Context: an optimization exercise on an open-source flow, tuned for small area. The choices shown serve that exercise and are no tape-out recipe.
Only simulation tests tie the RTL to the original design; equivalence was not proved.
Not every run is shown, and edits may drop behaviour that the tests do not exercise.

## flow/config.mk

```make
export PLATFORM = sky130hd
export DESIGN_NAME = display
export DESIGN_NICKNAME = display
export VERILOG_FILES = /design/flow/design.v
export SDC_FILE = /design/flow/constraint.sdc
export NUM_CORES = 4
export LEC_CHECK = 0
export CAP_MARGIN = 20
export CORE_MARGIN = 2
export CORE_UTILIZATION = 40
export SLEW_MARGIN = 20
```

## flow/constraint.sdc

```tcl
create_clock -name core_clock -period 10.0 [get_ports {clk}]
set_input_delay 2.0000 -clock core_clock [delete_from_list [all_inputs] [get_ports {clk}]]
set_output_delay 2.0000 -clock core_clock [all_outputs]
set_load 0.01 [all_outputs]
```

## flow/design.v

```verilog
`timescale 1ns / 1ps
module Clock(
    clkAdj, clkReg, clkFast, clkBlink,
    clk, rst
    );
    output       clkAdj;
    output       clkReg;
    output       clkFast;
    output       clkBlink;
    input        clk;
    input        rst;
    localparam REG_DIV   = 2000;
    localparam ADJ_DIV   = 1000;
    localparam BLINK_DIV = 400;
    localparam FAST_DIV  = 20;
    reg qAdj, qReg, qFast, qBlink;
    integer regCounter;
    integer adjCounter;
    integer blinkCounter;
    integer fastCounter;  
    assign clkReg   = (regCounter == REG_DIV) && !qReg;
    assign clkAdj   = (adjCounter == ADJ_DIV) && !qAdj;
    assign clkBlink = (blinkCounter == BLINK_DIV) && !qBlink;
    assign clkFast  = (fastCounter == FAST_DIV) && !qFast;
    always @ (posedge clk)
        begin
            if (rst)
                begin
                    qReg <= 0;
                    qAdj <= 0;
                    qBlink <= 0;
                    qFast <= 0;
                    regCounter <= 0;
                    adjCounter <= 0;
                    blinkCounter <= 0;
                    fastCounter <= 0;
                end
            else
                begin
                    if (regCounter == REG_DIV)
                        begin
                            qReg <= ~qReg;
                            regCounter <= 1;
                        end
                    else
                        regCounter <= regCounter + 1;
                    if (adjCounter == ADJ_DIV)
                        begin
                            qAdj <= ~qAdj;
                            adjCounter <= 1;
                        end
                    else
                        adjCounter <= adjCounter + 1;
                    if (blinkCounter == BLINK_DIV)
                        begin
                            qBlink <= ~qBlink;
                            blinkCounter <= 1;
                        end
                    else
                        blinkCounter <= blinkCounter + 1;
                    if (fastCounter == FAST_DIV)
                        begin
                            qFast <= ~qFast;
                            fastCounter <= 1;
                        end
                    else
                        fastCounter <= fastCounter + 1;
                end
        end
endmodule
`timescale 1ns / 1ps
module display (
input wire clk,
input wire rst,
input wire btnU, btnL, btnR, btnD, btnP,
output reg hsync, vsync,
output reg [3:0] red, green, blue,
output wire [6:0] seg,
output wire [3:0] an
);
wire clkAdj, clkReg, clkFast, clkBlink;
   Clock clock_ (
          .clkAdj                  (clkAdj), 
          .clkReg                  (clkReg), 
          .clkFast                 (clkFast), 
          .clkBlink                (clkBlink),
          .clk                       (clk),
          .rst                       (rst));
reg [9:0] hcount;
reg [9:0] vcount;
reg [1:0] counter;
reg enable;
wire square_on, maze_on, collision, ghost_on, dots_on;
    reg [3:0]  digit0;    
    reg [3:0]  anode;
    reg [1:0]  index;
    reg [6:0]  segreg;
        reg dot1;  
    reg dot2;
    reg dot3;
    reg pse;
    reg btnP_q;
    assign seg = ~segreg;
    assign an = ~anode;
	function [6:0] segments (input [3:0] digit);
       begin
        case (digit)
            4'b0000 : segments = 7'b0111111;
            4'b0001 : segments = 7'b0000110;
            4'b0010 : segments = 7'b1011011;
            4'b0011 : segments = 7'b1001111;
            4'b0100 : segments = 7'b1100110;
            4'b0101 : segments = 7'b1101101;
            4'b0110 : segments = 7'b1111101;
            4'b0111 : segments = 7'b0000111;
            4'b1000 : segments = 7'b1111111;
            4'b1001 : segments = 7'b1100111;
            default : segments = 7'b1111001;
        endcase
       end
   endfunction
   always @ (posedge clk)
        begin
          if (rst)
            digit0 <= 0;
          else if (clkBlink)
            digit0 <= dot1 + dot2 + dot3;
        end
   always @ (posedge clk)
          begin
            if (rst)
              begin
                index <= 0;
                anode <= 0;
                segreg <= 0;
              end
            else if (clkFast)
              begin
                index <= index + 1;
                anode <= 0;
                anode[index] <= 1;
                segreg <= segments(index == 0 ? digit0 : 4'd0);
              end
         end
always @ (posedge clk)
begin
  if (rst)
  begin
    counter <= 0;
    enable <= 0;
  end
  else if (counter == 3)
  begin
    counter <= 1'b0;
    enable <= 1'b1;
  end
  else
  begin
    counter <= counter + 1'b1;
    enable <= 1'b0;
  end
end
always @(posedge clk)
begin
  if (rst)
  begin
    hcount <= 0;
    vcount <= 0;
    hsync <= 0;
    vsync <= 0;
  end
  else if (enable == 1)
  begin
    if(hcount == 799)
    begin
      hcount <= 0;
      if(vcount == 524)
        vcount <= 0;
      else 
        vcount <= vcount+1'b1;
    end
    else
      hcount <= hcount+1'b1;
  if (vcount >= 490 && vcount < 492) 
    vsync <= 1'b0;
  else
    vsync <= 1'b1;
  if (hcount >= 656 && hcount < 752) 
    hsync <= 1'b0;
  else
    hsync <= 1'b1;
  end
end
    localparam T_W = 50;  
    localparam T_H = 50;  
    reg [9:0] ph;
    reg [9:0] pv;
    reg [9:0] gh;
    reg [9:0] gv;
    localparam WALL_W = 10;
    localparam WALL_H = 400;
    localparam NEW_W = 50 + WALL_W;
    function maze (input [9:0] hcount, vcount);
        begin
         maze = (hcount >= 50) && (hcount < 50 + WALL_W) && (vcount >= 50) && (vcount < 50 + WALL_H) ||
                (hcount >= 50 + WALL_H) && (hcount < 50 + WALL_H + WALL_W) && (vcount >= 50) && (vcount < 50 + WALL_H) ||
                (vcount >= 50) && (vcount <= 50 + WALL_W) && (hcount >= 50) && (hcount <= 50 + WALL_H) ||
                (vcount >= 50 + WALL_H) && (vcount <= 50 + WALL_H + WALL_W) && (hcount >= 50) && (hcount <= 50 + WALL_H + WALL_W) ||
                (hcount >= NEW_W + 60) && (hcount <= NEW_W + 140) && (vcount >= NEW_W + 60) && (vcount <= NEW_W + 60 + WALL_W) ||
                (vcount >= NEW_W + 60) && (vcount <= NEW_W + 140) && (hcount >= NEW_W + 60) && (hcount <= NEW_W + 60 + WALL_W) ||
                (hcount >= NEW_W + 60) && (hcount <= NEW_W +140) && (vcount >= NEW_W + 310) && (vcount <= NEW_W + 310 + WALL_W) ||
                (vcount >= NEW_W + 240) && (vcount <= NEW_W + 320) && (hcount >= NEW_W + 60) && (hcount <= NEW_W + 60 + WALL_W) ||
                (hcount >= NEW_W + 240) && (hcount <= NEW_W + 320) && (vcount >= NEW_W + 60) && (vcount <= NEW_W + 60 + WALL_W) ||
                (vcount >= NEW_W + 60) && (vcount <= NEW_W + 140) && (hcount >= NEW_W + 310) && (hcount <= NEW_W + 310 + WALL_W) ||
                (hcount >= NEW_W + 240) && (hcount <= NEW_W +320) && (vcount >= NEW_W + 310) && (vcount <= NEW_W + 310 + WALL_W) ||
                (vcount >= NEW_W + 240) && (vcount <= NEW_W + 320) && (hcount >= NEW_W + 310) && (hcount <= NEW_W + 310 + WALL_W) ||
                (vcount >= NEW_W + 140) && (vcount <= NEW_W + 240) && (hcount >= NEW_W + 140) && (hcount <= NEW_W + 140 + WALL_W) ||
                (hcount >= NEW_W + 140) && (hcount <= NEW_W + 240) && (vcount >= NEW_W + 230) && (vcount <= NEW_W + 230 + WALL_W) || 
                (vcount >= NEW_W + 140) && (vcount <= NEW_W + 240) && (hcount >= NEW_W + 230) && (hcount <= NEW_W + 230 + WALL_W)                            
        ;
        end
    endfunction
    assign maze_on = maze(hcount, vcount);
    localparam DOT_W = 16;
    assign dots_on = dots(hcount, vcount);
    function dots (input [9:0] hcount, vcount);
    begin
        dots = (hcount >= NEW_W + 22) && (hcount < NEW_W + 22 + DOT_W) && (vcount >= NEW_W + 22) && (vcount < NEW_W + 22 + DOT_W) && !dot1
        || (hcount >= NEW_W + 22) && (hcount <= NEW_W + 22 + DOT_W) && (vcount >= NEW_W + 212) && (vcount <= NEW_W + 212 +  DOT_W)  && !dot2
        || (hcount >= NEW_W + 212) && (hcount <= NEW_W + 212 + DOT_W) && (vcount >= NEW_W + 22) && (vcount <= NEW_W + 22 +  DOT_W) && !dot3
        ;
    end
    endfunction
    function hit (input[9:0] ph, pv, gh, gv, delta);
        begin
            hit = 0;
            if (ph >= gh && ph - gh < delta)
            begin
                if (pv >= gv && pv - gv < delta)
                            hit = 1;
                else if (gv >= pv && gv - pv < delta)
                            hit = 1;
            end
            else if (gh >= ph && gh - ph < delta)
            begin
                    if (pv >= gv && pv - gv < delta)
                        hit = 1;
                    else if (gv >= pv && gv - pv < delta)
                        hit = 1;
            end
            else
                hit = 0;
        end
    endfunction
    function hitDot (input[9:0] ph, pv, gh, gv, delta);
        begin
            hitDot = 0;
            if (ph > gh && ph - gh < delta)
            begin
                if ( gv > pv && gv - pv < T_W)
                    hitDot = 1;
                else if (pv > gv && pv - gv < delta)
                    hitDot = 1;
            end
            else if (gh > ph && gh - ph < T_W)
            begin
                if (pv > gv && pv - gv < delta) 
                    hitDot = 1;  
                else if (gv > pv && gv - pv < T_W)
                    hitDot = 1;
            end
            else if (gv > pv && gv - pv < T_W)
            begin
                if (gh > ph && gh - ph < T_W)
                    hitDot = 1;
                else if (ph > gh && ph - gh < delta)
                    hitDot = 1;
            end
            else if (pv > gv && pv - gv < delta)
            begin
               if (gh > ph && gh - ph < T_W)
                   hitDot = 1;
               else if (ph > gh && ph - gh < delta)
                   hitDot = 1;
            end
            else
                hitDot = 0;
        end
    endfunction
    assign collision = hit(ph, pv, gh, gv, T_W);  
    function pacman (input [9:0] hcount, vcount);
        begin
         pacman = (hcount >= ph) && (hcount < ph + T_W) &&
                           (vcount >= pv) && (vcount < pv + T_H);
        end
    endfunction
    assign square_on = pacman(hcount, vcount);
    function ghost (input [9:0] hcount, vcount);
        begin
         ghost = (hcount >= gh) && (hcount < gh + T_W) &&
                           (vcount >= gv) && (vcount < gv + T_H);
        end
    endfunction
    assign ghost_on = ghost(hcount, vcount);
    localparam LEFT = 2'b10;
    localparam RIGHT = 2'b01;
    localparam UP = 2'b00;
    localparam DOWN = 2'b11;
    reg [1:0] dir_reg, dir_next;
        always @(posedge clk)
        if (rst)
            dir_reg     <= UP;
        else
            dir_reg     <= dir_next;
    always @(posedge clk)
        if (rst)
        begin
            btnP_q <= 0;
            pse <= 0;
        end
        else
        begin
            btnP_q <= btnP;
            if (btnP && !btnP_q)
                pse <= pse + 1;
        end
    always @*
        begin
        dir_next <= dir_reg;    
        if(btnL && !btnR)      
            dir_next <= LEFT;  
        if(btnR && !btnL)      
            dir_next <= RIGHT;
        if (btnU && !btnD)     
            dir_next <= UP;
        if (btnD && !btnU)     
            dir_next <= DOWN;
        end
    integer gcount;  
    always @ (posedge clk)
        if (rst)
        begin
            gcount <= 0;
            gh <= 400;
            gv <= 200;
        end
        else if (clkFast)
        begin
            if (gcount == 15)
            begin
                gcount <= 0;
                if (pse == 0)
                begin
                if (gv < pv && !maze(gh, gv + T_W + 1) && !maze(gh + 10, gv + T_W + 1)&& !maze(gh + 20, gv + T_W + 1) && !maze(gh + 30, gv + T_W + 1) && !maze(gh + 40, gv + T_W + 1) && !maze(gh + 50, gv + T_W + 1))  
                    gv <= gv + 1;
                else if (gh > ph && !maze(gh - 1, gv) && !maze(gh - 1, gv + 10) && !maze(gh - 1, gv + 20) && !maze(gh - 1, gv + 30) && !maze(gh - 1, gv + 40) && !maze(gh - 1, gv + 50))
                    gh <= gh - 1;
                else if (gv > pv && !maze(gh, gv - 1) && !maze(gh + 10, gv - 1)&& !maze(gh + 20, gv - 1) && !maze(gh + 30, gv - 1) && !maze(gh + 40, gv - 1) && !maze(gh + 50, gv - 1))
                    gv <= gv - 1;
                else if (gh < ph && !maze(gh + T_W + 1, gv) && !maze(gh + T_W + 1, gv + 10)&& !maze(gh + T_W + 1, gv + 20) && !maze(gh + T_W + 1, gv + 30) && !maze(gh + T_W + 1, gv + 40)&& !maze(gh + T_W + 1, gv + 50))
                    gh <= gh + 1;
                else if (!maze(gh, gv + T_W + 1) && !maze(gh + 10, gv + T_W + 1)&& !maze(gh + 20, gv + T_W + 1) && !maze(gh + 30, gv + T_W + 1) && !maze(gh + 40, gv + T_W + 1) && !maze(gh + 50, gv + T_W + 1))  
                    gv <= gv + 1;
                else if (!maze(gh - 1, gv) && !maze(gh - 1, gv + 10) && !maze(gh - 1, gv + 20) && !maze(gh - 1, gv + 30) && !maze(gh - 1, gv + 40) && !maze(gh - 1, gv + 50))
                    gh <= gh - 1;
                else if (!maze(gh, gv - 1) && !maze(gh + 10, gv - 1)&& !maze(gh + 20, gv - 1) && !maze(gh + 30, gv - 1) && !maze(gh + 40, gv - 1) && !maze(gh + 50, gv - 1))
                    gv <= gv - 1;
                else if (!maze(gh + T_W + 1, gv) && !maze(gh + T_W + 1, gv + 10)&& !maze(gh + T_W + 1, gv + 20) && !maze(gh + T_W + 1, gv + 30) && !maze(gh + T_W + 1, gv + 40)&& !maze(gh + T_W + 1, gv + 50))
                    gh <= gh + 1;
                end
            end
            else
                gcount <= gcount + 1;
        end
    always @ (posedge clk)
        if (rst)
        begin
            ph <= 300;
            pv <= 300;
            dot1 <= 0;
            dot2 <= 0;
            dot3 <= 0;
        end
        else if (clkFast)
        begin
            case(dir_reg)
                RIGHT: if (pse == 0 && !collision)
                        begin
                            if (!maze(ph + T_W + 1, pv) && !maze(ph + T_W + 1, pv + 10)&& !maze(ph + T_W + 1, pv + 20) && !maze(ph + T_W + 1, pv + 30) && !maze(ph + T_W + 1, pv + 40)&& !maze(ph + T_W + 1, pv + 50))  
                                ph <= ph + 1;
                        end
                LEFT:  if (pse == 0 && !collision)
                        begin
                            if (!maze(ph - 1, pv) && !maze(ph - 1, pv + 10) && !maze(ph - 1, pv + 20) && !maze(ph - 1, pv + 30) && !maze(ph - 1, pv + 40) && !maze(ph - 1, pv + 50))
                                ph <= ph - 1;
                        end
                UP:    if (pse == 0 && !collision) 
                        begin
                            if (!maze(ph, pv - 1) && !maze(ph + 10, pv - 1)&& !maze(ph + 20, pv - 1) && !maze(ph + 30, pv - 1) && !maze(ph + 40, pv - 1) && !maze(ph + 50, pv - 1))
                                pv <= pv - 1;
                        end
                DOWN:  if (pse == 0 && !collision) 
                        begin
                            if (!maze(ph, pv + T_W + 1) && !maze(ph + 10, pv + T_W + 1)&& !maze(ph + 20, pv + T_W + 1) && !maze(ph + 30, pv + T_W + 1) && !maze(ph + 40, pv + T_W + 1) && !maze(ph + 50, pv + T_W + 1))
                                pv <= pv + 1;
                        end
            endcase
            if (hitDot(ph, pv, NEW_W + 22, NEW_W + 22, DOT_W))  
                dot1 <= 1;
            if (hitDot(ph, pv, NEW_W + 22, NEW_W + 212, DOT_W))  
                dot2 <= 1;
            if (hitDot(ph, pv, NEW_W + 212, NEW_W + 22, DOT_W))  
                dot3 <= 1;
        end
always @ (posedge clk)
begin
  if (rst)
  begin
    red <= 0;
    green <= 0;
    blue <= 0;
  end
  else if (enable)
  begin
    if (ghost_on)
    begin
        red <= 0;
        blue <= 3'b111;
        green <= 3'b111;
    end
    else if (square_on && collision)  
    begin
        red <= 3'b111;
        blue <= 0;
        green <= 3'b001;
    end
    else if (square_on)  
        begin
            red <= 3'b111;
            blue <= 3'b000;
            green <= 3'b111;
        end
    else if (maze_on)  
    begin
        red <= 3'b000;
        blue <= 3'b111;
        green <= 3'b000;
    end
    else if (dots_on)  
    begin
        red <= 3'b111;
        green <= 3'b101;
        blue <= 3'b110;
    end
    else 
    begin
      green <= 3'b000;
      blue <= 2'b00; 
      red <= 3'b000;
    end
  end 
end 
endmodule
```

## flow/run.sh

```bash
#!/bin/bash
# synth_recipe.tcl (not shown) runs the flow's synth.tcl, then flattens the netlist and writes it again
# the make line also repeats each setting of config.mk as NAME=value (left out here)
make -C /OpenROAD-flow-scripts/flow DESIGN_CONFIG=/design/flow/config.mk WORK_HOME=/design/flow/orfs CLKGATE_MAP_FILE= SYNTH_SCRIPT=/design/flow/synth_recipe.tcl finish
```

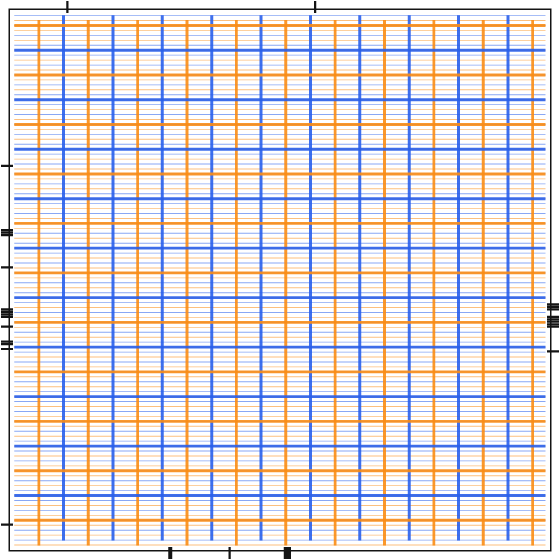
**Above:** run 1 (supply network).
Pins as bars on the die edge.
VSS -> orange
VDD -> blue
met5 straps = 21
rows = 107
signal pins = 32
met4 straps = 21

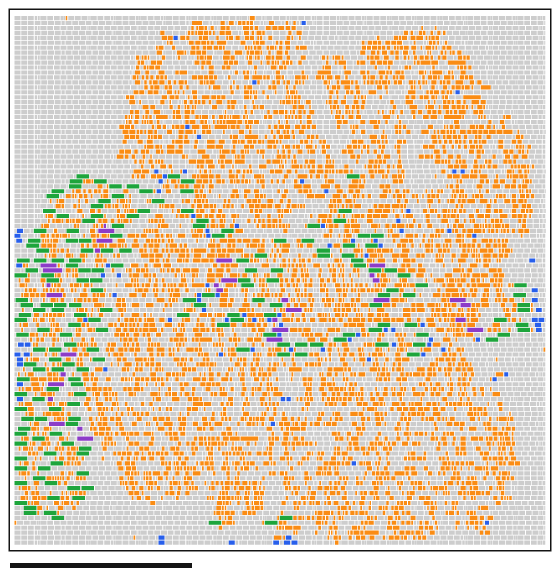
**Above:** run 1 (placement by cell class).
Bar = 100 um. Fill, decap, tap and diode cells in gray.
registers -> green  # cells 190
clock drivers and dummy loads -> purple  # cells 32
remaining buffers and delay cells -> blue  # cells 99
remaining logic cells -> orange  # cells 4,451
area of the core region: 0.0850 mm2
proportion of cell area occupied by registers: 10.7%
Util after Layout: 42.0%
Site Rows: 107

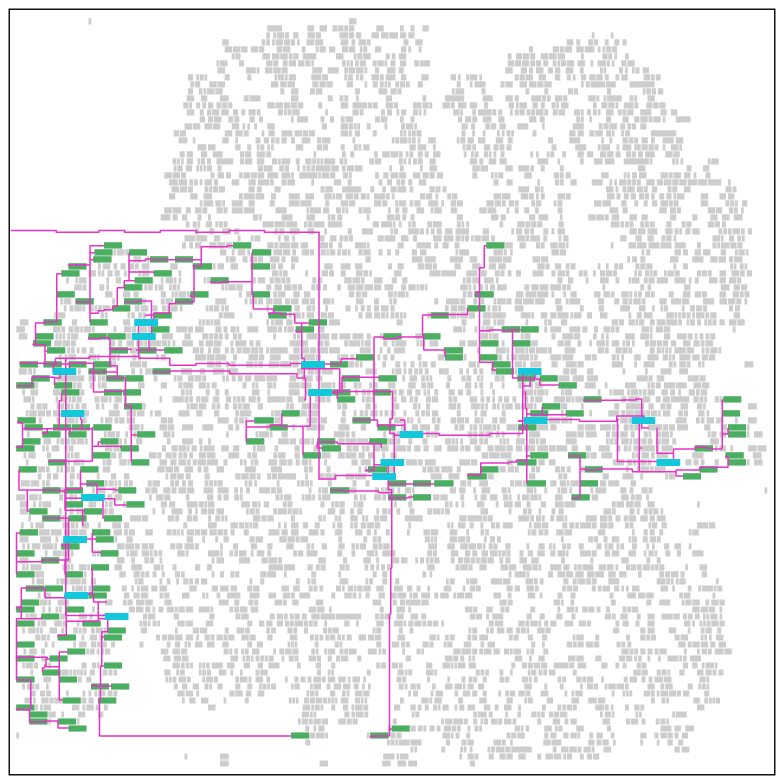
**Above:** run 1 (clock wires, drivers and flops).
clock-net drivers -> cyan  # count 17
flip-flops -> green  # count 190
clock wires -> magenta  # length 3,020 um
routed clock nets = 18
clock latency of the later-clocked register in the worst-skew pair: 0.48 ns

==> impl_metrics.json, run 1 <==
{
  "status": "finished clean",
  "final_net_count": 4995,
  "multi_input_comb_area_mm2": 0.0285,
  "numPortBuffers": 28,
  "yosys-top-cells-count": "sky130_fd_sc_hd__nor2_1 (498), sky130_fd_sc_hd__nand2_1 (405), sky130_fd_sc_hd__a21oi_1 (314), sky130_fd_sc_hd__o21ai_0 (268), sky130_fd_sc_hd__ha_1 (224)",
  "cell_types_occupying_the_most_area_after_synthesis": "sky130_fd_sc_hd__dfxtp_1 (11%), sky130_fd_sc_hd__ha_1 (8.2%), sky130_fd_sc_hd__nor2_1 (5.4%)",
  "crit-reg2reg-capture": "gv[0]$_SDFFE_PP0P_",
  "placer_s_final_routability_congestion_estimate": 1.05,
  "design.seq.count": 190,
  "highest-signal-layer": "met5",
  "grt_max_degree": 70,
  "met3_wirelength_um": 13100,
  "gr-usage-met2_pct": 46.3,
  "final_area_mm2": 0.0357,
  "n_clock_buffer": 18,
  "synth.yosys.warnings": 2,
  "top_regs": "clock_.blinkCounter x32, clock_.fastCounter x32, gcount x32",
  "setup.worst_path.start_class": "register",
  "critical-path-max-stage-delay_ns": 0.81,
  "min_to": "counter[0]$_SDFF_PP0_",
  "h-tree-depth": 4,
  "grt_most_used_layer": "met2",
  "track_usage_pct": 30.1,
  "worstSetupEndpoint": "gv[0]$_SDFFE_PP0P_",
  "worst_hold_slack_ns": 0.439,
  "tritoncts": "built",
  "post_route_cells_drive_above_1_share_pct": 6.41,
  "yosys.cell_count.top_type": "sky130_fd_sc_hd__nor2_1",
  "post_cts_buffers": 0
}
**Run 1: routed metal, one color a layer**

Bar = 100 um.
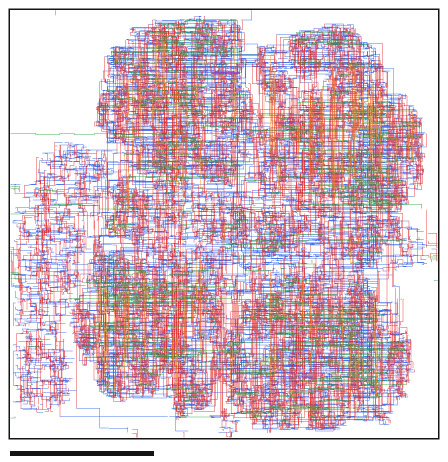

--- run 2 (changed files replaced; the others as in run 1) ---
==> flow/design.v <==
`timescale 1ns / 1ps
module Clock(
    input  wire       clk,
    input  wire       rst,
    output reg        en,
    output wire       fast,
    output wire       blink,
    output reg  [3:0] g16,
    output wire       half
    );
    reg [1:0] cnt;    
    reg [3:0] c10;    
    reg [2:0] g5;     
    assign half  = c10 >= 4'd5;
    assign fast  = en && c10 == 4'd4;
    assign blink = en && c10 == 4'd9 && g16[1:0] == 2'd1 && g5 == 3'd4;
    always @(posedge clk)
        if (rst) begin
            cnt <= 0;
            en  <= 0;
            c10 <= 0;
            g16 <= 0;
            g5  <= 0;
        end else begin
            cnt <= cnt + 1'b1;
            en  <= cnt == 2'd3;
            if (en) begin
                if (c10 == 4'd9) begin
                    c10 <= 0;
                    g16 <= g16 + 1'b1;
                    g5  <= (g5 == 3'd4) ? 3'd0 : g5 + 1'b1;
                end else
                    c10 <= c10 + 1'b1;
            end
        end
endmodule
`timescale 1ns / 1ps
module display (
input wire clk,
input wire rst,
input wire btnU, btnL, btnR, btnD, btnP,
output reg hsync, vsync,
output wire [3:0] red, green, blue,
output wire [6:0] seg,
output wire [3:0] an
);
wire en, fast, blink;
wire [3:0] g16;
wire half;
Clock clock_ (.clk(clk), .rst(rst), .en(en), .fast(fast), .blink(blink), .g16(g16), .half(half));
reg [9:0] hcount;
reg [9:0] vcount;
always @(posedge clk)
  if (rst) begin
    hcount <= 0;
    vcount <= 0;
    hsync <= 0;
    vsync <= 0;
  end else if (en) begin
    if (hcount == 799) begin
      hcount <= 0;
      if (vcount == 524) vcount <= 0;
      else vcount <= vcount + 1'b1;
    end else
      hcount <= hcount + 1'b1;
    vsync <= !(vcount >= 490 && vcount < 492);
    hsync <= !(hcount >= 656 && hcount < 752);
  end
reg [8:0] ph, pv, gh, gv;
reg [1:0] dir_reg;
reg pse, btnP_q;
reg dot1, dot2, dot3;
reg [1:0] digit0;
reg started;
localparam LEFT = 2'b10;
localparam RIGHT = 2'b01;
localparam UP = 2'b00;
localparam DOWN = 2'b11;
    function blkR (input [8:0] x, y);
        blkR = (x >= 9'd399 && x <= 9'd400 && y >= 9'd61 && y <= 9'd399) ||
               (x >= 9'd69 && x <= 9'd149 && y >= 9'd70 && y <= 9'd130) ||
               (x >= 9'd69 && x <= 9'd79 && y >= 9'd70 && y <= 9'd200) ||
               (x >= 9'd69 && x <= 9'd149 && y >= 9'd320 && y <= 9'd380) ||
               (x >= 9'd69 && x <= 9'd79 && y >= 9'd250 && y <= 9'd380) ||
               (x >= 9'd249 && x <= 9'd329 && y >= 9'd70 && y <= 9'd130) ||
               (x >= 9'd319 && x <= 9'd329 && y >= 9'd70 && y <= 9'd200) ||
               (x >= 9'd249 && x <= 9'd329 && y >= 9'd320 && y <= 9'd380) ||
               (x >= 9'd319 && x <= 9'd329 && y >= 9'd250 && y <= 9'd380) ||
               (x >= 9'd149 && x <= 9'd159 && y >= 9'd150 && y <= 9'd300) ||
               (x >= 9'd149 && x <= 9'd249 && y >= 9'd240 && y <= 9'd300) ||
               (x >= 9'd239 && x <= 9'd249 && y >= 9'd150 && y <= 9'd300);
    endfunction
    function blkL (input [8:0] x, y);
        blkL = (x >= 9'd60 && x <= 9'd60 && y >= 9'd61 && y <= 9'd399) ||
               (x >= 9'd121 && x <= 9'd201 && y >= 9'd70 && y <= 9'd130) ||
               (x >= 9'd121 && x <= 9'd131 && y >= 9'd70 && y <= 9'd200) ||
               (x >= 9'd121 && x <= 9'd201 && y >= 9'd320 && y <= 9'd380) ||
               (x >= 9'd121 && x <= 9'd131 && y >= 9'd250 && y <= 9'd380) ||
               (x >= 9'd301 && x <= 9'd381 && y >= 9'd70 && y <= 9'd130) ||
               (x >= 9'd371 && x <= 9'd381 && y >= 9'd70 && y <= 9'd200) ||
               (x >= 9'd301 && x <= 9'd381 && y >= 9'd320 && y <= 9'd380) ||
               (x >= 9'd371 && x <= 9'd381 && y >= 9'd250 && y <= 9'd380) ||
               (x >= 9'd201 && x <= 9'd211 && y >= 9'd150 && y <= 9'd300) ||
               (x >= 9'd201 && x <= 9'd301 && y >= 9'd240 && y <= 9'd300) ||
               (x >= 9'd291 && x <= 9'd301 && y >= 9'd150 && y <= 9'd300);
    endfunction
    function blkU (input [8:0] x, y);
        blkU = (x >= 9'd400 && x <= 9'd400 && y >= 9'd61 && y <= 9'd399) ||
               (x >= 9'd60 && x <= 9'd400 && y >= 9'd61 && y <= 9'd61) ||
               (x >= 9'd70 && x <= 9'd200 && y >= 9'd121 && y <= 9'd131) ||
               (x >= 9'd70 && x <= 9'd130 && y >= 9'd121 && y <= 9'd201) ||
               (x >= 9'd70 && x <= 9'd200 && y >= 9'd371 && y <= 9'd381) ||
               (x >= 9'd70 && x <= 9'd130 && y >= 9'd301 && y <= 9'd381) ||
               (x >= 9'd250 && x <= 9'd380 && y >= 9'd121 && y <= 9'd131) ||
               (x >= 9'd320 && x <= 9'd380 && y >= 9'd121 && y <= 9'd201) ||
               (x >= 9'd250 && x <= 9'd380 && y >= 9'd371 && y <= 9'd381) ||
               (x >= 9'd320 && x <= 9'd380 && y >= 9'd301 && y <= 9'd381) ||
               (x >= 9'd150 && x <= 9'd210 && y >= 9'd201 && y <= 9'd301) ||
               (x >= 9'd150 && x <= 9'd300 && y >= 9'd291 && y <= 9'd301) ||
               (x >= 9'd240 && x <= 9'd300 && y >= 9'd201 && y <= 9'd301);
    endfunction
    function blkD (input [8:0] x, y);
        blkD = (x >= 9'd400 && x <= 9'd400 && y >= 9'd61 && y <= 9'd398) ||
               (x >= 9'd60 && x <= 9'd400 && y >= 9'd399 && y <= 9'd399) ||
               (x >= 9'd70 && x <= 9'd200 && y >= 9'd69 && y <= 9'd79) ||
               (x >= 9'd70 && x <= 9'd130 && y >= 9'd69 && y <= 9'd149) ||
               (x >= 9'd70 && x <= 9'd200 && y >= 9'd319 && y <= 9'd329) ||
               (x >= 9'd70 && x <= 9'd130 && y >= 9'd249 && y <= 9'd329) ||
               (x >= 9'd250 && x <= 9'd380 && y >= 9'd69 && y <= 9'd79) ||
               (x >= 9'd320 && x <= 9'd380 && y >= 9'd69 && y <= 9'd149) ||
               (x >= 9'd250 && x <= 9'd380 && y >= 9'd319 && y <= 9'd329) ||
               (x >= 9'd320 && x <= 9'd380 && y >= 9'd249 && y <= 9'd329) ||
               (x >= 9'd150 && x <= 9'd210 && y >= 9'd149 && y <= 9'd249) ||
               (x >= 9'd150 && x <= 9'd300 && y >= 9'd239 && y <= 9'd249) ||
               (x >= 9'd240 && x <= 9'd300 && y >= 9'd149 && y <= 9'd249);
    endfunction
wire [9:0] dh = {1'b0, ph} - {1'b0, gh};
wire [9:0] dv = {1'b0, pv} - {1'b0, gv};
wire [9:0] dh49 = dh + 10'd49;
wire [9:0] dv49 = dv + 10'd49;
wire collision = dh49 < 10'd99 && dv49 < 10'd99;
wire gh_gt = dh[9];                  
wire gh_lt = !dh[9] && dh != 0;      
wire gv_gt = dv[9];                  
wire gv_lt = !dv[9] && dv != 0;      
function hitDot (input [8:0] x, y, input [9:0] cx, cy);
    hitDot = ((x > cx && x < cx + 16) || (cx > x && cx < x + 50)) &&
             ((y > cy && y < cy + 16) || (cy > y && cy < y + 50));
endfunction
wire [1:0] dir_next = (btnD && !btnU) ? DOWN :
                      (btnU && !btnD) ? UP :
                      (btnR && !btnL) ? RIGHT :
                      (btnL && !btnR) ? LEFT : dir_reg;
always @(posedge clk)
  if (rst) begin
    dir_reg <= UP;
    btnP_q <= 0;
    pse <= 0;
  end else begin
    dir_reg <= dir_next;
    btnP_q <= btnP;
    if (btnP && !btnP_q) pse <= !pse;
  end
always @(posedge clk)
  if (rst) begin
    gh <= 400;
    gv <= 200;
  end else if (fast && g16 == 4'd15 && !pse) begin
    if (gv_lt && !blkD(gh, gv)) gv <= gv + 1'b1;
    else if (gh_gt && !blkL(gh, gv)) gh <= gh - 1'b1;
    else if (gv_gt && !blkU(gh, gv)) gv <= gv - 1'b1;
    else if (gh_lt && !blkR(gh, gv)) gh <= gh + 1'b1;
    else if (!blkD(gh, gv)) gv <= gv + 1'b1;
    else if (!blkL(gh, gv)) gh <= gh - 1'b1;
    else if (!blkU(gh, gv)) gv <= gv - 1'b1;
    else if (!blkR(gh, gv)) gh <= gh + 1'b1;
  end
always @(posedge clk)
  if (rst) begin
    ph <= 300;
    pv <= 300;
    dot1 <= 0;
    dot2 <= 0;
    dot3 <= 0;
  end else if (fast) begin
    if (!pse && !collision)
      case (dir_reg)
        RIGHT: if (!blkR(ph, pv)) ph <= ph + 1'b1;
        LEFT:  if (!blkL(ph, pv)) ph <= ph - 1'b1;
        UP:    if (!blkU(ph, pv)) pv <= pv - 1'b1;
        DOWN:  if (!blkD(ph, pv)) pv <= pv + 1'b1;
      endcase
    if (hitDot(ph, pv, 82, 82)) dot1 <= 1;
    if (hitDot(ph, pv, 82, 272)) dot2 <= 1;
    if (hitDot(ph, pv, 272, 82)) dot3 <= 1;
  end
always @(posedge clk)
  if (rst) digit0 <= 0;
  else if (blink) digit0 <= dot1 + dot2 + dot3;
always @(posedge clk)
  if (rst) started <= 0;
  else if (fast) started <= 1;
wire [1:0] idx = g16[1:0] + {1'b0, half} - 2'd1;
wire [1:0] dsel = (idx == 2'd0) ? digit0 : 2'd0;
reg [6:0] segs;
always @*
  case (dsel)
    2'd0: segs = 7'b0111111;
    2'd1: segs = 7'b0000110;
    2'd2: segs = 7'b1011011;
    default: segs = 7'b1001111;
  endcase
assign seg = started ? ~segs : 7'h7f;
assign an  = started ? ~(4'b0001 << idx) : 4'hf;
function maze (input [9:0] hcount, vcount);
    maze = (hcount >= 50) && (hcount < 60) && (vcount >= 50) && (vcount < 450) ||
           (hcount >= 450) && (hcount < 460) && (vcount >= 50) && (vcount < 450) ||
           (vcount >= 50) && (vcount <= 60) && (hcount >= 50) && (hcount <= 450) ||
           (vcount >= 450) && (vcount <= 460) && (hcount >= 50) && (hcount <= 460) ||
           (hcount >= 120) && (hcount <= 200) && (vcount >= 120) && (vcount <= 130) ||
           (vcount >= 120) && (vcount <= 200) && (hcount >= 120) && (hcount <= 130) ||
           (hcount >= 120) && (hcount <= 200) && (vcount >= 370) && (vcount <= 380) ||
           (vcount >= 300) && (vcount <= 380) && (hcount >= 120) && (hcount <= 130) ||
           (hcount >= 300) && (hcount <= 380) && (vcount >= 120) && (vcount <= 130) ||
           (vcount >= 120) && (vcount <= 200) && (hcount >= 370) && (hcount <= 380) ||
           (hcount >= 300) && (hcount <= 380) && (vcount >= 370) && (vcount <= 380) ||
           (vcount >= 300) && (vcount <= 380) && (hcount >= 370) && (hcount <= 380) ||
           (vcount >= 200) && (vcount <= 300) && (hcount >= 200) && (hcount <= 210) ||
           (hcount >= 200) && (hcount <= 300) && (vcount >= 290) && (vcount <= 300) ||
           (vcount >= 200) && (vcount <= 300) && (hcount >= 290) && (hcount <= 300);
endfunction
wire maze_on = maze(hcount, vcount);
wire dots_on = (hcount >= 82) && (hcount < 98) && (vcount >= 82) && (vcount < 98) && !dot1
            || (hcount >= 82) && (hcount <= 98) && (vcount >= 272) && (vcount <= 288) && !dot2
            || (hcount >= 272) && (hcount <= 288) && (vcount >= 82) && (vcount <= 98) && !dot3;
wire [9:0] hp = hcount - {1'b0, ph};
wire [9:0] vp = vcount - {1'b0, pv};
wire [9:0] hg = hcount - {1'b0, gh};
wire [9:0] vg = vcount - {1'b0, gv};
wire square_on = hp < 50 && vp < 50;
wire ghost_on = hg < 50 && vg < 50;
reg r_on, g0, g1, g2, b0, b12;
always @(posedge clk)
  if (rst) begin
    r_on <= 0; g0 <= 0; g1 <= 0; g2 <= 0; b0 <= 0; b12 <= 0;
  end else if (en) begin
    if (ghost_on) begin
      r_on <= 0; g0 <= 1; g1 <= 1; g2 <= 1; b0 <= 1; b12 <= 1;
    end else if (square_on && collision) begin
      r_on <= 1; g0 <= 1; g1 <= 0; g2 <= 0; b0 <= 0; b12 <= 0;
    end else if (square_on) begin
      r_on <= 1; g0 <= 1; g1 <= 1; g2 <= 1; b0 <= 0; b12 <= 0;
    end else if (maze_on) begin
      r_on <= 0; g0 <= 0; g1 <= 0; g2 <= 0; b0 <= 1; b12 <= 1;
    end else if (dots_on) begin
      r_on <= 1; g0 <= 1; g1 <= 0; g2 <= 1; b0 <= 0; b12 <= 1;
    end else begin
      r_on <= 0; g0 <= 0; g1 <= 0; g2 <= 0; b0 <= 0; b12 <= 0;
    end
  end
assign red   = {1'b0, r_on, r_on, r_on};
assign green = {1'b0, g2, g1, g0};
assign blue  = {1'b0, b12, b12, b0};
endmodule
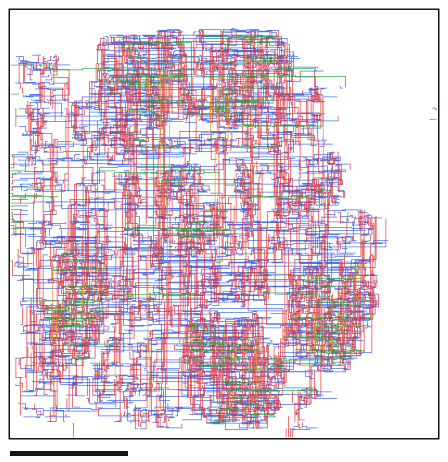
**Above:** run 2 (routed metal, one color a layer).
Bar = 50 um.
M3 -> green  # wire length 2,970 um
M1 -> blue  # wire length 19,000 um
M4 -> orange  # wire length 1,030 um
M2 -> red  # wire length 18,200 um
gr usage total: 24.1%
Via Count: 13,800
Final Routed Wirelength: 41,200 um
mean routed wirelength per cell: 19.5 um

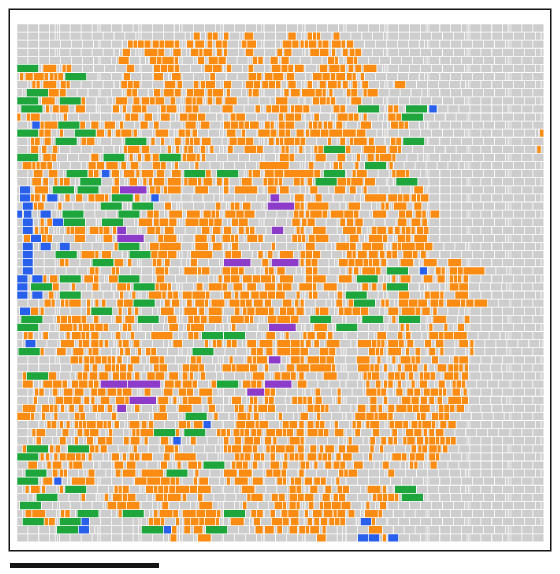
**Above:** run 2 (placement by cell class).
Bar = 50 um. Fill, decap, tap and diode cells in gray.
remaining logic cells -> orange  # cells 1,578
remaining buffers and delay cells -> blue  # cells 39
clock drivers and dummy loads -> purple  # cells 16
registers -> green  # cells 88

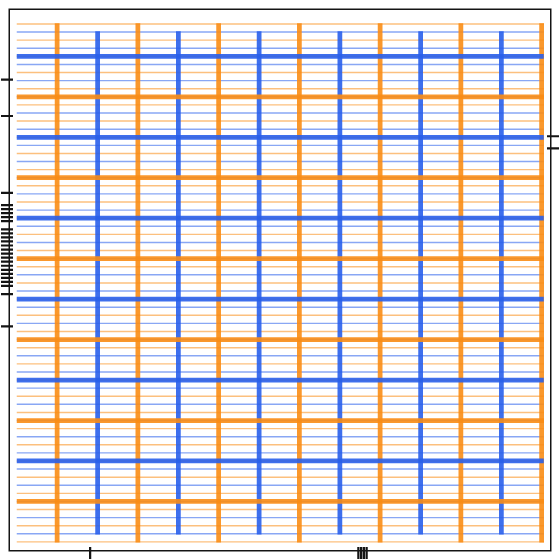
**Above:** run 2 (supply network).
Pins as bars on the die edge.
VSS -> orange
VDD -> blue
rows = 64
signal pins = 32
met4 straps = 13

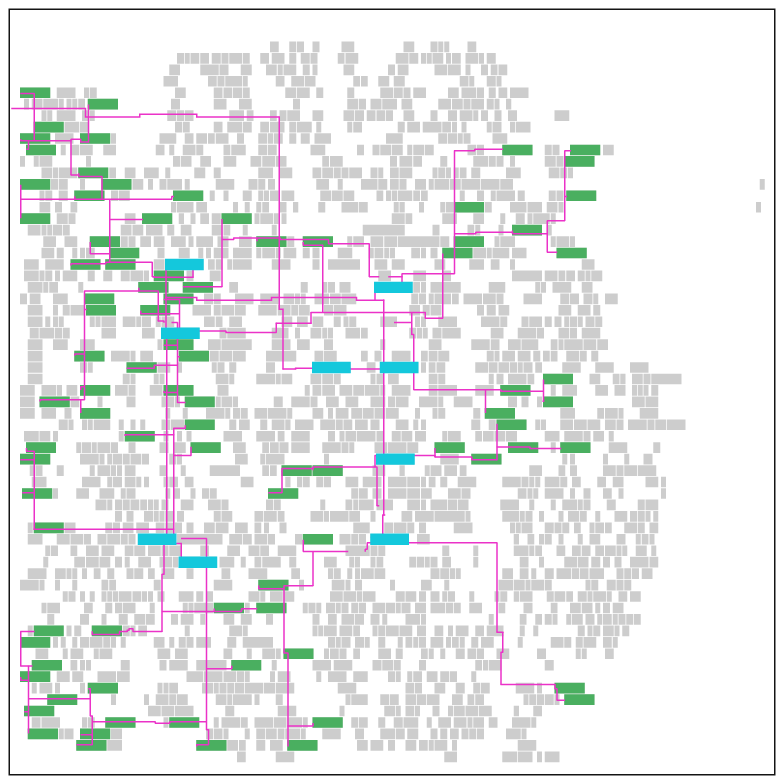
**Above:** run 2 (clock wires, drivers and flops).
clock wires -> magenta  # length 1,630 um
clock-net drivers -> cyan  # count 9
flip-flops -> green  # count 88
flops lie = all over the die
routed clock nets = 10
Setup Skew: 0.0125 ns

==> run 2 against run 1 <==
Effect of this change:
- non-clock buffer count decreased by 60
- sequential share of layout area increased by 2.7 points
- count of clock-buffer cells in the layout decreased by 9
- critical path depth decreased by 2
- highest routed layer is now met4
- critical endpoint is now pv[8]$_SDFFE_PP1P_
- cell count decreased by 64%
- synthesized cell count decreased by 64%
==> impl_metrics.json, run 2 <==
{
  "gr-usage-met2_pct": 38.3,
  "yosys-top-cells-count": "sky130_fd_sc_hd__nor2_1 (189), sky130_fd_sc_hd__nand2_1 (142), sky130_fd_sc_hd__a21oi_1 (126), sky130_fd_sc_hd__o21ai_0 (100), sky130_fd_sc_hd__ha_1 (97)",
  "synth.yosys.warnings": 2,
  "core.rowCount": 64,
  "n_clock_buffer": 9,
  "top_regs": "hcount x10, vcount x10",
  "highest-signal-layer": "met4",
  "post_cts_buffers": 0,
  "core_area_mm2": 0.0308,
  "design.seq.count": 88,
  "timing.final.setup_violations": 0,
  "use_met3_pct": 1.99,
  "grt_most_used_layer": "met2",
  "tritoncts.num_buffers": 9,
  "status": "finished clean",
  "crit-reg2reg-capture": "pv[8]$_SDFFE_PP1P_",
  "met3_wirelength_um": 2970,
  "grt_max_degree": 63,
  "timing.final.max_slew_violations": 0,
  "final_core_utilization_pct": 42.7,
  "grt_pass1_vias": 12400,
  "yosys.cell_count.top_type": "sky130_fd_sc_hd__nor2_1",
  "numPortBuffers": 28,
  "cell_types_occupying_the_most_area_after_synthesis": "sky130_fd_sc_hd__dfxtp_1 (14%), sky130_fd_sc_hd__ha_1 (9.6%), sky130_fd_sc_hd__nor2_1 (5.6%)",
  "worst_hold_slack_ns": 0.420,
  "syn-mean-instance-area_um2": 7.00,
  "postRouteAntennaNets": 0,
  "setup.worst_path.start_class": "register",
  "xor_xnor_portion_of_the_synthesized_cell_area_pct": 5.35,
  "critical-path-max-stage-delay_ns": 0.82,
  "worstSetupEndpoint": "pv[8]$_SDFFE_PP1P_",
  "ctsRootBufferMaster": "sky130_fd_sc_hd__clkbuf_16",
  "placer_s_final_routability_congestion_estimate": 0.940,
  "synth-seq-cells": 88,
  "min_to": "clock_.cnt[0]$_SDFF_PP0_",
  "clk-insertion-delay-late_ns": 0.36,
  "tritoncts": "built",
  "final_area_mm2": 0.0132,
  "seq-cell-share_pct": 13.4
}
**Run 2: cell placement**

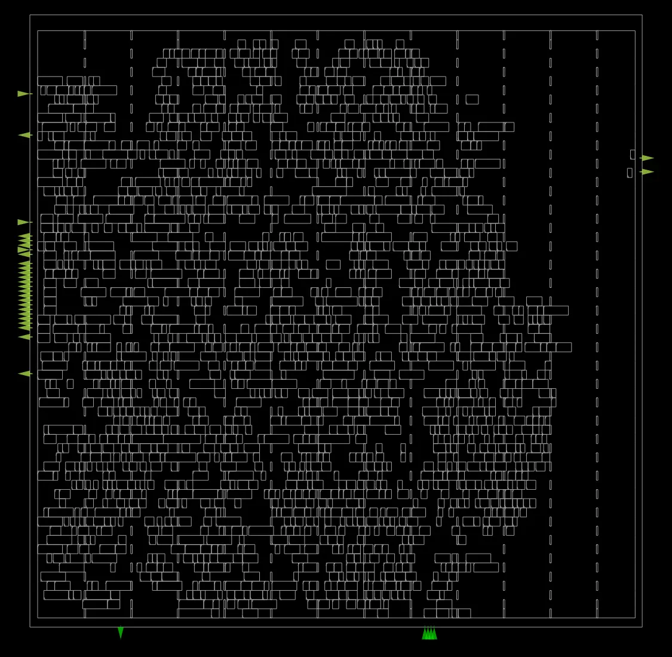

## Run 3: files that changed since run 2, shown whole
==> flow/design.v <==
`timescale 1ns / 1ps
module Clock(
    input  wire       clk,
    input  wire       rst,
    output reg  [1:0] cnt,
    output reg        en
    );
    always @(posedge clk)
        if (rst) begin
            cnt <= 0;
            en  <= 0;
        end else begin
            cnt <= cnt + 1'b1;
            en  <= cnt == 2'd3;
        end
endmodule
`timescale 1ns / 1ps
module display (
input wire clk,
input wire rst,
input wire btnU, btnL, btnR, btnD, btnP,
output reg hsync, vsync,
output wire [3:0] red, green, blue,
output wire [6:0] seg,
output wire [3:0] an
);
wire [1:0] cnt;
wire en;
Clock clock_ (.clk(clk), .rst(rst), .cnt(cnt), .en(en));
reg [6:0] hH;    
reg [3:0] hL;
reg [5:0] vH;    
reg [3:0] vL;
wire [10:0] hc = {hH, hL};
wire [9:0]  vc = {vH, vL};
always @(posedge clk)
  if (rst) begin
    hH <= 0; hL <= 0; vH <= 0; vL <= 0;
    hsync <= 0;
    vsync <= 0;
  end else if (en) begin
    if (hL == 4'd9) begin
      hL <= 0;
      if (hH == 7'd79) begin
        hH <= 0;
        if (vc == ((((524)/10)<<4) | ((524)%10))) begin
          vH <= 0; vL <= 0;
        end else if (vL == 4'd9) begin
          vL <= 0; vH <= vH + 1'b1;
        end else
          vL <= vL + 1'b1;
      end else
        hH <= hH + 1'b1;
    end else
      hL <= hL + 1'b1;
    vsync <= !(vc >= ((((490)/10)<<4) | ((490)%10)) && vc < ((((492)/10)<<4) | ((492)%10)));
    hsync <= !(hc >= ((((656)/10)<<4) | ((656)%10)) && hc < ((((752)/10)<<4) | ((752)%10)));
  end
wire fast  = en && hL == 4'd4;
wire blink = en && hL == 4'd9 && (hH == 7'd9 || hH == 7'd29 || hH == 7'd49 || hH == 7'd69);
wire gstep = hH[3:0] == 4'd15;     
reg [8:0] ph, pv, gh, gv;
reg [1:0] dir_reg;
reg pse, btnP_q;
reg dot1, dot2, dot3;
reg [1:0] digit0;
reg started;
localparam LEFT = 2'b10;
localparam RIGHT = 2'b01;
localparam UP = 2'b00;
localparam DOWN = 2'b11;
    function blkR (input [8:0] x, y);
        blkR = (x >= 9'd399) ||
               (x >= 9'd69 && x <= 9'd127 && y >= 9'd70 && y <= 9'd200) ||
               (x >= 9'd319 && x <= 9'd319 && y >= 9'd256 && y <= 9'd319) ||
               (x >= 9'd239 && x <= 9'd255 && y >= 9'd150 && y <= 9'd255) ||
               (x >= 9'd149 && x <= 9'd191 && y >= 9'd150 && y <= 9'd255) ||
               (x >= 9'd69 && x <= 9'd127 && y >= 9'd250 && y <= 9'd380) ||
               (x >= 9'd319 && x <= 9'd319 && y >= 9'd250 && y <= 9'd255) ||
               (x >= 9'd249 && x <= 9'd255 && y >= 9'd70 && y <= 9'd130) ||
               (x >= 9'd149 && x <= 9'd255 && y >= 9'd256 && y <= 9'd300) ||
               (x >= 9'd249 && x <= 9'd255 && y >= 9'd320 && y <= 9'd380) ||
               (x >= 9'd319 && x <= 9'd319 && y >= 9'd128 && y <= 9'd200);
    endfunction
    function blkL (input [8:0] x, y);
        blkL = (x <= 9'd60) ||
               (x >= 9'd128 && x <= 9'd131 && y >= 9'd256 && y <= 9'd319) ||
               (x >= 9'd320 && x <= 9'd381 && y >= 9'd70 && y <= 9'd200) ||
               (x >= 9'd256 && x <= 9'd301 && y >= 9'd150 && y <= 9'd255) ||
               (x >= 9'd192 && x <= 9'd211 && y >= 9'd150 && y <= 9'd255) ||
               (x >= 9'd320 && x <= 9'd381 && y >= 9'd250 && y <= 9'd380) ||
               (x >= 9'd128 && x <= 9'd131 && y >= 9'd250 && y <= 9'd255) ||
               (x >= 9'd128 && x <= 9'd201 && y >= 9'd70 && y <= 9'd130) ||
               (x >= 9'd256 && x <= 9'd301 && y >= 9'd256 && y <= 9'd300) ||
               (x >= 9'd128 && x <= 9'd131 && y >= 9'd128 && y <= 9'd200) ||
               (x >= 9'd128 && x <= 9'd201 && y >= 9'd320 && y <= 9'd380);
    endfunction
    function blkU (input [8:0] x, y);
        blkU = (y <= 9'd61) ||
               (x >= 9'd256 && x <= 9'd319 && y >= 9'd128 && y <= 9'd131) ||
               (x >= 9'd70 && x <= 9'd200 && y >= 9'd320 && y <= 9'd381) ||
               (x >= 9'd150 && x <= 9'd255 && y >= 9'd256 && y <= 9'd301) ||
               (x >= 9'd250 && x <= 9'd380 && y >= 9'd320 && y <= 9'd381) ||
               (x >= 9'd250 && x <= 9'd255 && y >= 9'd128 && y <= 9'd131) ||
               (x >= 9'd70 && x <= 9'd130 && y >= 9'd128 && y <= 9'd201) ||
               (x >= 9'd400) ||
               (x >= 9'd256 && x <= 9'd300 && y >= 9'd256 && y <= 9'd301) ||
               (x >= 9'd128 && x <= 9'd200 && y >= 9'd128 && y <= 9'd131) ||
               (x >= 9'd320 && x <= 9'd380 && y >= 9'd128 && y <= 9'd201);
    endfunction
    function blkD (input [8:0] x, y);
        blkD = (y >= 9'd399) ||
               (x >= 9'd70 && x <= 9'd200 && y >= 9'd69 && y <= 9'd127) ||
               (x >= 9'd256 && x <= 9'd319 && y >= 9'd319 && y <= 9'd319) ||
               (x >= 9'd240 && x <= 9'd300 && y >= 9'd149 && y <= 9'd255) ||
               (x >= 9'd150 && x <= 9'd210 && y >= 9'd149 && y <= 9'd255) ||
               (x >= 9'd192 && x <= 9'd255 && y >= 9'd239 && y <= 9'd255) ||
               (x >= 9'd250 && x <= 9'd380 && y >= 9'd69 && y <= 9'd127) ||
               (x >= 9'd250 && x <= 9'd255 && y >= 9'd319 && y <= 9'd319) ||
               (x >= 9'd70 && x <= 9'd130 && y >= 9'd249 && y <= 9'd255) ||
               (x >= 9'd400) ||
               (x >= 9'd320 && x <= 9'd380 && y >= 9'd249 && y <= 9'd255) ||
               (x >= 9'd128 && x <= 9'd200 && y >= 9'd319 && y <= 9'd319);
    endfunction
wire [8:0] cx = cnt[0] ? pv : ph;
wire [8:0] cy = cnt[0] ? gv : gh;
wire [9:0] cd = {1'b0, cx} - {1'b0, cy};
wire c_near = cd[9] ? (cd >= 10'd975) : (cd <= 10'd49);
wire c_neg  = cd[9];
wire c_pos  = !cd[9] && cd != 10'd0;
reg  cq_near, cq_neg, cq_pos;
always @(posedge clk) begin
  cq_near <= c_near;
  cq_neg  <= c_neg;
  cq_pos  <= c_pos;
end
wire collision = c_near && cq_near;
wire gh_gt = c_neg;       
wire gh_lt = c_pos;       
wire gv_gt = cq_neg;      
wire gv_lt = cq_pos;      
wire [8:0] wx = fast ? ph : gh;
wire [8:0] wy = fast ? pv : gv;
wire bR = blkR(wx, wy), bL = blkL(wx, wy), bU = blkU(wx, wy), bD = blkD(wx, wy);
reg gbR, gbL, gbU, gbD;
always @(posedge clk)
  if (!fast) begin
    gbR <= bR; gbL <= bL; gbU <= bU; gbD <= bD;
  end
function hitDot (input [8:0] x, y, input [9:0] cx, cy);
    hitDot = ((x > cx && x < cx + 16) || (cx > x && cx < x + 50)) &&
             ((y > cy && y < cy + 16) || (cy > y && cy < y + 50));
endfunction
wire [1:0] dir_next = (btnD && !btnU) ? DOWN :
                      (btnU && !btnD) ? UP :
                      (btnR && !btnL) ? RIGHT :
                      (btnL && !btnR) ? LEFT : dir_reg;
always @(posedge clk)
  if (rst) begin
    dir_reg <= UP;
    btnP_q <= 0;
    pse <= 0;
  end else begin
    dir_reg <= dir_next;
    btnP_q <= btnP;
    if (btnP && !btnP_q) pse <= !pse;
  end
always @(posedge clk)
  if (rst) begin
    gh <= 400;
    gv <= 200;
  end else if (fast && gstep && !pse) begin
    if (gv_lt && !gbD) gv <= gv + 1'b1;
    else if (gh_gt && !gbL) gh <= gh - 1'b1;
    else if (gv_gt && !gbU) gv <= gv - 1'b1;
    else if (gh_lt && !gbR) gh <= gh + 1'b1;
    else if (!gbD) gv <= gv + 1'b1;
    else if (!gbL) gh <= gh - 1'b1;
    else if (!gbU) gv <= gv - 1'b1;
    else if (!gbR) gh <= gh + 1'b1;
  end
always @(posedge clk)
  if (rst) begin
    ph <= 300;
    pv <= 300;
    dot1 <= 0;
    dot2 <= 0;
    dot3 <= 0;
  end else if (fast) begin
    if (!pse && !collision)
      case (dir_reg)
        RIGHT: if (!bR) ph <= ph + 1'b1;
        LEFT:  if (!bL) ph <= ph - 1'b1;
        UP:    if (!bU) pv <= pv - 1'b1;
        DOWN:  if (!bD) pv <= pv + 1'b1;
      endcase
    if (hitDot(ph, pv, 82, 82)) dot1 <= 1;
    if (hitDot(ph, pv, 82, 272)) dot2 <= 1;
    if (hitDot(ph, pv, 272, 82)) dot3 <= 1;
  end
always @(posedge clk)
  if (rst) digit0 <= 0;
  else if (blink) digit0 <= dot1 + dot2 + dot3;
always @(posedge clk)
  if (rst) started <= 0;
  else if (fast) started <= 1;
wire [1:0] idx = hH[1:0] + {1'b0, hL >= 4'd5} - 2'd1;
wire [1:0] dsel = (idx == 2'd0) ? digit0 : 2'd0;
reg [6:0] segs;
always @*
  case (dsel)
    2'd0: segs = 7'b0111111;
    2'd1: segs = 7'b0000110;
    2'd2: segs = 7'b1011011;
    default: segs = 7'b1001111;
  endcase
assign seg = started ? ~segs : 7'h7f;
assign an  = started ? ~(4'b0001 << idx) : 4'hf;
function maze (input [10:0] h, input [9:0] v);
    maze = (h >= ((((50)/10)<<4) | ((50)%10))) && (h < ((((60)/10)<<4) | ((60)%10))) && (v >= ((((50)/10)<<4) | ((50)%10))) && (v < ((((450)/10)<<4) | ((450)%10))) ||
           (h >= ((((450)/10)<<4) | ((450)%10))) && (h < ((((460)/10)<<4) | ((460)%10))) && (v >= ((((50)/10)<<4) | ((50)%10))) && (v < ((((450)/10)<<4) | ((450)%10))) ||
           (v >= ((((50)/10)<<4) | ((50)%10))) && (v <= ((((60)/10)<<4) | ((60)%10))) && (h >= ((((50)/10)<<4) | ((50)%10))) && (h <= ((((450)/10)<<4) | ((450)%10))) ||
           (v >= ((((450)/10)<<4) | ((450)%10))) && (v <= ((((460)/10)<<4) | ((460)%10))) && (h >= ((((50)/10)<<4) | ((50)%10))) && (h <= ((((460)/10)<<4) | ((460)%10))) ||
           (h >= ((((120)/10)<<4) | ((120)%10))) && (h <= ((((200)/10)<<4) | ((200)%10))) && (v >= ((((120)/10)<<4) | ((120)%10))) && (v <= ((((130)/10)<<4) | ((130)%10))) ||
           (v >= ((((120)/10)<<4) | ((120)%10))) && (v <= ((((200)/10)<<4) | ((200)%10))) && (h >= ((((120)/10)<<4) | ((120)%10))) && (h <= ((((130)/10)<<4) | ((130)%10))) ||
           (h >= ((((120)/10)<<4) | ((120)%10))) && (h <= ((((200)/10)<<4) | ((200)%10))) && (v >= ((((370)/10)<<4) | ((370)%10))) && (v <= ((((380)/10)<<4) | ((380)%10))) ||
           (v >= ((((300)/10)<<4) | ((300)%10))) && (v <= ((((380)/10)<<4) | ((380)%10))) && (h >= ((((120)/10)<<4) | ((120)%10))) && (h <= ((((130)/10)<<4) | ((130)%10))) ||
           (h >= ((((300)/10)<<4) | ((300)%10))) && (h <= ((((380)/10)<<4) | ((380)%10))) && (v >= ((((120)/10)<<4) | ((120)%10))) && (v <= ((((130)/10)<<4) | ((130)%10))) ||
           (v >= ((((120)/10)<<4) | ((120)%10))) && (v <= ((((200)/10)<<4) | ((200)%10))) && (h >= ((((370)/10)<<4) | ((370)%10))) && (h <= ((((380)/10)<<4) | ((380)%10))) ||
           (h >= ((((300)/10)<<4) | ((300)%10))) && (h <= ((((380)/10)<<4) | ((380)%10))) && (v >= ((((370)/10)<<4) | ((370)%10))) && (v <= ((((380)/10)<<4) | ((380)%10))) ||
           (v >= ((((300)/10)<<4) | ((300)%10))) && (v <= ((((380)/10)<<4) | ((380)%10))) && (h >= ((((370)/10)<<4) | ((370)%10))) && (h <= ((((380)/10)<<4) | ((380)%10))) ||
           (v >= ((((200)/10)<<4) | ((200)%10))) && (v <= ((((300)/10)<<4) | ((300)%10))) && (h >= ((((200)/10)<<4) | ((200)%10))) && (h <= ((((210)/10)<<4) | ((210)%10))) ||
           (h >= ((((200)/10)<<4) | ((200)%10))) && (h <= ((((300)/10)<<4) | ((300)%10))) && (v >= ((((290)/10)<<4) | ((290)%10))) && (v <= ((((300)/10)<<4) | ((300)%10))) ||
           (v >= ((((200)/10)<<4) | ((200)%10))) && (v <= ((((300)/10)<<4) | ((300)%10))) && (h >= ((((290)/10)<<4) | ((290)%10))) && (h <= ((((300)/10)<<4) | ((300)%10)));
endfunction
wire maze_on = maze(hc, vc);
wire dots_on = (hc >= ((((82)/10)<<4) | ((82)%10))) && (hc < ((((98)/10)<<4) | ((98)%10))) && (vc >= ((((82)/10)<<4) | ((82)%10))) && (vc < ((((98)/10)<<4) | ((98)%10))) && !dot1
            || (hc >= ((((82)/10)<<4) | ((82)%10))) && (hc <= ((((98)/10)<<4) | ((98)%10))) && (vc >= ((((272)/10)<<4) | ((272)%10))) && (vc <= ((((288)/10)<<4) | ((288)%10))) && !dot2
            || (hc >= ((((272)/10)<<4) | ((272)%10))) && (hc <= ((((288)/10)<<4) | ((288)%10))) && (vc >= ((((82)/10)<<4) | ((82)%10))) && (vc <= ((((98)/10)<<4) | ((98)%10))) && !dot3;
wire [10:0] sm = cnt[0] ? hc : {1'b0, vc};
wire [9:0] sa = {sm[10:4], 3'b000} + {sm[10:4], 1'b0} + sm[3:0];    
reg  [8:0] sb;
always @*
  case (cnt)
    2'd1: sb = ph;
    2'd2: sb = pv;
    2'd3: sb = gh;
    default: sb = gv;
  endcase
wire [9:0] sd = sa - {1'b0, sb};
wire s_in = sd < 10'd50;
reg s1, s2, s3;
always @(posedge clk) begin
  s1 <= s_in;
  s2 <= s1;
  s3 <= s2;
end
wire square_on = s3 && s2;
wire ghost_on = s1 && s_in;
reg r_on, g0, g1, g2, b0, b12;
always @(posedge clk)
  if (rst) begin
    r_on <= 0; g0 <= 0; g1 <= 0; g2 <= 0; b0 <= 0; b12 <= 0;
  end else if (en) begin
    if (ghost_on) begin
      r_on <= 0; g0 <= 1; g1 <= 1; g2 <= 1; b0 <= 1; b12 <= 1;
    end else if (square_on && collision) begin
      r_on <= 1; g0 <= 1; g1 <= 0; g2 <= 0; b0 <= 0; b12 <= 0;
    end else if (square_on) begin
      r_on <= 1; g0 <= 1; g1 <= 1; g2 <= 1; b0 <= 0; b12 <= 0;
    end else if (maze_on) begin
      r_on <= 0; g0 <= 0; g1 <= 0; g2 <= 0; b0 <= 1; b12 <= 1;
    end else if (dots_on) begin
      r_on <= 1; g0 <= 1; g1 <= 0; g2 <= 1; b0 <= 0; b12 <= 1;
    end else begin
      r_on <= 0; g0 <= 0; g1 <= 0; g2 <= 0; b0 <= 0; b12 <= 0;
    end
  end
assign red   = {1'b0, r_on, r_on, r_on};
assign green = {1'b0, g2, g1, g0};
assign blue  = {1'b0, b12, b12, b0};
endmodule
==> flow/config.mk <==
export PLATFORM = sky130hd
export DESIGN_NAME = display
export DESIGN_NICKNAME = display
export VERILOG_FILES = /design/flow/design.v
export SDC_FILE = /design/flow/constraint.sdc
export NUM_CORES = 4
export LEC_CHECK = 0
export ABC_AREA = 1
export CAP_MARGIN = 20
export CORE_MARGIN = 2
export CORE_UTILIZATION = 40
export SLEW_MARGIN = 20
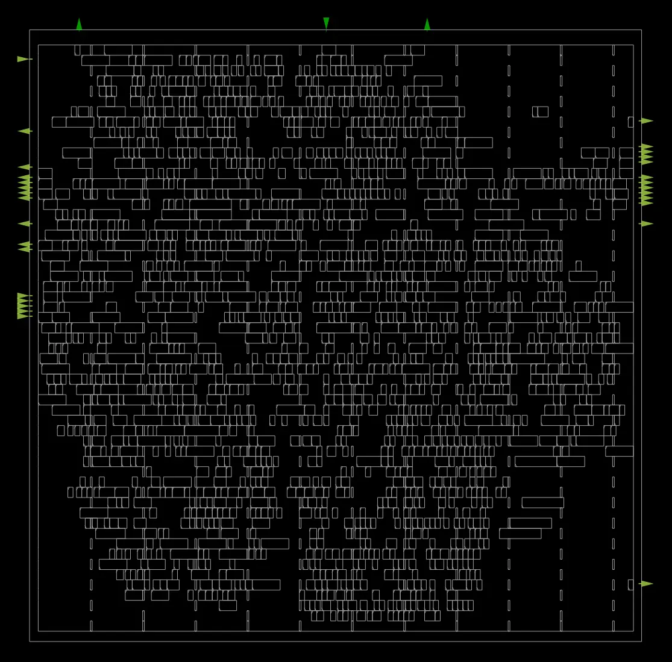
**Above:** run 3 (cell placement).
count of placed standard cells in the final layout, fillers left out: 1,953
proportion of cell area occupied by registers: 16.9%
Util after Layout: 43.7%
area of the core region: 0.0244 mm2
Site Rows: 57

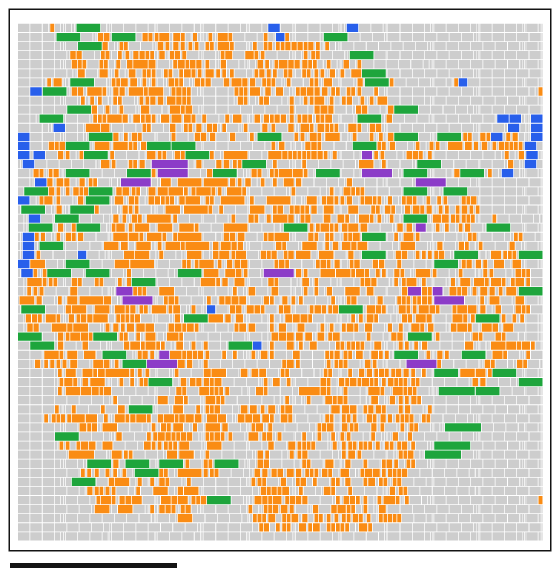
**Above:** run 3 (placement by cell class).
Bar = 50 um. Fill, decap, tap and diode cells in gray.
remaining logic cells -> orange  # cells 1,492
registers -> green  # cells 88
clock drivers and dummy loads -> purple  # cells 16
remaining buffers and delay cells -> blue  # cells 33
Design Area, Final: 0.0106 mm2

==> run 3 against run 2 <==
Effect of this change:
- still clean
- cell area decreased by 19%
- synthesized area decreased by 21%
- wire length decreased by 25%
- first-iteration DRC count decreased by 39%
- register-to-register slack got worse by 0.03 ns
==> impl_metrics.json, run 3 <==
{
  "status": "finished clean",
  "synth.yosys.warnings": 2,
  "n_clock_buffer": 10,
  "highest-signal-layer": "met4",
  "timing.final.setup_violations": 0,
  "xor_xnor_portion_of_the_synthesized_cell_area_pct": 4.49,
  "final_net_count": 1712,
  "tritoncts.num_buffers": 9,
  "placer_s_final_routability_congestion_estimate": 0.977,
  "use_met3_pct": 3.12,
  "design.seq.count": 88,
  "synth-seq-cells": 88,
  "tritoncts": "built",
  "post_cts_buffers": 0,
  "vias": 10800,
  "multi_input_comb_area_mm2": 0.00703,
  "min_to": "s3$_DFF_P_",
  "post_route_cells_drive_above_1_share_pct": 4.60,
  "grt_max_degree": 62,
  "crit-reg2reg-capture": "g2$_SDFFE_PP0P_",
  "timing.final.max_slew_violations": 0,
  "syn-mean-instance-area_um2": 6.06,
  "finalClockSkew_ns": 0.0128,
  "worst_hold_slack_ns": 0.353,
  "setup.worst_path.start_class": "register",
  "met3_wirelength_um": 2370,
  "grt_most_used_layer": "met1",
  "numPortBuffers": 28,
  "postRouteAntennaNets": 0,
  "grt_pass1_vias": 9634,
  "h-tree-depth": 3
}
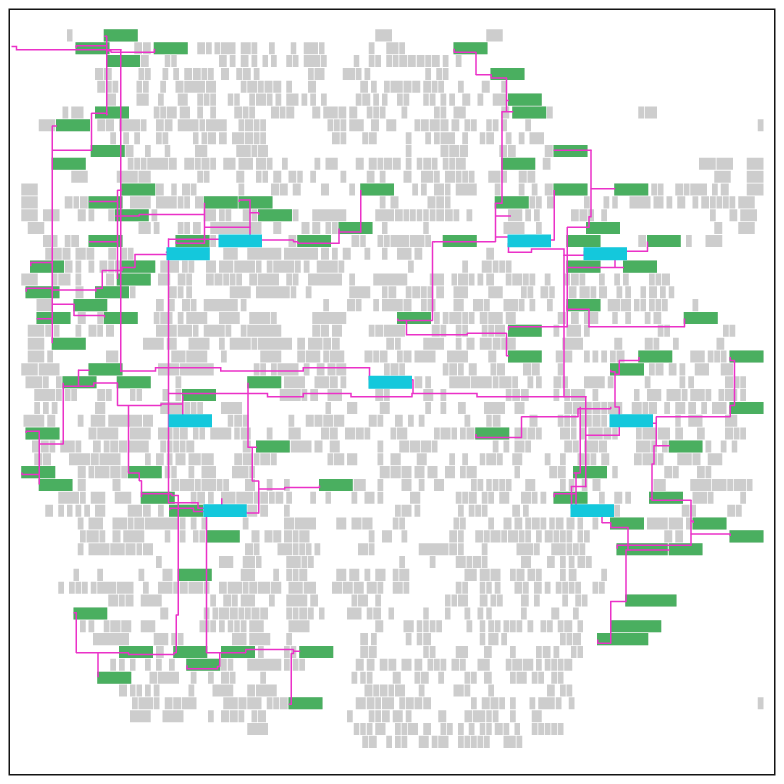
**Above:** run 3 (clock wires, drivers and flops).
clock wires -> magenta  # length 1,530 um
clock-net drivers -> cyan  # count 9
flip-flops -> green  # count 88
flops lie = all over the die
routed clock nets = 10

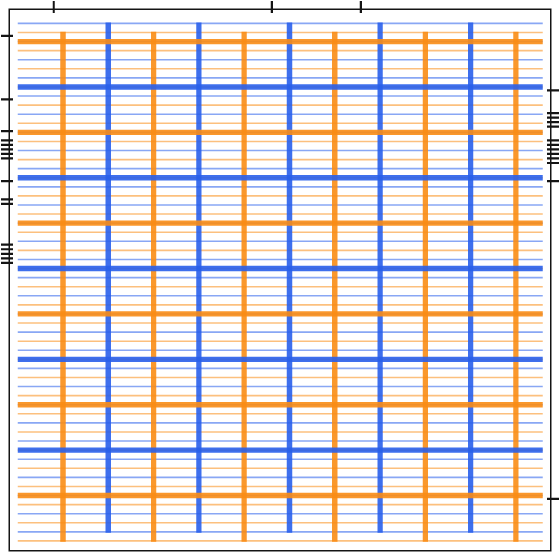
**Above:** run 3 (supply network).
Pins as bars on the die edge.
VSS -> orange
VDD -> blue
rows = 57
met5 straps = 11
met4 straps = 11

**Run 3: routed metal, one color a layer**

Bar = 50 um.
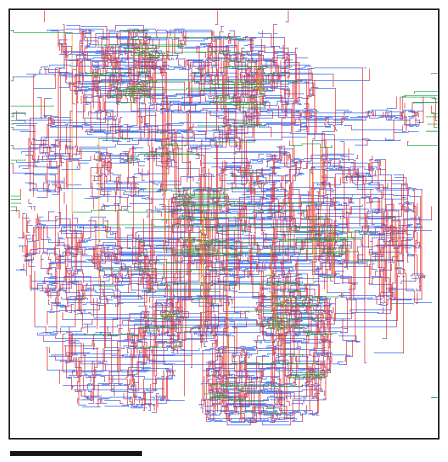

==> run 4: changes to the inputs <==
==> flow/flow/run.sh (new file) <==
#!/bin/bash
# Own layout flow: the standard synthesis, then the combinational logic
# between the registers is mapped again by ABC for area (the registers, their
# names and cell types are kept as the standard synthesis gave them), then
# the standard layout from the floorplan on.
set -euo pipefail
HERE=$(pwd)
RES=$HERE/orfs/results/$FLOW_PLATFORM/display/base
LIB=$FLOW_HOME/platforms/$FLOW_PLATFORM/lib/sky130_fd_sc_hd__tt_025C_1v80.lib
YOSYS=$(command -v yosys || echo /OpenROAD-flow-scripts/tools/install/yosys/bin/yosys)
[ -x "$YOSYS" ] || YOSYS=$FLOW_HOME/../tools/install/yosys/bin/yosys

bash standard.sh synth > synth.log 2>&1

DU=""
for c in $(sed -n '/DONT_USE_CELLS += /,/^$/p' $FLOW_HOME/platforms/$FLOW_PLATFORM/config.mk | grep -o 'sky130_fd_sc_hd__[a-z0-9_]*'); do
  DU="$DU -dont_use $c"
done

cp $RES/1_2_yosys.v $HERE/1_2_yosys_standard.v
cat > $HERE/reopt.ys <<EOS
read_liberty -ignore_miss_func $LIB
read_verilog $HERE/1_2_yosys_standard.v
hierarchy -top $FLOW_TOP
blackbox sky130_fd_sc_hd__*df* sky130_fd_sc_hd__conb*
flatten
opt -purge
abc -liberty $LIB $DU -script $HERE/flow/area.abc
setundef -zero
splitnets
opt_clean -purge
hilomap -singleton -hicell sky130_fd_sc_hd__conb_1 HI -locell sky130_fd_sc_hd__conb_1 LO
insbuf -buf sky130_fd_sc_hd__buf_4 A X
opt_clean -purge
stat -liberty $LIB
check
write_verilog -noattr -nohex -nodec $HERE/1_2_yosys_area.v
EOS
$YOSYS -s $HERE/reopt.ys > reopt.log 2>&1

# Prove the new netlist equal to the standard one (registers paired by name);
# keep the standard netlist if the proof does not go through.
cat > $HERE/equiv.ys <<EOS
read_liberty -ignore_miss_func $LIB
read_verilog $HERE/1_2_yosys_standard.v
rename $FLOW_TOP gold
read_verilog $HERE/1_2_yosys_area.v
rename $FLOW_TOP gate
hierarchy -check
flatten gold gate
opt_clean
equiv_make gold gate eq
hierarchy -top eq
equiv_simple -undef
equiv_induct -undef
equiv_status -assert
EOS
if $YOSYS -s $HERE/equiv.ys > equiv.log 2>&1; then
  cp $HERE/1_2_yosys_area.v $RES/1_2_yosys.v
else
  echo "equivalence proof failed; keeping the standard netlist" >> equiv.log
fi
rm -f $RES/1_synth.odb $RES/1_synth.sdc

bash standard.sh finish > finish.log 2>&1
==> flow/flow/area.abc (new file) <==
strash
&get -n
&deepsyn -T 60
&put
balance -l; resub -K 6 -l; rewrite -l; resub -K 6 -N 2 -l; refactor -l; resub -K 8 -l; balance -l; resub -K 8 -N 2 -l; rewrite -l; resub -K 10 -l; rewrite -z -l; resub -K 10 -N 2 -l; balance -l; resub -K 12 -l; refactor -z -l; resub -K 12 -N 2 -l; rewrite -z -l; balance -l
dch -f
amap
topo
==> flow/standard.sh (new file) <==
#!/bin/bash
# synth_recipe.tcl (not shown) runs the flow's synth.tcl, then flattens the netlist and writes it again
# the make line also repeats each setting of config.mk as NAME=value (left out here)
make -C /OpenROAD-flow-scripts/flow DESIGN_CONFIG=/design/flow/config.mk WORK_HOME=/design/flow/orfs CLKGATE_MAP_FILE= SYNTH_SCRIPT=/design/flow/synth_recipe.tcl "${@:-finish}"
removed: flow/run.sh
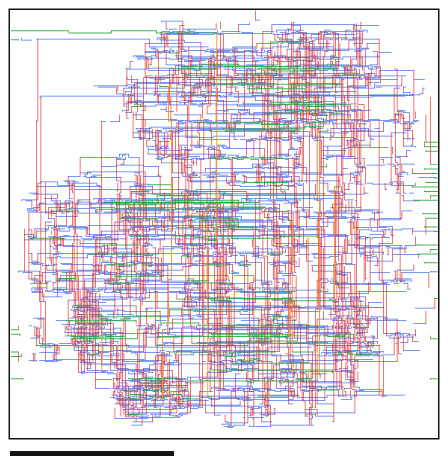
**Above:** run 4 (routed metal, one color a layer).
Bar = 50 um.
M3 -> green  # wire length 2,100 um
M4 -> orange  # wire length 390 um
M1 -> blue  # wire length 10,000 um
M2 -> red  # wire length 8,690 um
Final Routed Wirelength: 21,200 um
mean routed wirelength per cell: 17.1 um
gr usage total: 25.5%
Via Count: 7,419

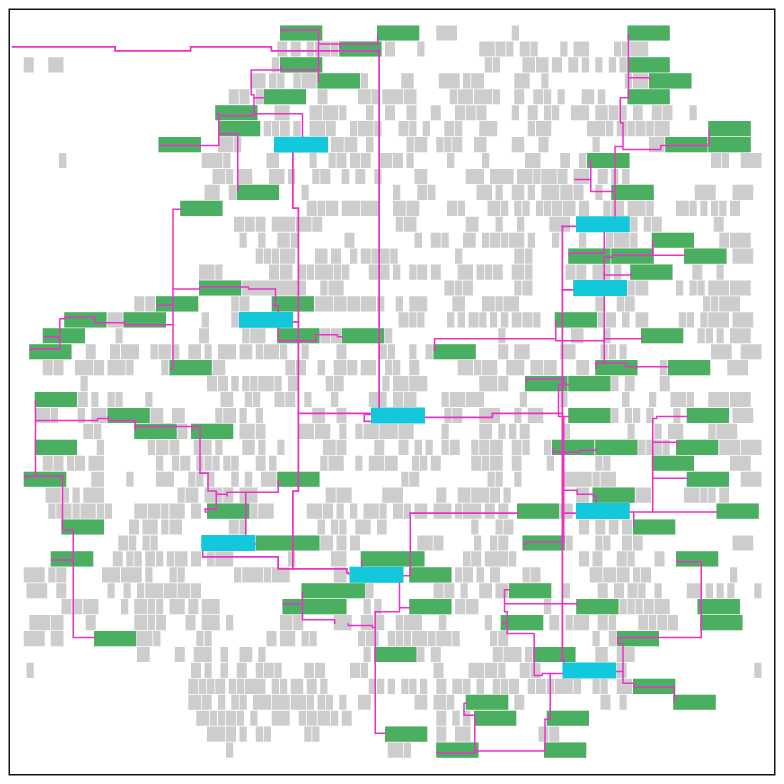
**Above:** run 4 (clock wires, drivers and flops).
clock-net drivers -> cyan  # count 9
clock wires -> magenta  # length 1,250 um
flip-flops -> green  # count 88
flops lie = all over the die
routed clock nets = 10
clock latency of the later-clocked register in the worst-skew pair: 0.35 ns
Setup Skew: 0.00864 ns

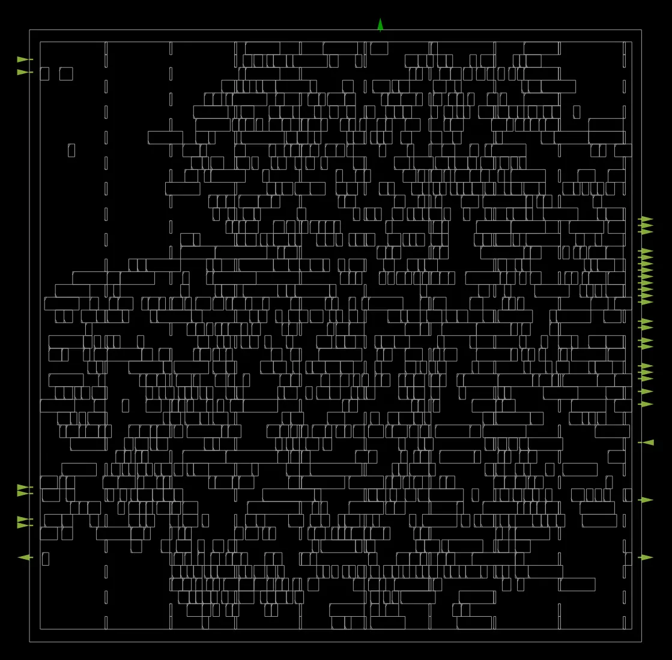
**Above:** run 4 (cell placement).
Util after Layout: 45.5%
Site Rows: 46

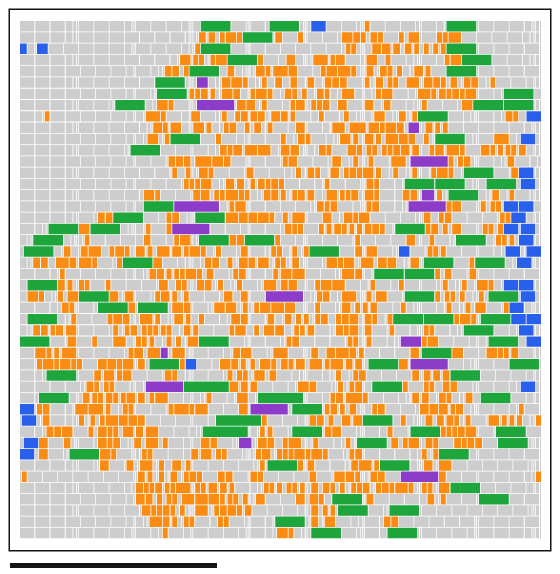
**Above:** run 4 (placement by cell class).
Bar = 50 um. Fill, decap, tap and diode cells in gray.
remaining logic cells -> orange  # cells 891
registers -> green  # cells 88
remaining buffers and delay cells -> blue  # cells 31
clock drivers and dummy loads -> purple  # cells 16
area of the core region: 0.0158 mm2
proportion of cell area occupied by registers: 25.1%
Design Area, Final: 0.00718 mm2

==> run 4 against run 3 <==
Effect of this change:
- count of clock-buffer cells in the layout stayed put
- non-clock buffer count is 2 lower
- cell area is 33% lower
- largest cell class unchanged
==> impl_metrics.json, run 4 <==
{
  "min_to": "s2$_DFF_P_",
  "crit_fanout": 29,
  "cts-root-to-sink-buffers": 2,
  "setup.worst_path.start_class": "register",
  "beginning_of_the_worst_hold_path": "s1$_DFF_P_",
  "buffers_non_clock": 31,
  "final_net_count": 1028,
  "antenna_found_initial": 0,
  "finish.cell_count_without_fillers": 1242,
  "layout.clock.cell_area_share_pct": 4.27,
  "crit_path_top_delay_cell": "sky130_fd_sc_hd__clkinv_1",
  "multi_input_comb_area_mm2": 0.00404,
  "worstSetupEndpoint": "gh[8]$_SDFFE_PP1P_",
  "placer_s_final_routability_congestion_estimate": 0.941,
  "max_cap_viol_count": 0,
  "achievable-frequency_ghz": 0.148,
  "critical-path-max-stage-delay_ns": 0.88,
  "grt_most_used_layer": "met1",
  "h-tree-depth": 3,
  "post-route-drc-count": 0,
  "worst_setup_path_startpoint": "clock_.cnt[0]$_SDFF_PP0_",
  "detail_route.wirelength.met1_um": 10000,
  "rsz0062_at_grt": "false",
  "min_delay_path_depth": 0,
  "gr-total-overflow": 0,
  "initial_core_util_pct": 40.5,
  "worst_hold_slack_ns": 0.357,
  "design.seq.count": 88,
  "status": "finished clean",
  "tritoncts": "built",
  "postRouteAntennaNets": 0,
  "timing.final.max_slew_violations": 0,
  "numPortBuffers": 28,
  "grt_pass1_vias": 6292,
  "ctsRootBufferMaster": "sky130_fd_sc_hd__clkbuf_16",
  "met2_length_um": 8690,
  "crit-reg2reg-capture": "gh[8]$_SDFFE_PP1P_",
  "tritoncts.num_buffers": 9,
  "post_route_cells_drive_above_1_share_pct": 2.05,
  "n_clock_buffer": 10,
  "max_slew_margin_pct": 43.4,
  "use_met3_pct": 5.90,
  "post_cts_buffers": 0,
  "layout_commonest_cell": "sky130_fd_sc_hd__nor2_1",
  "grt_max_degree": 55,
  "synth.yosys.warnings": 2,
  "area_growth_syn_to_layout_pct": 12.4,
  "highest-signal-layer": "met4",
  "syn-mean-instance-area_um2": 6.46,
  "timing.final.setup_violations": 0,
  "final-nonclk-buf-share_pct": 4.15,
  "met3_wirelength_um": 2100,
  "classification_of_the_worst_slack_hold_path": "reg2reg",
  "gr-usage-met2_pct": 37.0
}
**Run 4: supply network**

Pins as bars on the die edge.
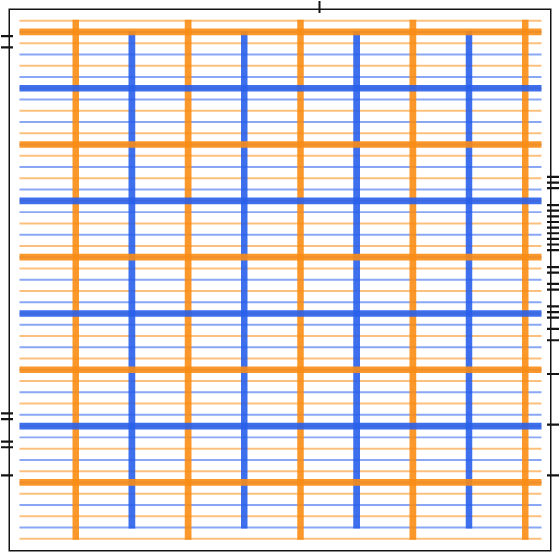

==> run 5: changes to the inputs <==
--- a/flow/design.v
+++ b/flow/design.v
@@ -19,7 +19,7 @@
 input wire clk,
 input wire rst,
 input wire btnU, btnL, btnR, btnD, btnP,
-output reg hsync, vsync,
+output wire hsync, vsync,
 output wire [3:0] red, green, blue,
 output wire [6:0] seg,
 output wire [3:0] an
@@ -32,12 +32,11 @@
 reg [5:0] vH;    
 reg [3:0] vL;
 wire [10:0] hc = {hH, hL};
+reg started;    
 wire [9:0]  vc = {vH, vL};
 always @(posedge clk)
   if (rst) begin
     hH <= 0; hL <= 0; vH <= 0; vL <= 0;
-    hsync <= 0;
-    vsync <= 0;
   end else if (en) begin
     if (hL == 4'd9) begin
       hL <= 0;
@@ -53,10 +52,12 @@
         hH <= hH + 1'b1;
     end else
       hL <= hL + 1'b1;
-    vsync <= !(vc >= ((((490)/10)<<4) | ((490)%10)) && vc < ((((492)/10)<<4) | ((492)%10)));
-    hsync <= !(hc >= ((((656)/10)<<4) | ((656)%10)) && hc < ((((752)/10)<<4) | ((752)%10)));
   end
 wire fast  = en && hL == 4'd4;
+wire first = hc == 0 && vc == 0 && !started;
+assign hsync = !first && !(hc >= ((((657)/10)<<4) | ((657)%10)) && hc <= ((((752)/10)<<4) | ((752)%10)));
+assign vsync = !first && !(hL == 0 && hH == 0 ? (vH == 6'd49 && (vL == 4'd1 || vL == 4'd2))
+                                                : (vH == 6'd49 && vL <= 4'd1));
 wire blink = en && hL == 4'd9 && (hH == 7'd9 || hH == 7'd29 || hH == 7'd49 || hH == 7'd69);
 wire gstep = hH[3:0] == 4'd15;     
 reg [8:0] ph, pv, gh, gv;
@@ -64,7 +65,6 @@
 reg pse, btnP_q;
 reg dot1, dot2, dot3;
 reg [1:0] digit0;
-reg started;
 localparam LEFT = 2'b10;
 localparam RIGHT = 2'b01;
 localparam UP = 2'b00;
@@ -148,8 +148,8 @@
     gbR <= bR; gbL <= bL; gbU <= bU; gbD <= bD;
   end
 function hitDot (input [8:0] x, y, input [9:0] cx, cy);
-    hitDot = ((x > cx && x < cx + 16) || (cx > x && cx < x + 50)) &&
-             ((y > cy && y < cy + 16) || (cy > y && cy < y + 50));
+    hitDot = (x < cx + 16) && (x != cx) && (cx < 100 || x > cx - 50) &&
+             (y < cy + 16) && (y != cy) && (cy < 100 || y > cy - 50);
 endfunction
 wire [1:0] dir_next = (btnD && !btnU) ? DOWN :
                       (btnU && !btnD) ? UP :
--- a/flow/flow/run.sh
+++ b/flow/flow/run.sh
@@ -62,4 +62,8 @@
 fi
 rm -f $RES/1_synth.odb $RES/1_synth.sdc
 
+# Port buffers: the standard flow buffers every input and output port; use
+# the smallest buffer cell for them (the ports' loads are small).
+printf '\nexport BUFFER_PORTS_ARGS = -buffer_cell sky130_fd_sc_hd__buf_1\n' >> $HERE/config.mk
+
 bash standard.sh finish > finish.log 2>&1
--- a/flow/config.mk
+++ b/flow/config.mk
@@ -8,5 +8,7 @@
 export ABC_AREA = 1
 export CAP_MARGIN = 20
 export CORE_MARGIN = 2
-export CORE_UTILIZATION = 40
+export CORE_UTILIZATION = 70
 export SLEW_MARGIN = 20
+
+export BUFFER_PORTS_ARGS = -buffer_cell sky130_fd_sc_hd__buf_1
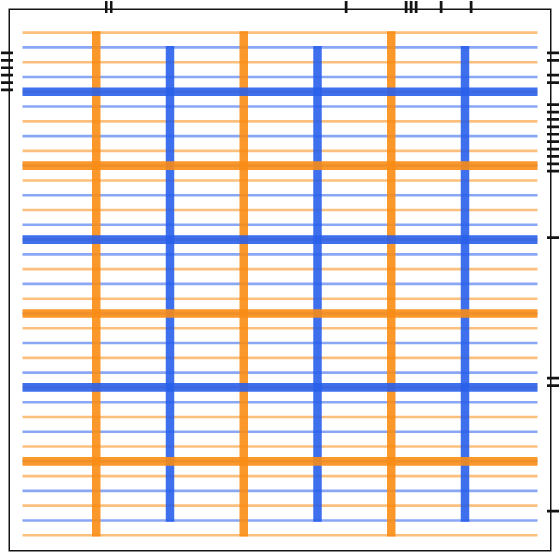
**Above:** run 5 (supply network).
Pins as bars on the die edge.
VDD -> blue
VSS -> orange
met5 straps = 6
signal pins = 32
met1 rails = 35
rows = 34
met4 straps = 6
floorplan die height: 99.4 um
die extent in x: 99.4 um

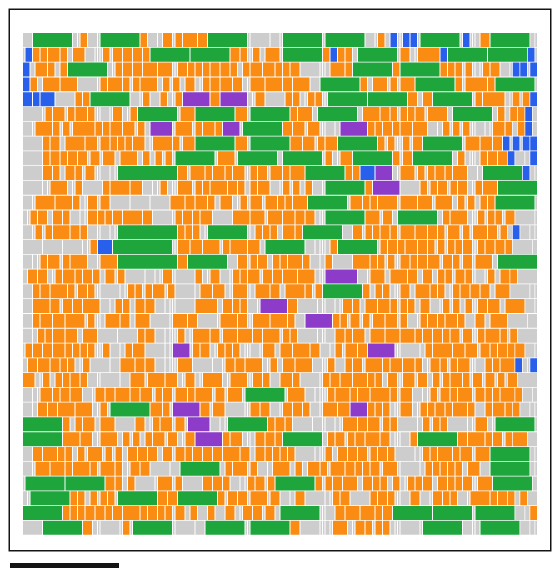
**Above:** run 5 (placement by cell class).
Bar = 20 um. Fill, decap, tap and diode cells in gray.
clock drivers and dummy loads -> purple  # cells 16
remaining logic cells -> orange  # cells 880
remaining buffers and delay cells -> blue  # cells 31
registers -> green  # cells 86
Site Rows: 34
Design Area, Final: 0.00674 mm2

==> run 5 against run 4 <==
Effect of this change:
- first-iteration DRC count is 37% higher
- core utilization rose by 31 points
- global-route usage increased by 16 points
- critical path depth is 1 lower
- critical endpoint unchanged
- largest cell class unchanged
==> impl_metrics.json, run 5 <==
{
  "grt_most_used_layer": "met2",
  "crit_path_top_delay_cell": "sky130_fd_sc_hd__dfxtp_1",
  "antenna_found_initial": 0,
  "design.seq.count": 86,
  "wirelength_um": 20800,
  "post_cts_buffers": 0,
  "worst_hold_slack_ns": 0.357,
  "ctsRootBufferMaster": "sky130_fd_sc_hd__clkbuf_8",
  "min_delay_path_depth": 0,
  "post-route-drc-count": 0,
  "use_met3_pct": 7.10,
  "grt_max_degree": 55,
  "grt_pass1_vias": 7180,
  "worstSetupEndpoint": "gh[8]$_SDFFE_PP1P_",
  "critical-path-max-stage-delay_ns": 0.83,
  "beginning_of_the_worst_hold_path": "s1$_DFF_P_",
  "layout.clock.cell_area_share_pct": 2.93,
  "finalClockSkew_ns": 0.0135,
  "initial_core_util_pct": 72.6,
  "crit-reg2reg-capture": "gh[8]$_SDFFE_PP1P_",
  "gr-usage-met2_pct": 69.2,
  "detail_route.wirelength.met1_um": 7570,
  "numPortBuffers": 28,
  "timing.final.max_slew_violations": 0,
  "met2_length_um": 9450,
  "met3_wirelength_um": 2150,
  "track_usage_pct": 41.9,
  "rsz0062_at_grt": "false",
  "status": "finished clean",
  "clk-insertion-delay-late_ns": 0.38,
  "gr-total-overflow": 0,
  "layout_commonest_cell": "sky130_fd_sc_hd__nor2_1",
  "final_core_utilization_pct": 76.9,
  "final-nonclk-buf-share_pct": 1.91,
  "routedWlPerCell_um": 18.6,
  "multi_input_comb_area_mm2": 0.00404,
  "tritoncts": "built",
  "syn-mean-instance-area_um2": 6.52,
  "setup.worst_path.start_class": "register",
  "min_to": "s2$_DFF_P_",
  "final_net_count": 1015,
  "post_route_cells_drive_above_1_share_pct": 2.07,
  "h-tree-depth": 3,
  "max_slew_margin_pct": 19.7,
  "n_clock_buffer": 9
}
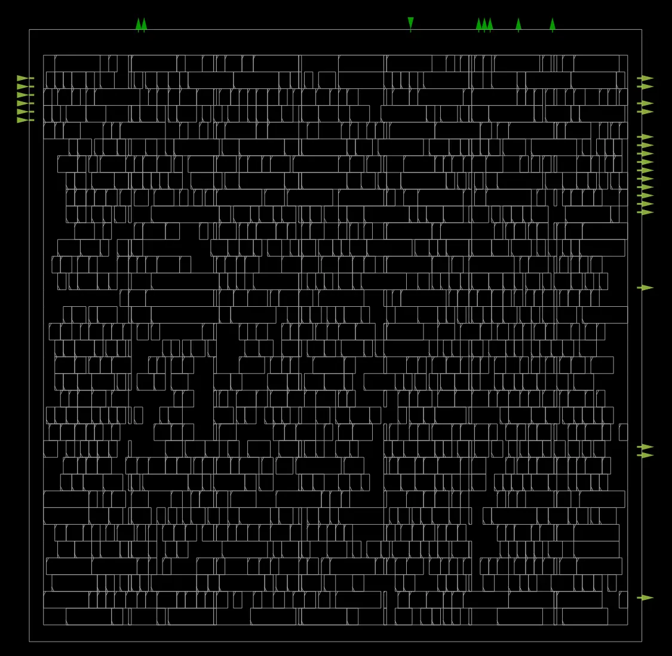
**Above:** run 5 (cell placement).
area of the core region: 0.00876 mm2
filler instances: 664
proportion of cell area occupied by registers: 26.1%
count of placed standard cells in the final layout, fillers left out: 1,121

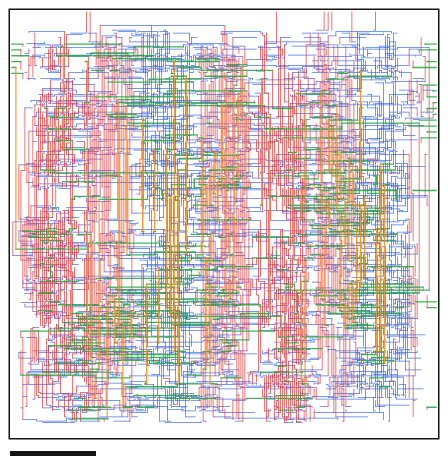
**Above:** run 5 (routed metal, one color a layer).
Bar = 20 um.
M2 -> red  # wire length 9,450 um
M4 -> orange  # wire length 1,670 um
M1 -> blue  # wire length 7,570 um
M3 -> green  # wire length 2,150 um

**Run 5: clock wires, drivers and flops**

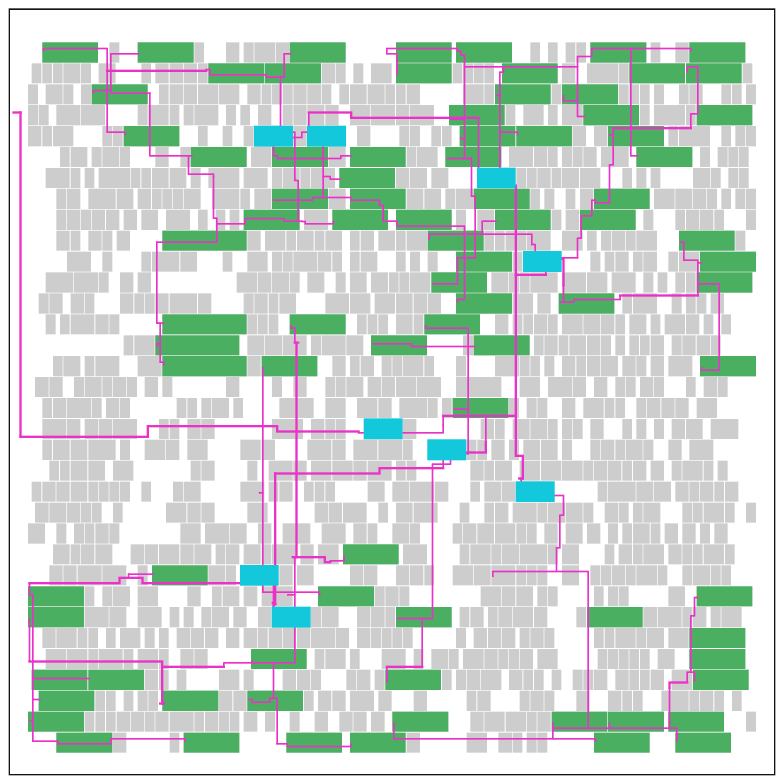

==> run 6: changes to the inputs <==
--- a/flow/design.v
+++ b/flow/design.v
@@ -143,10 +143,9 @@
 wire [8:0] wy = fast ? pv : gv;
 wire bR = blkR(wx, wy), bL = blkL(wx, wy), bU = blkU(wx, wy), bD = blkD(wx, wy);
 reg gbR, gbL, gbU, gbD;
-always @(posedge clk)
-  if (!fast) begin
-    gbR <= bR; gbL <= bL; gbU <= bU; gbD <= bD;
-  end
+always @(posedge clk) begin
+  gbR <= bR; gbL <= bL; gbU <= bU; gbD <= bD;
+end
 function hitDot (input [8:0] x, y, input [9:0] cx, cy);
     hitDot = (x < cx + 16) && (x != cx) && (cx < 100 || x > cx - 50) &&
              (y < cy + 16) && (y != cy) && (cy < 100 || y > cy - 50);
@@ -257,26 +256,27 @@
 end
 wire square_on = s3 && s2;
 wire ghost_on = s1 && s_in;
-reg r_on, g0, g1, g2, b0, b12;
-always @(posedge clk)
-  if (rst) begin
-    r_on <= 0; g0 <= 0; g1 <= 0; g2 <= 0; b0 <= 0; b12 <= 0;
-  end else if (en) begin
-    if (ghost_on) begin
-      r_on <= 0; g0 <= 1; g1 <= 1; g2 <= 1; b0 <= 1; b12 <= 1;
-    end else if (square_on && collision) begin
-      r_on <= 1; g0 <= 1; g1 <= 0; g2 <= 0; b0 <= 0; b12 <= 0;
-    end else if (square_on) begin
-      r_on <= 1; g0 <= 1; g1 <= 1; g2 <= 1; b0 <= 0; b12 <= 0;
-    end else if (maze_on) begin
-      r_on <= 0; g0 <= 0; g1 <= 0; g2 <= 0; b0 <= 1; b12 <= 1;
-    end else if (dots_on) begin
-      r_on <= 1; g0 <= 1; g1 <= 0; g2 <= 1; b0 <= 0; b12 <= 1;
-    end else begin
-      r_on <= 0; g0 <= 0; g1 <= 0; g2 <= 0; b0 <= 0; b12 <= 0;
-    end
-  end
-assign red   = {1'b0, r_on, r_on, r_on};
-assign green = {1'b0, g2, g1, g0};
-assign blue  = {1'b0, b12, b12, b0};
+localparam C_BLACK = 3'd0, C_GHOST = 3'd1, C_HIT = 3'd2, C_PAC = 3'd3, C_MAZE = 3'd4, C_DOT = 3'd5;
+reg [2:0] col;
+always @(posedge clk)
+  if (rst) col <= C_BLACK;
+  else if (en)
+    col <= ghost_on ? C_GHOST :
+           (square_on && collision) ? C_HIT :
+           square_on ? C_PAC :
+           maze_on ? C_MAZE :
+           dots_on ? C_DOT : C_BLACK;
+reg [2:0] r3, g3, b3;
+always @*
+  case (col)
+    C_GHOST: begin r3 = 3'd0; g3 = 3'd7; b3 = 3'd7; end
+    C_HIT:   begin r3 = 3'd7; g3 = 3'd1; b3 = 3'd0; end
+    C_PAC:   begin r3 = 3'd7; g3 = 3'd7; b3 = 3'd0; end
+    C_MAZE:  begin r3 = 3'd0; g3 = 3'd0; b3 = 3'd7; end
+    C_DOT:   begin r3 = 3'd7; g3 = 3'd5; b3 = 3'd6; end
+    default: begin r3 = 3'd0; g3 = 3'd0; b3 = 3'd0; end
+  endcase
+assign red   = {1'b0, r3};
+assign green = {1'b0, g3};
+assign blue  = {1'b0, b3};
 endmodule
--- a/flow/flow/run.sh
+++ b/flow/flow/run.sh
@@ -18,25 +18,42 @@
 done
 
 cp $RES/1_2_yosys.v $HERE/1_2_yosys_standard.v
-cat > $HERE/reopt.ys <<EOS
+
+# Map the logic again with ABC's deep synthesis under several random seeds
+# (four at a time) and keep the smallest result.
+C2="balance -l; resub -K 6 -l; rewrite -l; resub -K 6 -N 2 -l; refactor -l; resub -K 8 -l; balance -l; resub -K 8 -N 2 -l; rewrite -l; resub -K 10 -l; rewrite -z -l; resub -K 10 -N 2 -l; balance -l; resub -K 12 -l; refactor -z -l; resub -K 12 -N 2 -l; rewrite -z -l; balance -l"
+reopt () {
+  local n=$1
+  printf 'strash\n&get -n\n&deepsyn -T 60 -S %s\n&put\n%s\ndch -f\namap\nstrash\ndch -f\namap\ntopo\n' $n "$C2" > $HERE/area_$n.abc
+  cat > $HERE/reopt_$n.ys <<EOS
 read_liberty -ignore_miss_func $LIB
 read_verilog $HERE/1_2_yosys_standard.v
 hierarchy -top $FLOW_TOP
 blackbox sky130_fd_sc_hd__*df* sky130_fd_sc_hd__conb*
 flatten
 opt -purge
-abc -liberty $LIB $DU -script $HERE/flow/area.abc
+abc -liberty $LIB $DU -script $HERE/area_$n.abc
 setundef -zero
 splitnets
 opt_clean -purge
 hilomap -singleton -hicell sky130_fd_sc_hd__conb_1 HI -locell sky130_fd_sc_hd__conb_1 LO
 insbuf -buf sky130_fd_sc_hd__buf_4 A X
 opt_clean -purge
-stat -liberty $LIB
-check
-write_verilog -noattr -nohex -nodec $HERE/1_2_yosys_area.v
+tee -o $HERE/stat_$n.txt stat -liberty $LIB
+write_verilog -noattr -nohex -nodec $HERE/1_2_yosys_area_$n.v
 EOS
-$YOSYS -s $HERE/reopt.ys > reopt.log 2>&1
+  $YOSYS -s $HERE/reopt_$n.ys > reopt_$n.log 2>&1 || true
+}
+for n in 1 2 3 4; do reopt $n & done; wait
+for n in 5 6 7 8; do reopt $n & done; wait
+best=""; bestarea=""
+for n in 1 2 3 4 5 6 7 8; do
+  a=$(grep -o "Chip area for module .*: [0-9.]*" $HERE/stat_$n.txt 2>/dev/null | awk '{print $NF}' || true)
+  [ -n "$a" ] || continue
+  if [ -z "$best" ] || awk "BEGIN{exit !($a < $bestarea)}"; then best=$n; bestarea=$a; fi
+done
+echo "best seed $best area $bestarea" > reopt.log
+if [ -n "$best" ]; then cp $HERE/1_2_yosys_area_$best.v $HERE/1_2_yosys_area.v; else cp $HERE/1_2_yosys_standard.v $HERE/1_2_yosys_area.v; fi
 
 # Prove the new netlist equal to the standard one (registers paired by name);
 # keep the standard netlist if the proof does not go through.
--- a/flow/config.mk
+++ b/flow/config.mk
@@ -8,7 +8,7 @@
 export ABC_AREA = 1
 export CAP_MARGIN = 20
 export CORE_MARGIN = 2
-export CORE_UTILIZATION = 70
+export CORE_UTILIZATION = 60
 export SLEW_MARGIN = 20
 
 export BUFFER_PORTS_ARGS = -buffer_cell sky130_fd_sc_hd__buf_1
removed: flow/flow/area.abc
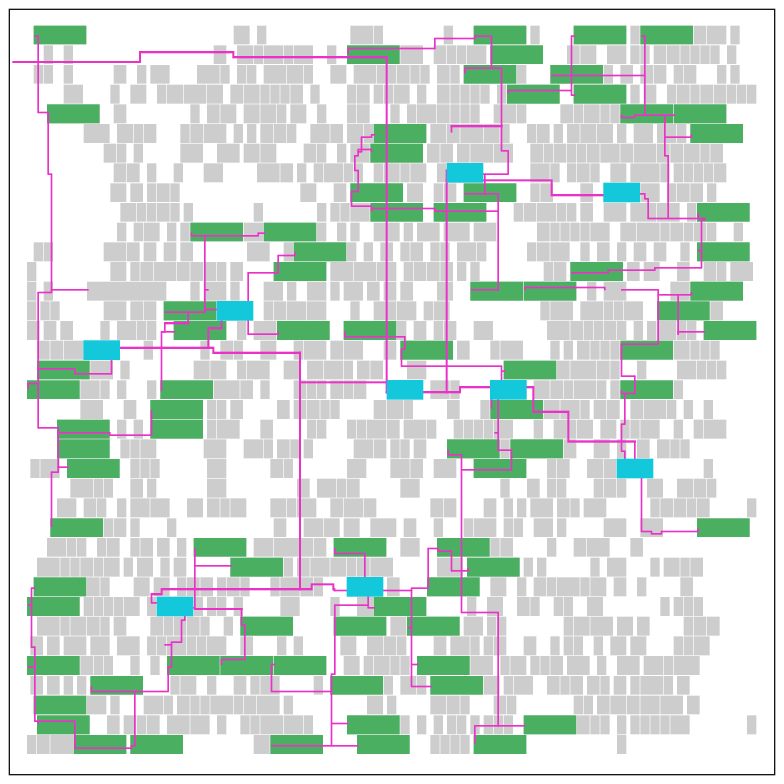
**Above:** run 6 (clock wires, drivers and flops).
clock-net drivers -> cyan  # count 9
clock wires -> magenta  # length 1,150 um
flip-flops -> green  # count 83
routed clock nets = 10
flops lie = all over the die
Setup Skew: 0.0125 ns
clock latency of the later-clocked register in the worst-skew pair: 0.38 ns

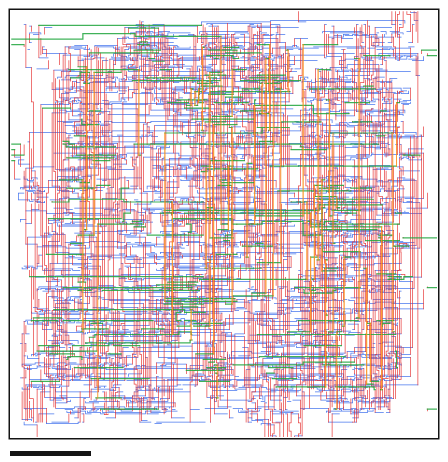
**Above:** run 6 (routed metal, one color a layer).
Bar = 20 um.
M1 -> blue  # wire length 8,310 um
M4 -> orange  # wire length 1,330 um
M2 -> red  # wire length 10,500 um
M3 -> green  # wire length 2,010 um

==> run 6 against run 5 <==
Effect of this change:
- setup slack better by 0.51 ns
- critical path depth down 3
- cell area down 1.8%
- via count down 2.7%
- still clean on timing, DRC and antenna
- global-route usage down 2.2 points
- largest cell class unchanged
- synthesized area down 3.0%
- non-clock buffer count down 1
==> impl_metrics.json, run 6 <==
{
  "setup.worst_path.start_class": "register",
  "antenna_found_initial": 0,
  "grt_most_used_layer": "met2",
  "worst_setup_path_startpoint": "clock_.cnt[0]$_SDFF_PP0_",
  "status": "finished clean",
  "design.seq.count": 83,
  "final-nonclk-buf-share_pct": 1.83,
  "timing.final.max_slew_violations": 0,
  "die_extent_in_x_um": 105,
  "detail_route.wirelength.met1_um": 8310,
  "final_net_count": 1004,
  "buffers_non_clock": 30,
  "crit_fanout": 22,
  "synth.yosys.warnings": 2,
  "min_delay_path_depth": 0,
  "beginning_of_the_worst_hold_path": "s1$_DFF_P_",
  "worst_hold_slack_ns": 0.369,
  "classification_of_the_worst_slack_hold_path": "reg2reg",
  "use_met3_pct": 8.91,
  "ctsRootBufferMaster": "sky130_fd_sc_hd__clkbuf_8",
  "max_slew_margin_pct": 30.9,
  "min_to": "s2$_DFF_P_",
  "finish.cell_count_without_fillers": 1138,
  "worstSetupEndpoint": "gv[4]$_SDFFE_PP0P_",
  "floorplan_die_height_um": 105,
  "post_cts_buffers": 0,
  "grt_pass1_vias": 6923,
  "fillerInstances": 900,
  "met2_length_um": 10500,
  "core.rowCount": 37,
  "max_cap_viol_count": 0,
  "crit_path_top_delay_cell": "sky130_fd_sc_hd__dfxtp_1",
  "highest-signal-layer": "met4",
  "post_route_cells_drive_above_1_share_pct": 1.90,
  "syn-mean-instance-area_um2": 6.43,
  "gr-usage-met2_pct": 67.4,
  "layout_commonest_cell": "sky130_fd_sc_hd__nor2_1",
  "gr-total-overflow": 0,
  "cts-root-to-sink-buffers": 2,
  "initial_core_util_pct": 60.9,
  "tritoncts.num_buffers": 9,
  "achievable-frequency_ghz": 0.145
}
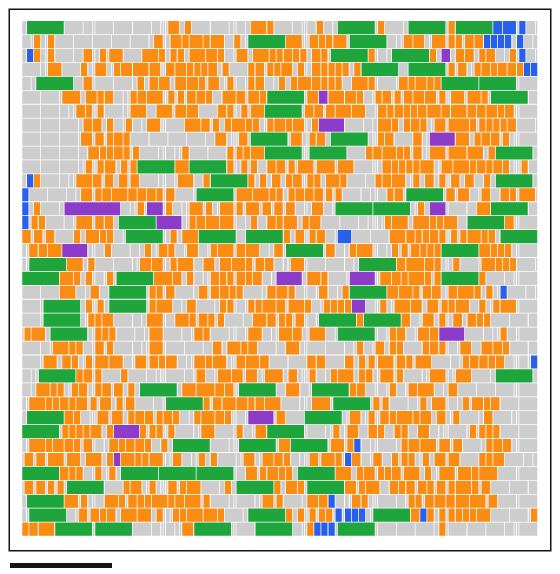
**Above:** run 6 (placement by cell class).
Bar = 20 um. Fill, decap, tap and diode cells in gray.
remaining logic cells -> orange  # cells 873
clock drivers and dummy loads -> purple  # cells 16
registers -> green  # cells 83
remaining buffers and delay cells -> blue  # cells 30
Design Area, Final: 0.00662 mm2
proportion of cell area occupied by registers: 25.1%
area of the core region: 0.0101 mm2
Util after Layout: 65.3%

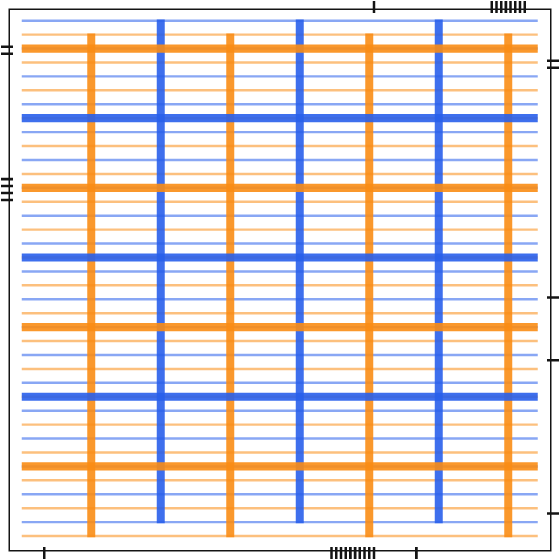
**Above:** run 6 (supply network).
Pins as bars on the die edge.
VDD -> blue
VSS -> orange
signal pins = 32
met4 straps = 7
met1 rails = 38
rows = 37
met5 straps = 7

**Run 6: cell placement**

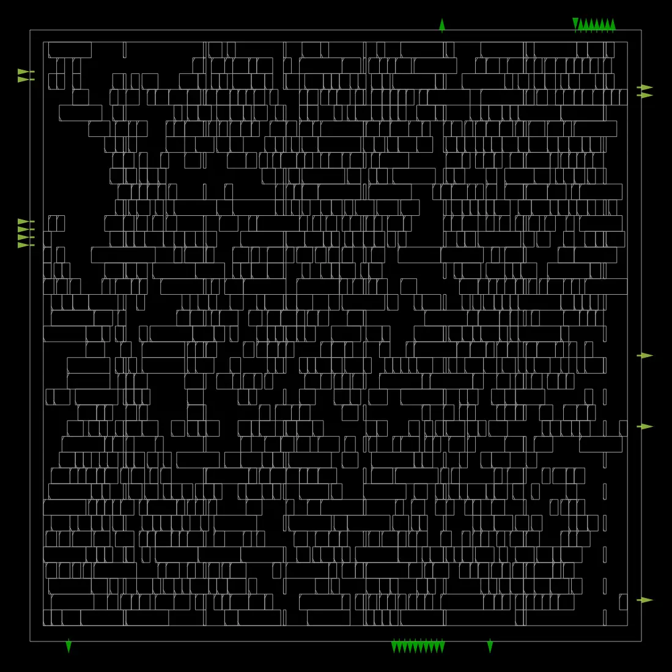

==> run 7: changes to the inputs <==
--- a/flow/flow/run.sh
+++ b/flow/flow/run.sh
@@ -20,11 +20,16 @@
 cp $RES/1_2_yosys.v $HERE/1_2_yosys_standard.v
 
 # Map the logic again with ABC's deep synthesis under several random seeds
-# (four at a time) and keep the smallest result.
+# and two finishing scripts (four runs at a time) and keep the smallest result.
 C2="balance -l; resub -K 6 -l; rewrite -l; resub -K 6 -N 2 -l; refactor -l; resub -K 8 -l; balance -l; resub -K 8 -N 2 -l; rewrite -l; resub -K 10 -l; rewrite -z -l; resub -K 10 -N 2 -l; balance -l; resub -K 12 -l; refactor -z -l; resub -K 12 -N 2 -l; rewrite -z -l; balance -l"
 reopt () {
   local n=$1
-  printf 'strash\n&get -n\n&deepsyn -T 60 -S %s\n&put\n%s\ndch -f\namap\nstrash\ndch -f\namap\ntopo\n' $n "$C2" > $HERE/area_$n.abc
+  local seed=$(( (n + 1) / 2 ))
+  if (( n % 2 )); then
+    printf 'strash\n&get -n\n&deepsyn -T 60 -S %s\n&put\n%s\ndch -f\namap\nstrash\ndch -f\namap\ntopo\n' $seed "$C2" > $HERE/area_$n.abc
+  else
+    printf 'strash\n&get -n\n&deepsyn -T 60 -S %s\n&put\n%s\ndch -f\namap\ntopo\n' $seed "$C2" > $HERE/area_$n.abc
+  fi
   cat > $HERE/reopt_$n.ys <<EOS
 read_liberty -ignore_miss_func $LIB
 read_verilog $HERE/1_2_yosys_standard.v
@@ -44,10 +49,11 @@
 EOS
   $YOSYS -s $HERE/reopt_$n.ys > reopt_$n.log 2>&1 || true
 }
-for n in 1 2 3 4; do reopt $n & done; wait
-for n in 5 6 7 8; do reopt $n & done; wait
+for b in 0 4 8 12; do
+  for n in 1 2 3 4; do reopt $((b + n)) & done; wait
+done
 best=""; bestarea=""
-for n in 1 2 3 4 5 6 7 8; do
+for n in $(seq 1 16); do
   a=$(grep -o "Chip area for module .*: [0-9.]*" $HERE/stat_$n.txt 2>/dev/null | awk '{print $NF}' || true)
   [ -n "$a" ] || continue
   if [ -z "$best" ] || awk "BEGIN{exit !($a < $bestarea)}"; then best=$n; bestarea=$a; fi
--- a/flow/config.mk
+++ b/flow/config.mk
@@ -8,7 +8,7 @@
 export ABC_AREA = 1
 export CAP_MARGIN = 20
 export CORE_MARGIN = 2
-export CORE_UTILIZATION = 60
+export CORE_UTILIZATION = 65
 export SLEW_MARGIN = 20
 
 export BUFFER_PORTS_ARGS = -buffer_cell sky130_fd_sc_hd__buf_1
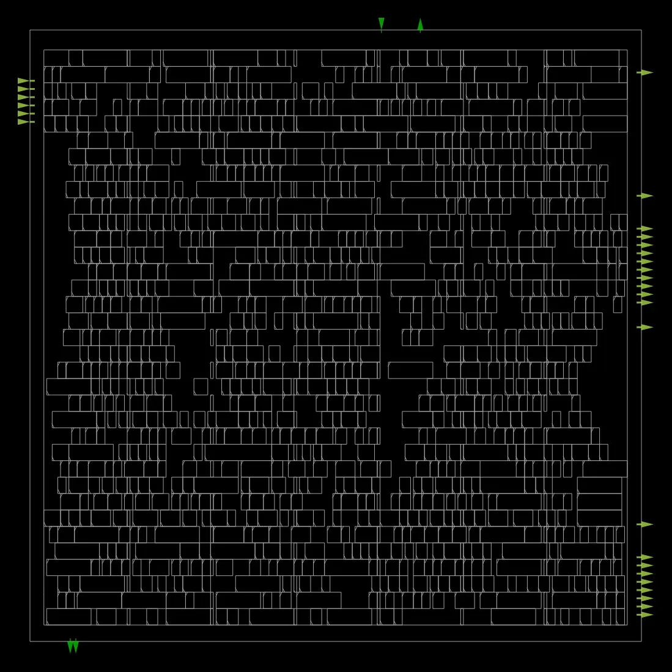
**Above:** run 7 (cell placement).
Util after Layout: 71.3%
proportion of cell area occupied by registers: 25.4%

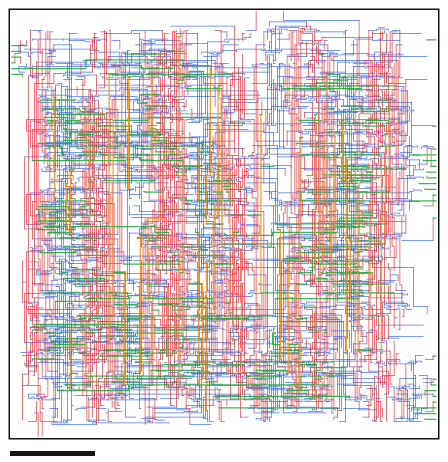
**Above:** run 7 (routed metal, one color a layer).
Bar = 20 um.
M3 -> green  # wire length 2,290 um
M4 -> orange  # wire length 1,510 um
M2 -> red  # wire length 9,800 um
M1 -> blue  # wire length 7,790 um
Final Routed Wirelength: 21,400 um
mean routed wirelength per cell: 19.2 um
gr usage total: 41.6%
Via Count: 7,816

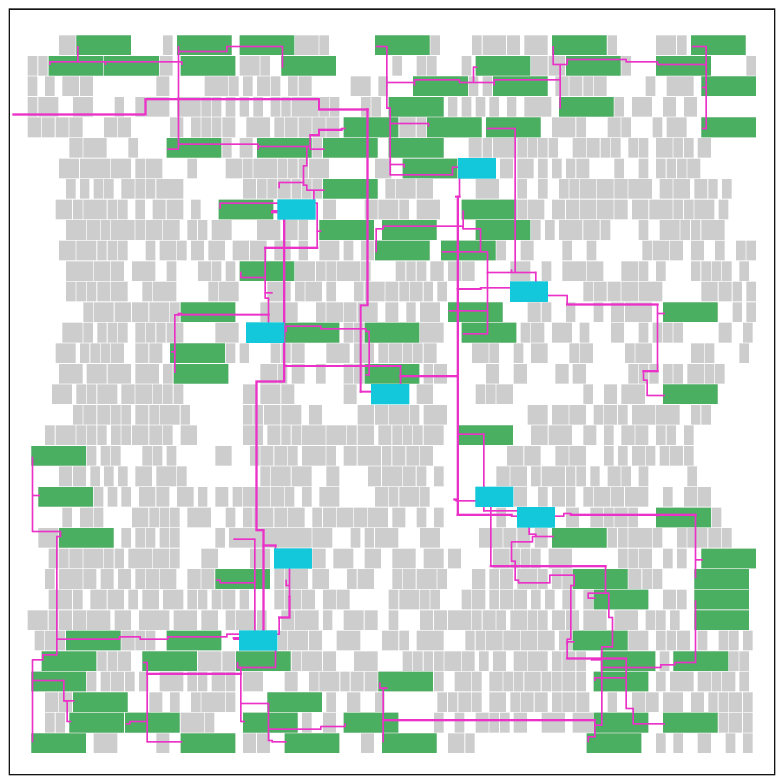
**Above:** run 7 (clock wires, drivers and flops).
clock-net drivers -> cyan  # count 9
flip-flops -> green  # count 83
clock wires -> magenta  # length 1,100 um
routed clock nets = 10
flops lie = all over the die
Setup Skew: 0.00703 ns
clock latency of the later-clocked register in the worst-skew pair: 0.36 ns

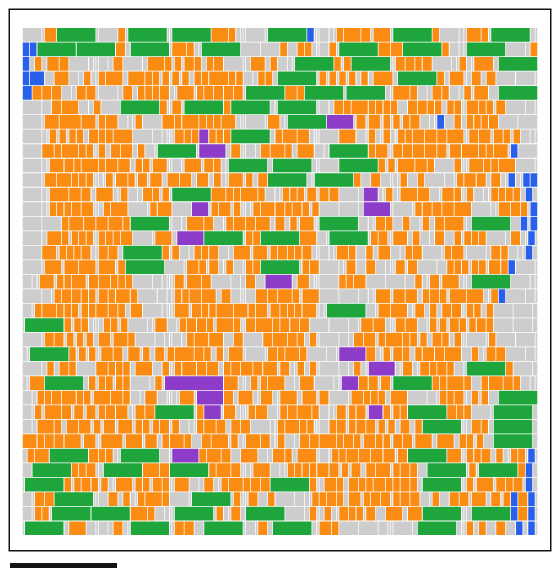
**Above:** run 7 (placement by cell class).
Bar = 20 um. Fill, decap, tap and diode cells in gray.
remaining logic cells -> orange  # cells 875
registers -> green  # cells 83
clock drivers and dummy loads -> purple  # cells 16
remaining buffers and delay cells -> blue  # cells 29

==> run 7 against run 6 <==
Effect of this change:
- cell count is 2.1% lower
- first-iteration DRC count is 1.6% higher
- worst hold slack worse by 0.0075 ns
- synthesized area is 0.49% lower
- via count is 1.9% higher
- register-to-register slack worse by 0.10 ns
- clock skew is 0.0054 ns lower
- sequential share of layout area is 0.25 points higher
- largest cell class unchanged
==> impl_metrics.json, run 7 <==
{
  "status": "finished clean",
  "gr-usage-met2_pct": 70.2,
  "worstSetupEndpoint": "gh[8]$_SDFFE_PP1P_",
  "postRouteAntennaNets": 0,
  "setup.worst_path.start_class": "register",
  "fillerInstances": 795,
  "crit_path_top_delay_cell": "sky130_fd_sc_hd__dfxtp_1",
  "crit-reg2reg-capture": "gh[8]$_SDFFE_PP1P_",
  "buffers_non_clock": 29,
  "max_slew_margin_pct": 42.7,
  "design.seq.count": 83,
  "final_net_count": 1005,
  "ctsRootBufferMaster": "sky130_fd_sc_hd__clkbuf_8",
  "worst_hold_slack_ns": 0.362,
  "initial_core_util_pct": 66.8,
  "numPortBuffers": 28,
  "post_route_cells_drive_above_1_share_pct": 1.79,
  "achievable-frequency_ghz": 0.143,
  "max_cap_viol_count": 0,
  "detail_route.wirelength.met1_um": 7790,
  "highest-signal-layer": "met4",
  "post_cts_buffers": 0,
  "core.rowCount": 35,
  "n_clock_buffer": 9,
  "syn-mean-instance-area_um2": 6.38,
  "tritoncts.num_buffers": 9,
  "use_met3_pct": 6.21,
  "rsz0062_at_grt": "false",
  "placer_s_final_routability_congestion_estimate": 1.20
}

afterwards: timing with drivers on the ports:
In the flow no input, the clock included, has a driving cell. The finished layouts below were timed again as built, in two steps. Step 1 sets driving cells, clkbuf_16 on the clock port and buf_2 on the other inputs (assumed; they add their load-dependent delay and slew). Step 2 moves the port delays by t, midway between the first and last clock arrival at a register: inputs arrive t later, outputs are due t later. That takes back most of the time a late clock gives input paths. a / b / c = ideal ports / drivers / drivers and shift; a / b = the first two.
| run | t, ns | slack for setup (ns) | hold slack, ns | worst data-port slew with drivers (ns) | cell pins on the clock port's net |
|---|---|---|---|---|---|
| run 1 | 0.532 | 3.341 / 3.341 / 3.341 | 0.439 / 0.439 / 0.439 | 0.03 | 1 |
| run 2 | 0.402 | 5.234 / 5.234 / 5.234 | 0.420 / 0.420 / 0.420 | 0.04 | 1 |
| run 3 | 0.403 | 4.916 / 4.869 / 5.200 | 0.353 / 0.353 / 0.353 | 0.03 | 1 |
| run 4 | 0.395 | 3.264 / 3.264 / 3.264 | 0.357 / 0.357 / 0.357 | 0.03 | 1 |
| run 5 | 0.404 | 2.583 / 2.583 / 2.583 | 0.357 / 0.357 / 0.357 | 0.03 | 1 |
| run 6 | 0.412 | 3.089 / 3.089 / 3.089 | 0.369 / 0.369 / 0.369 | 0.03 | 1 |
| run 7 | 0.397 | 2.986 / 2.986 / 2.986 | 0.362 / 0.362 / 0.362 | 0.03 | 1 |
After both steps setup and hold are still met in every run listed.
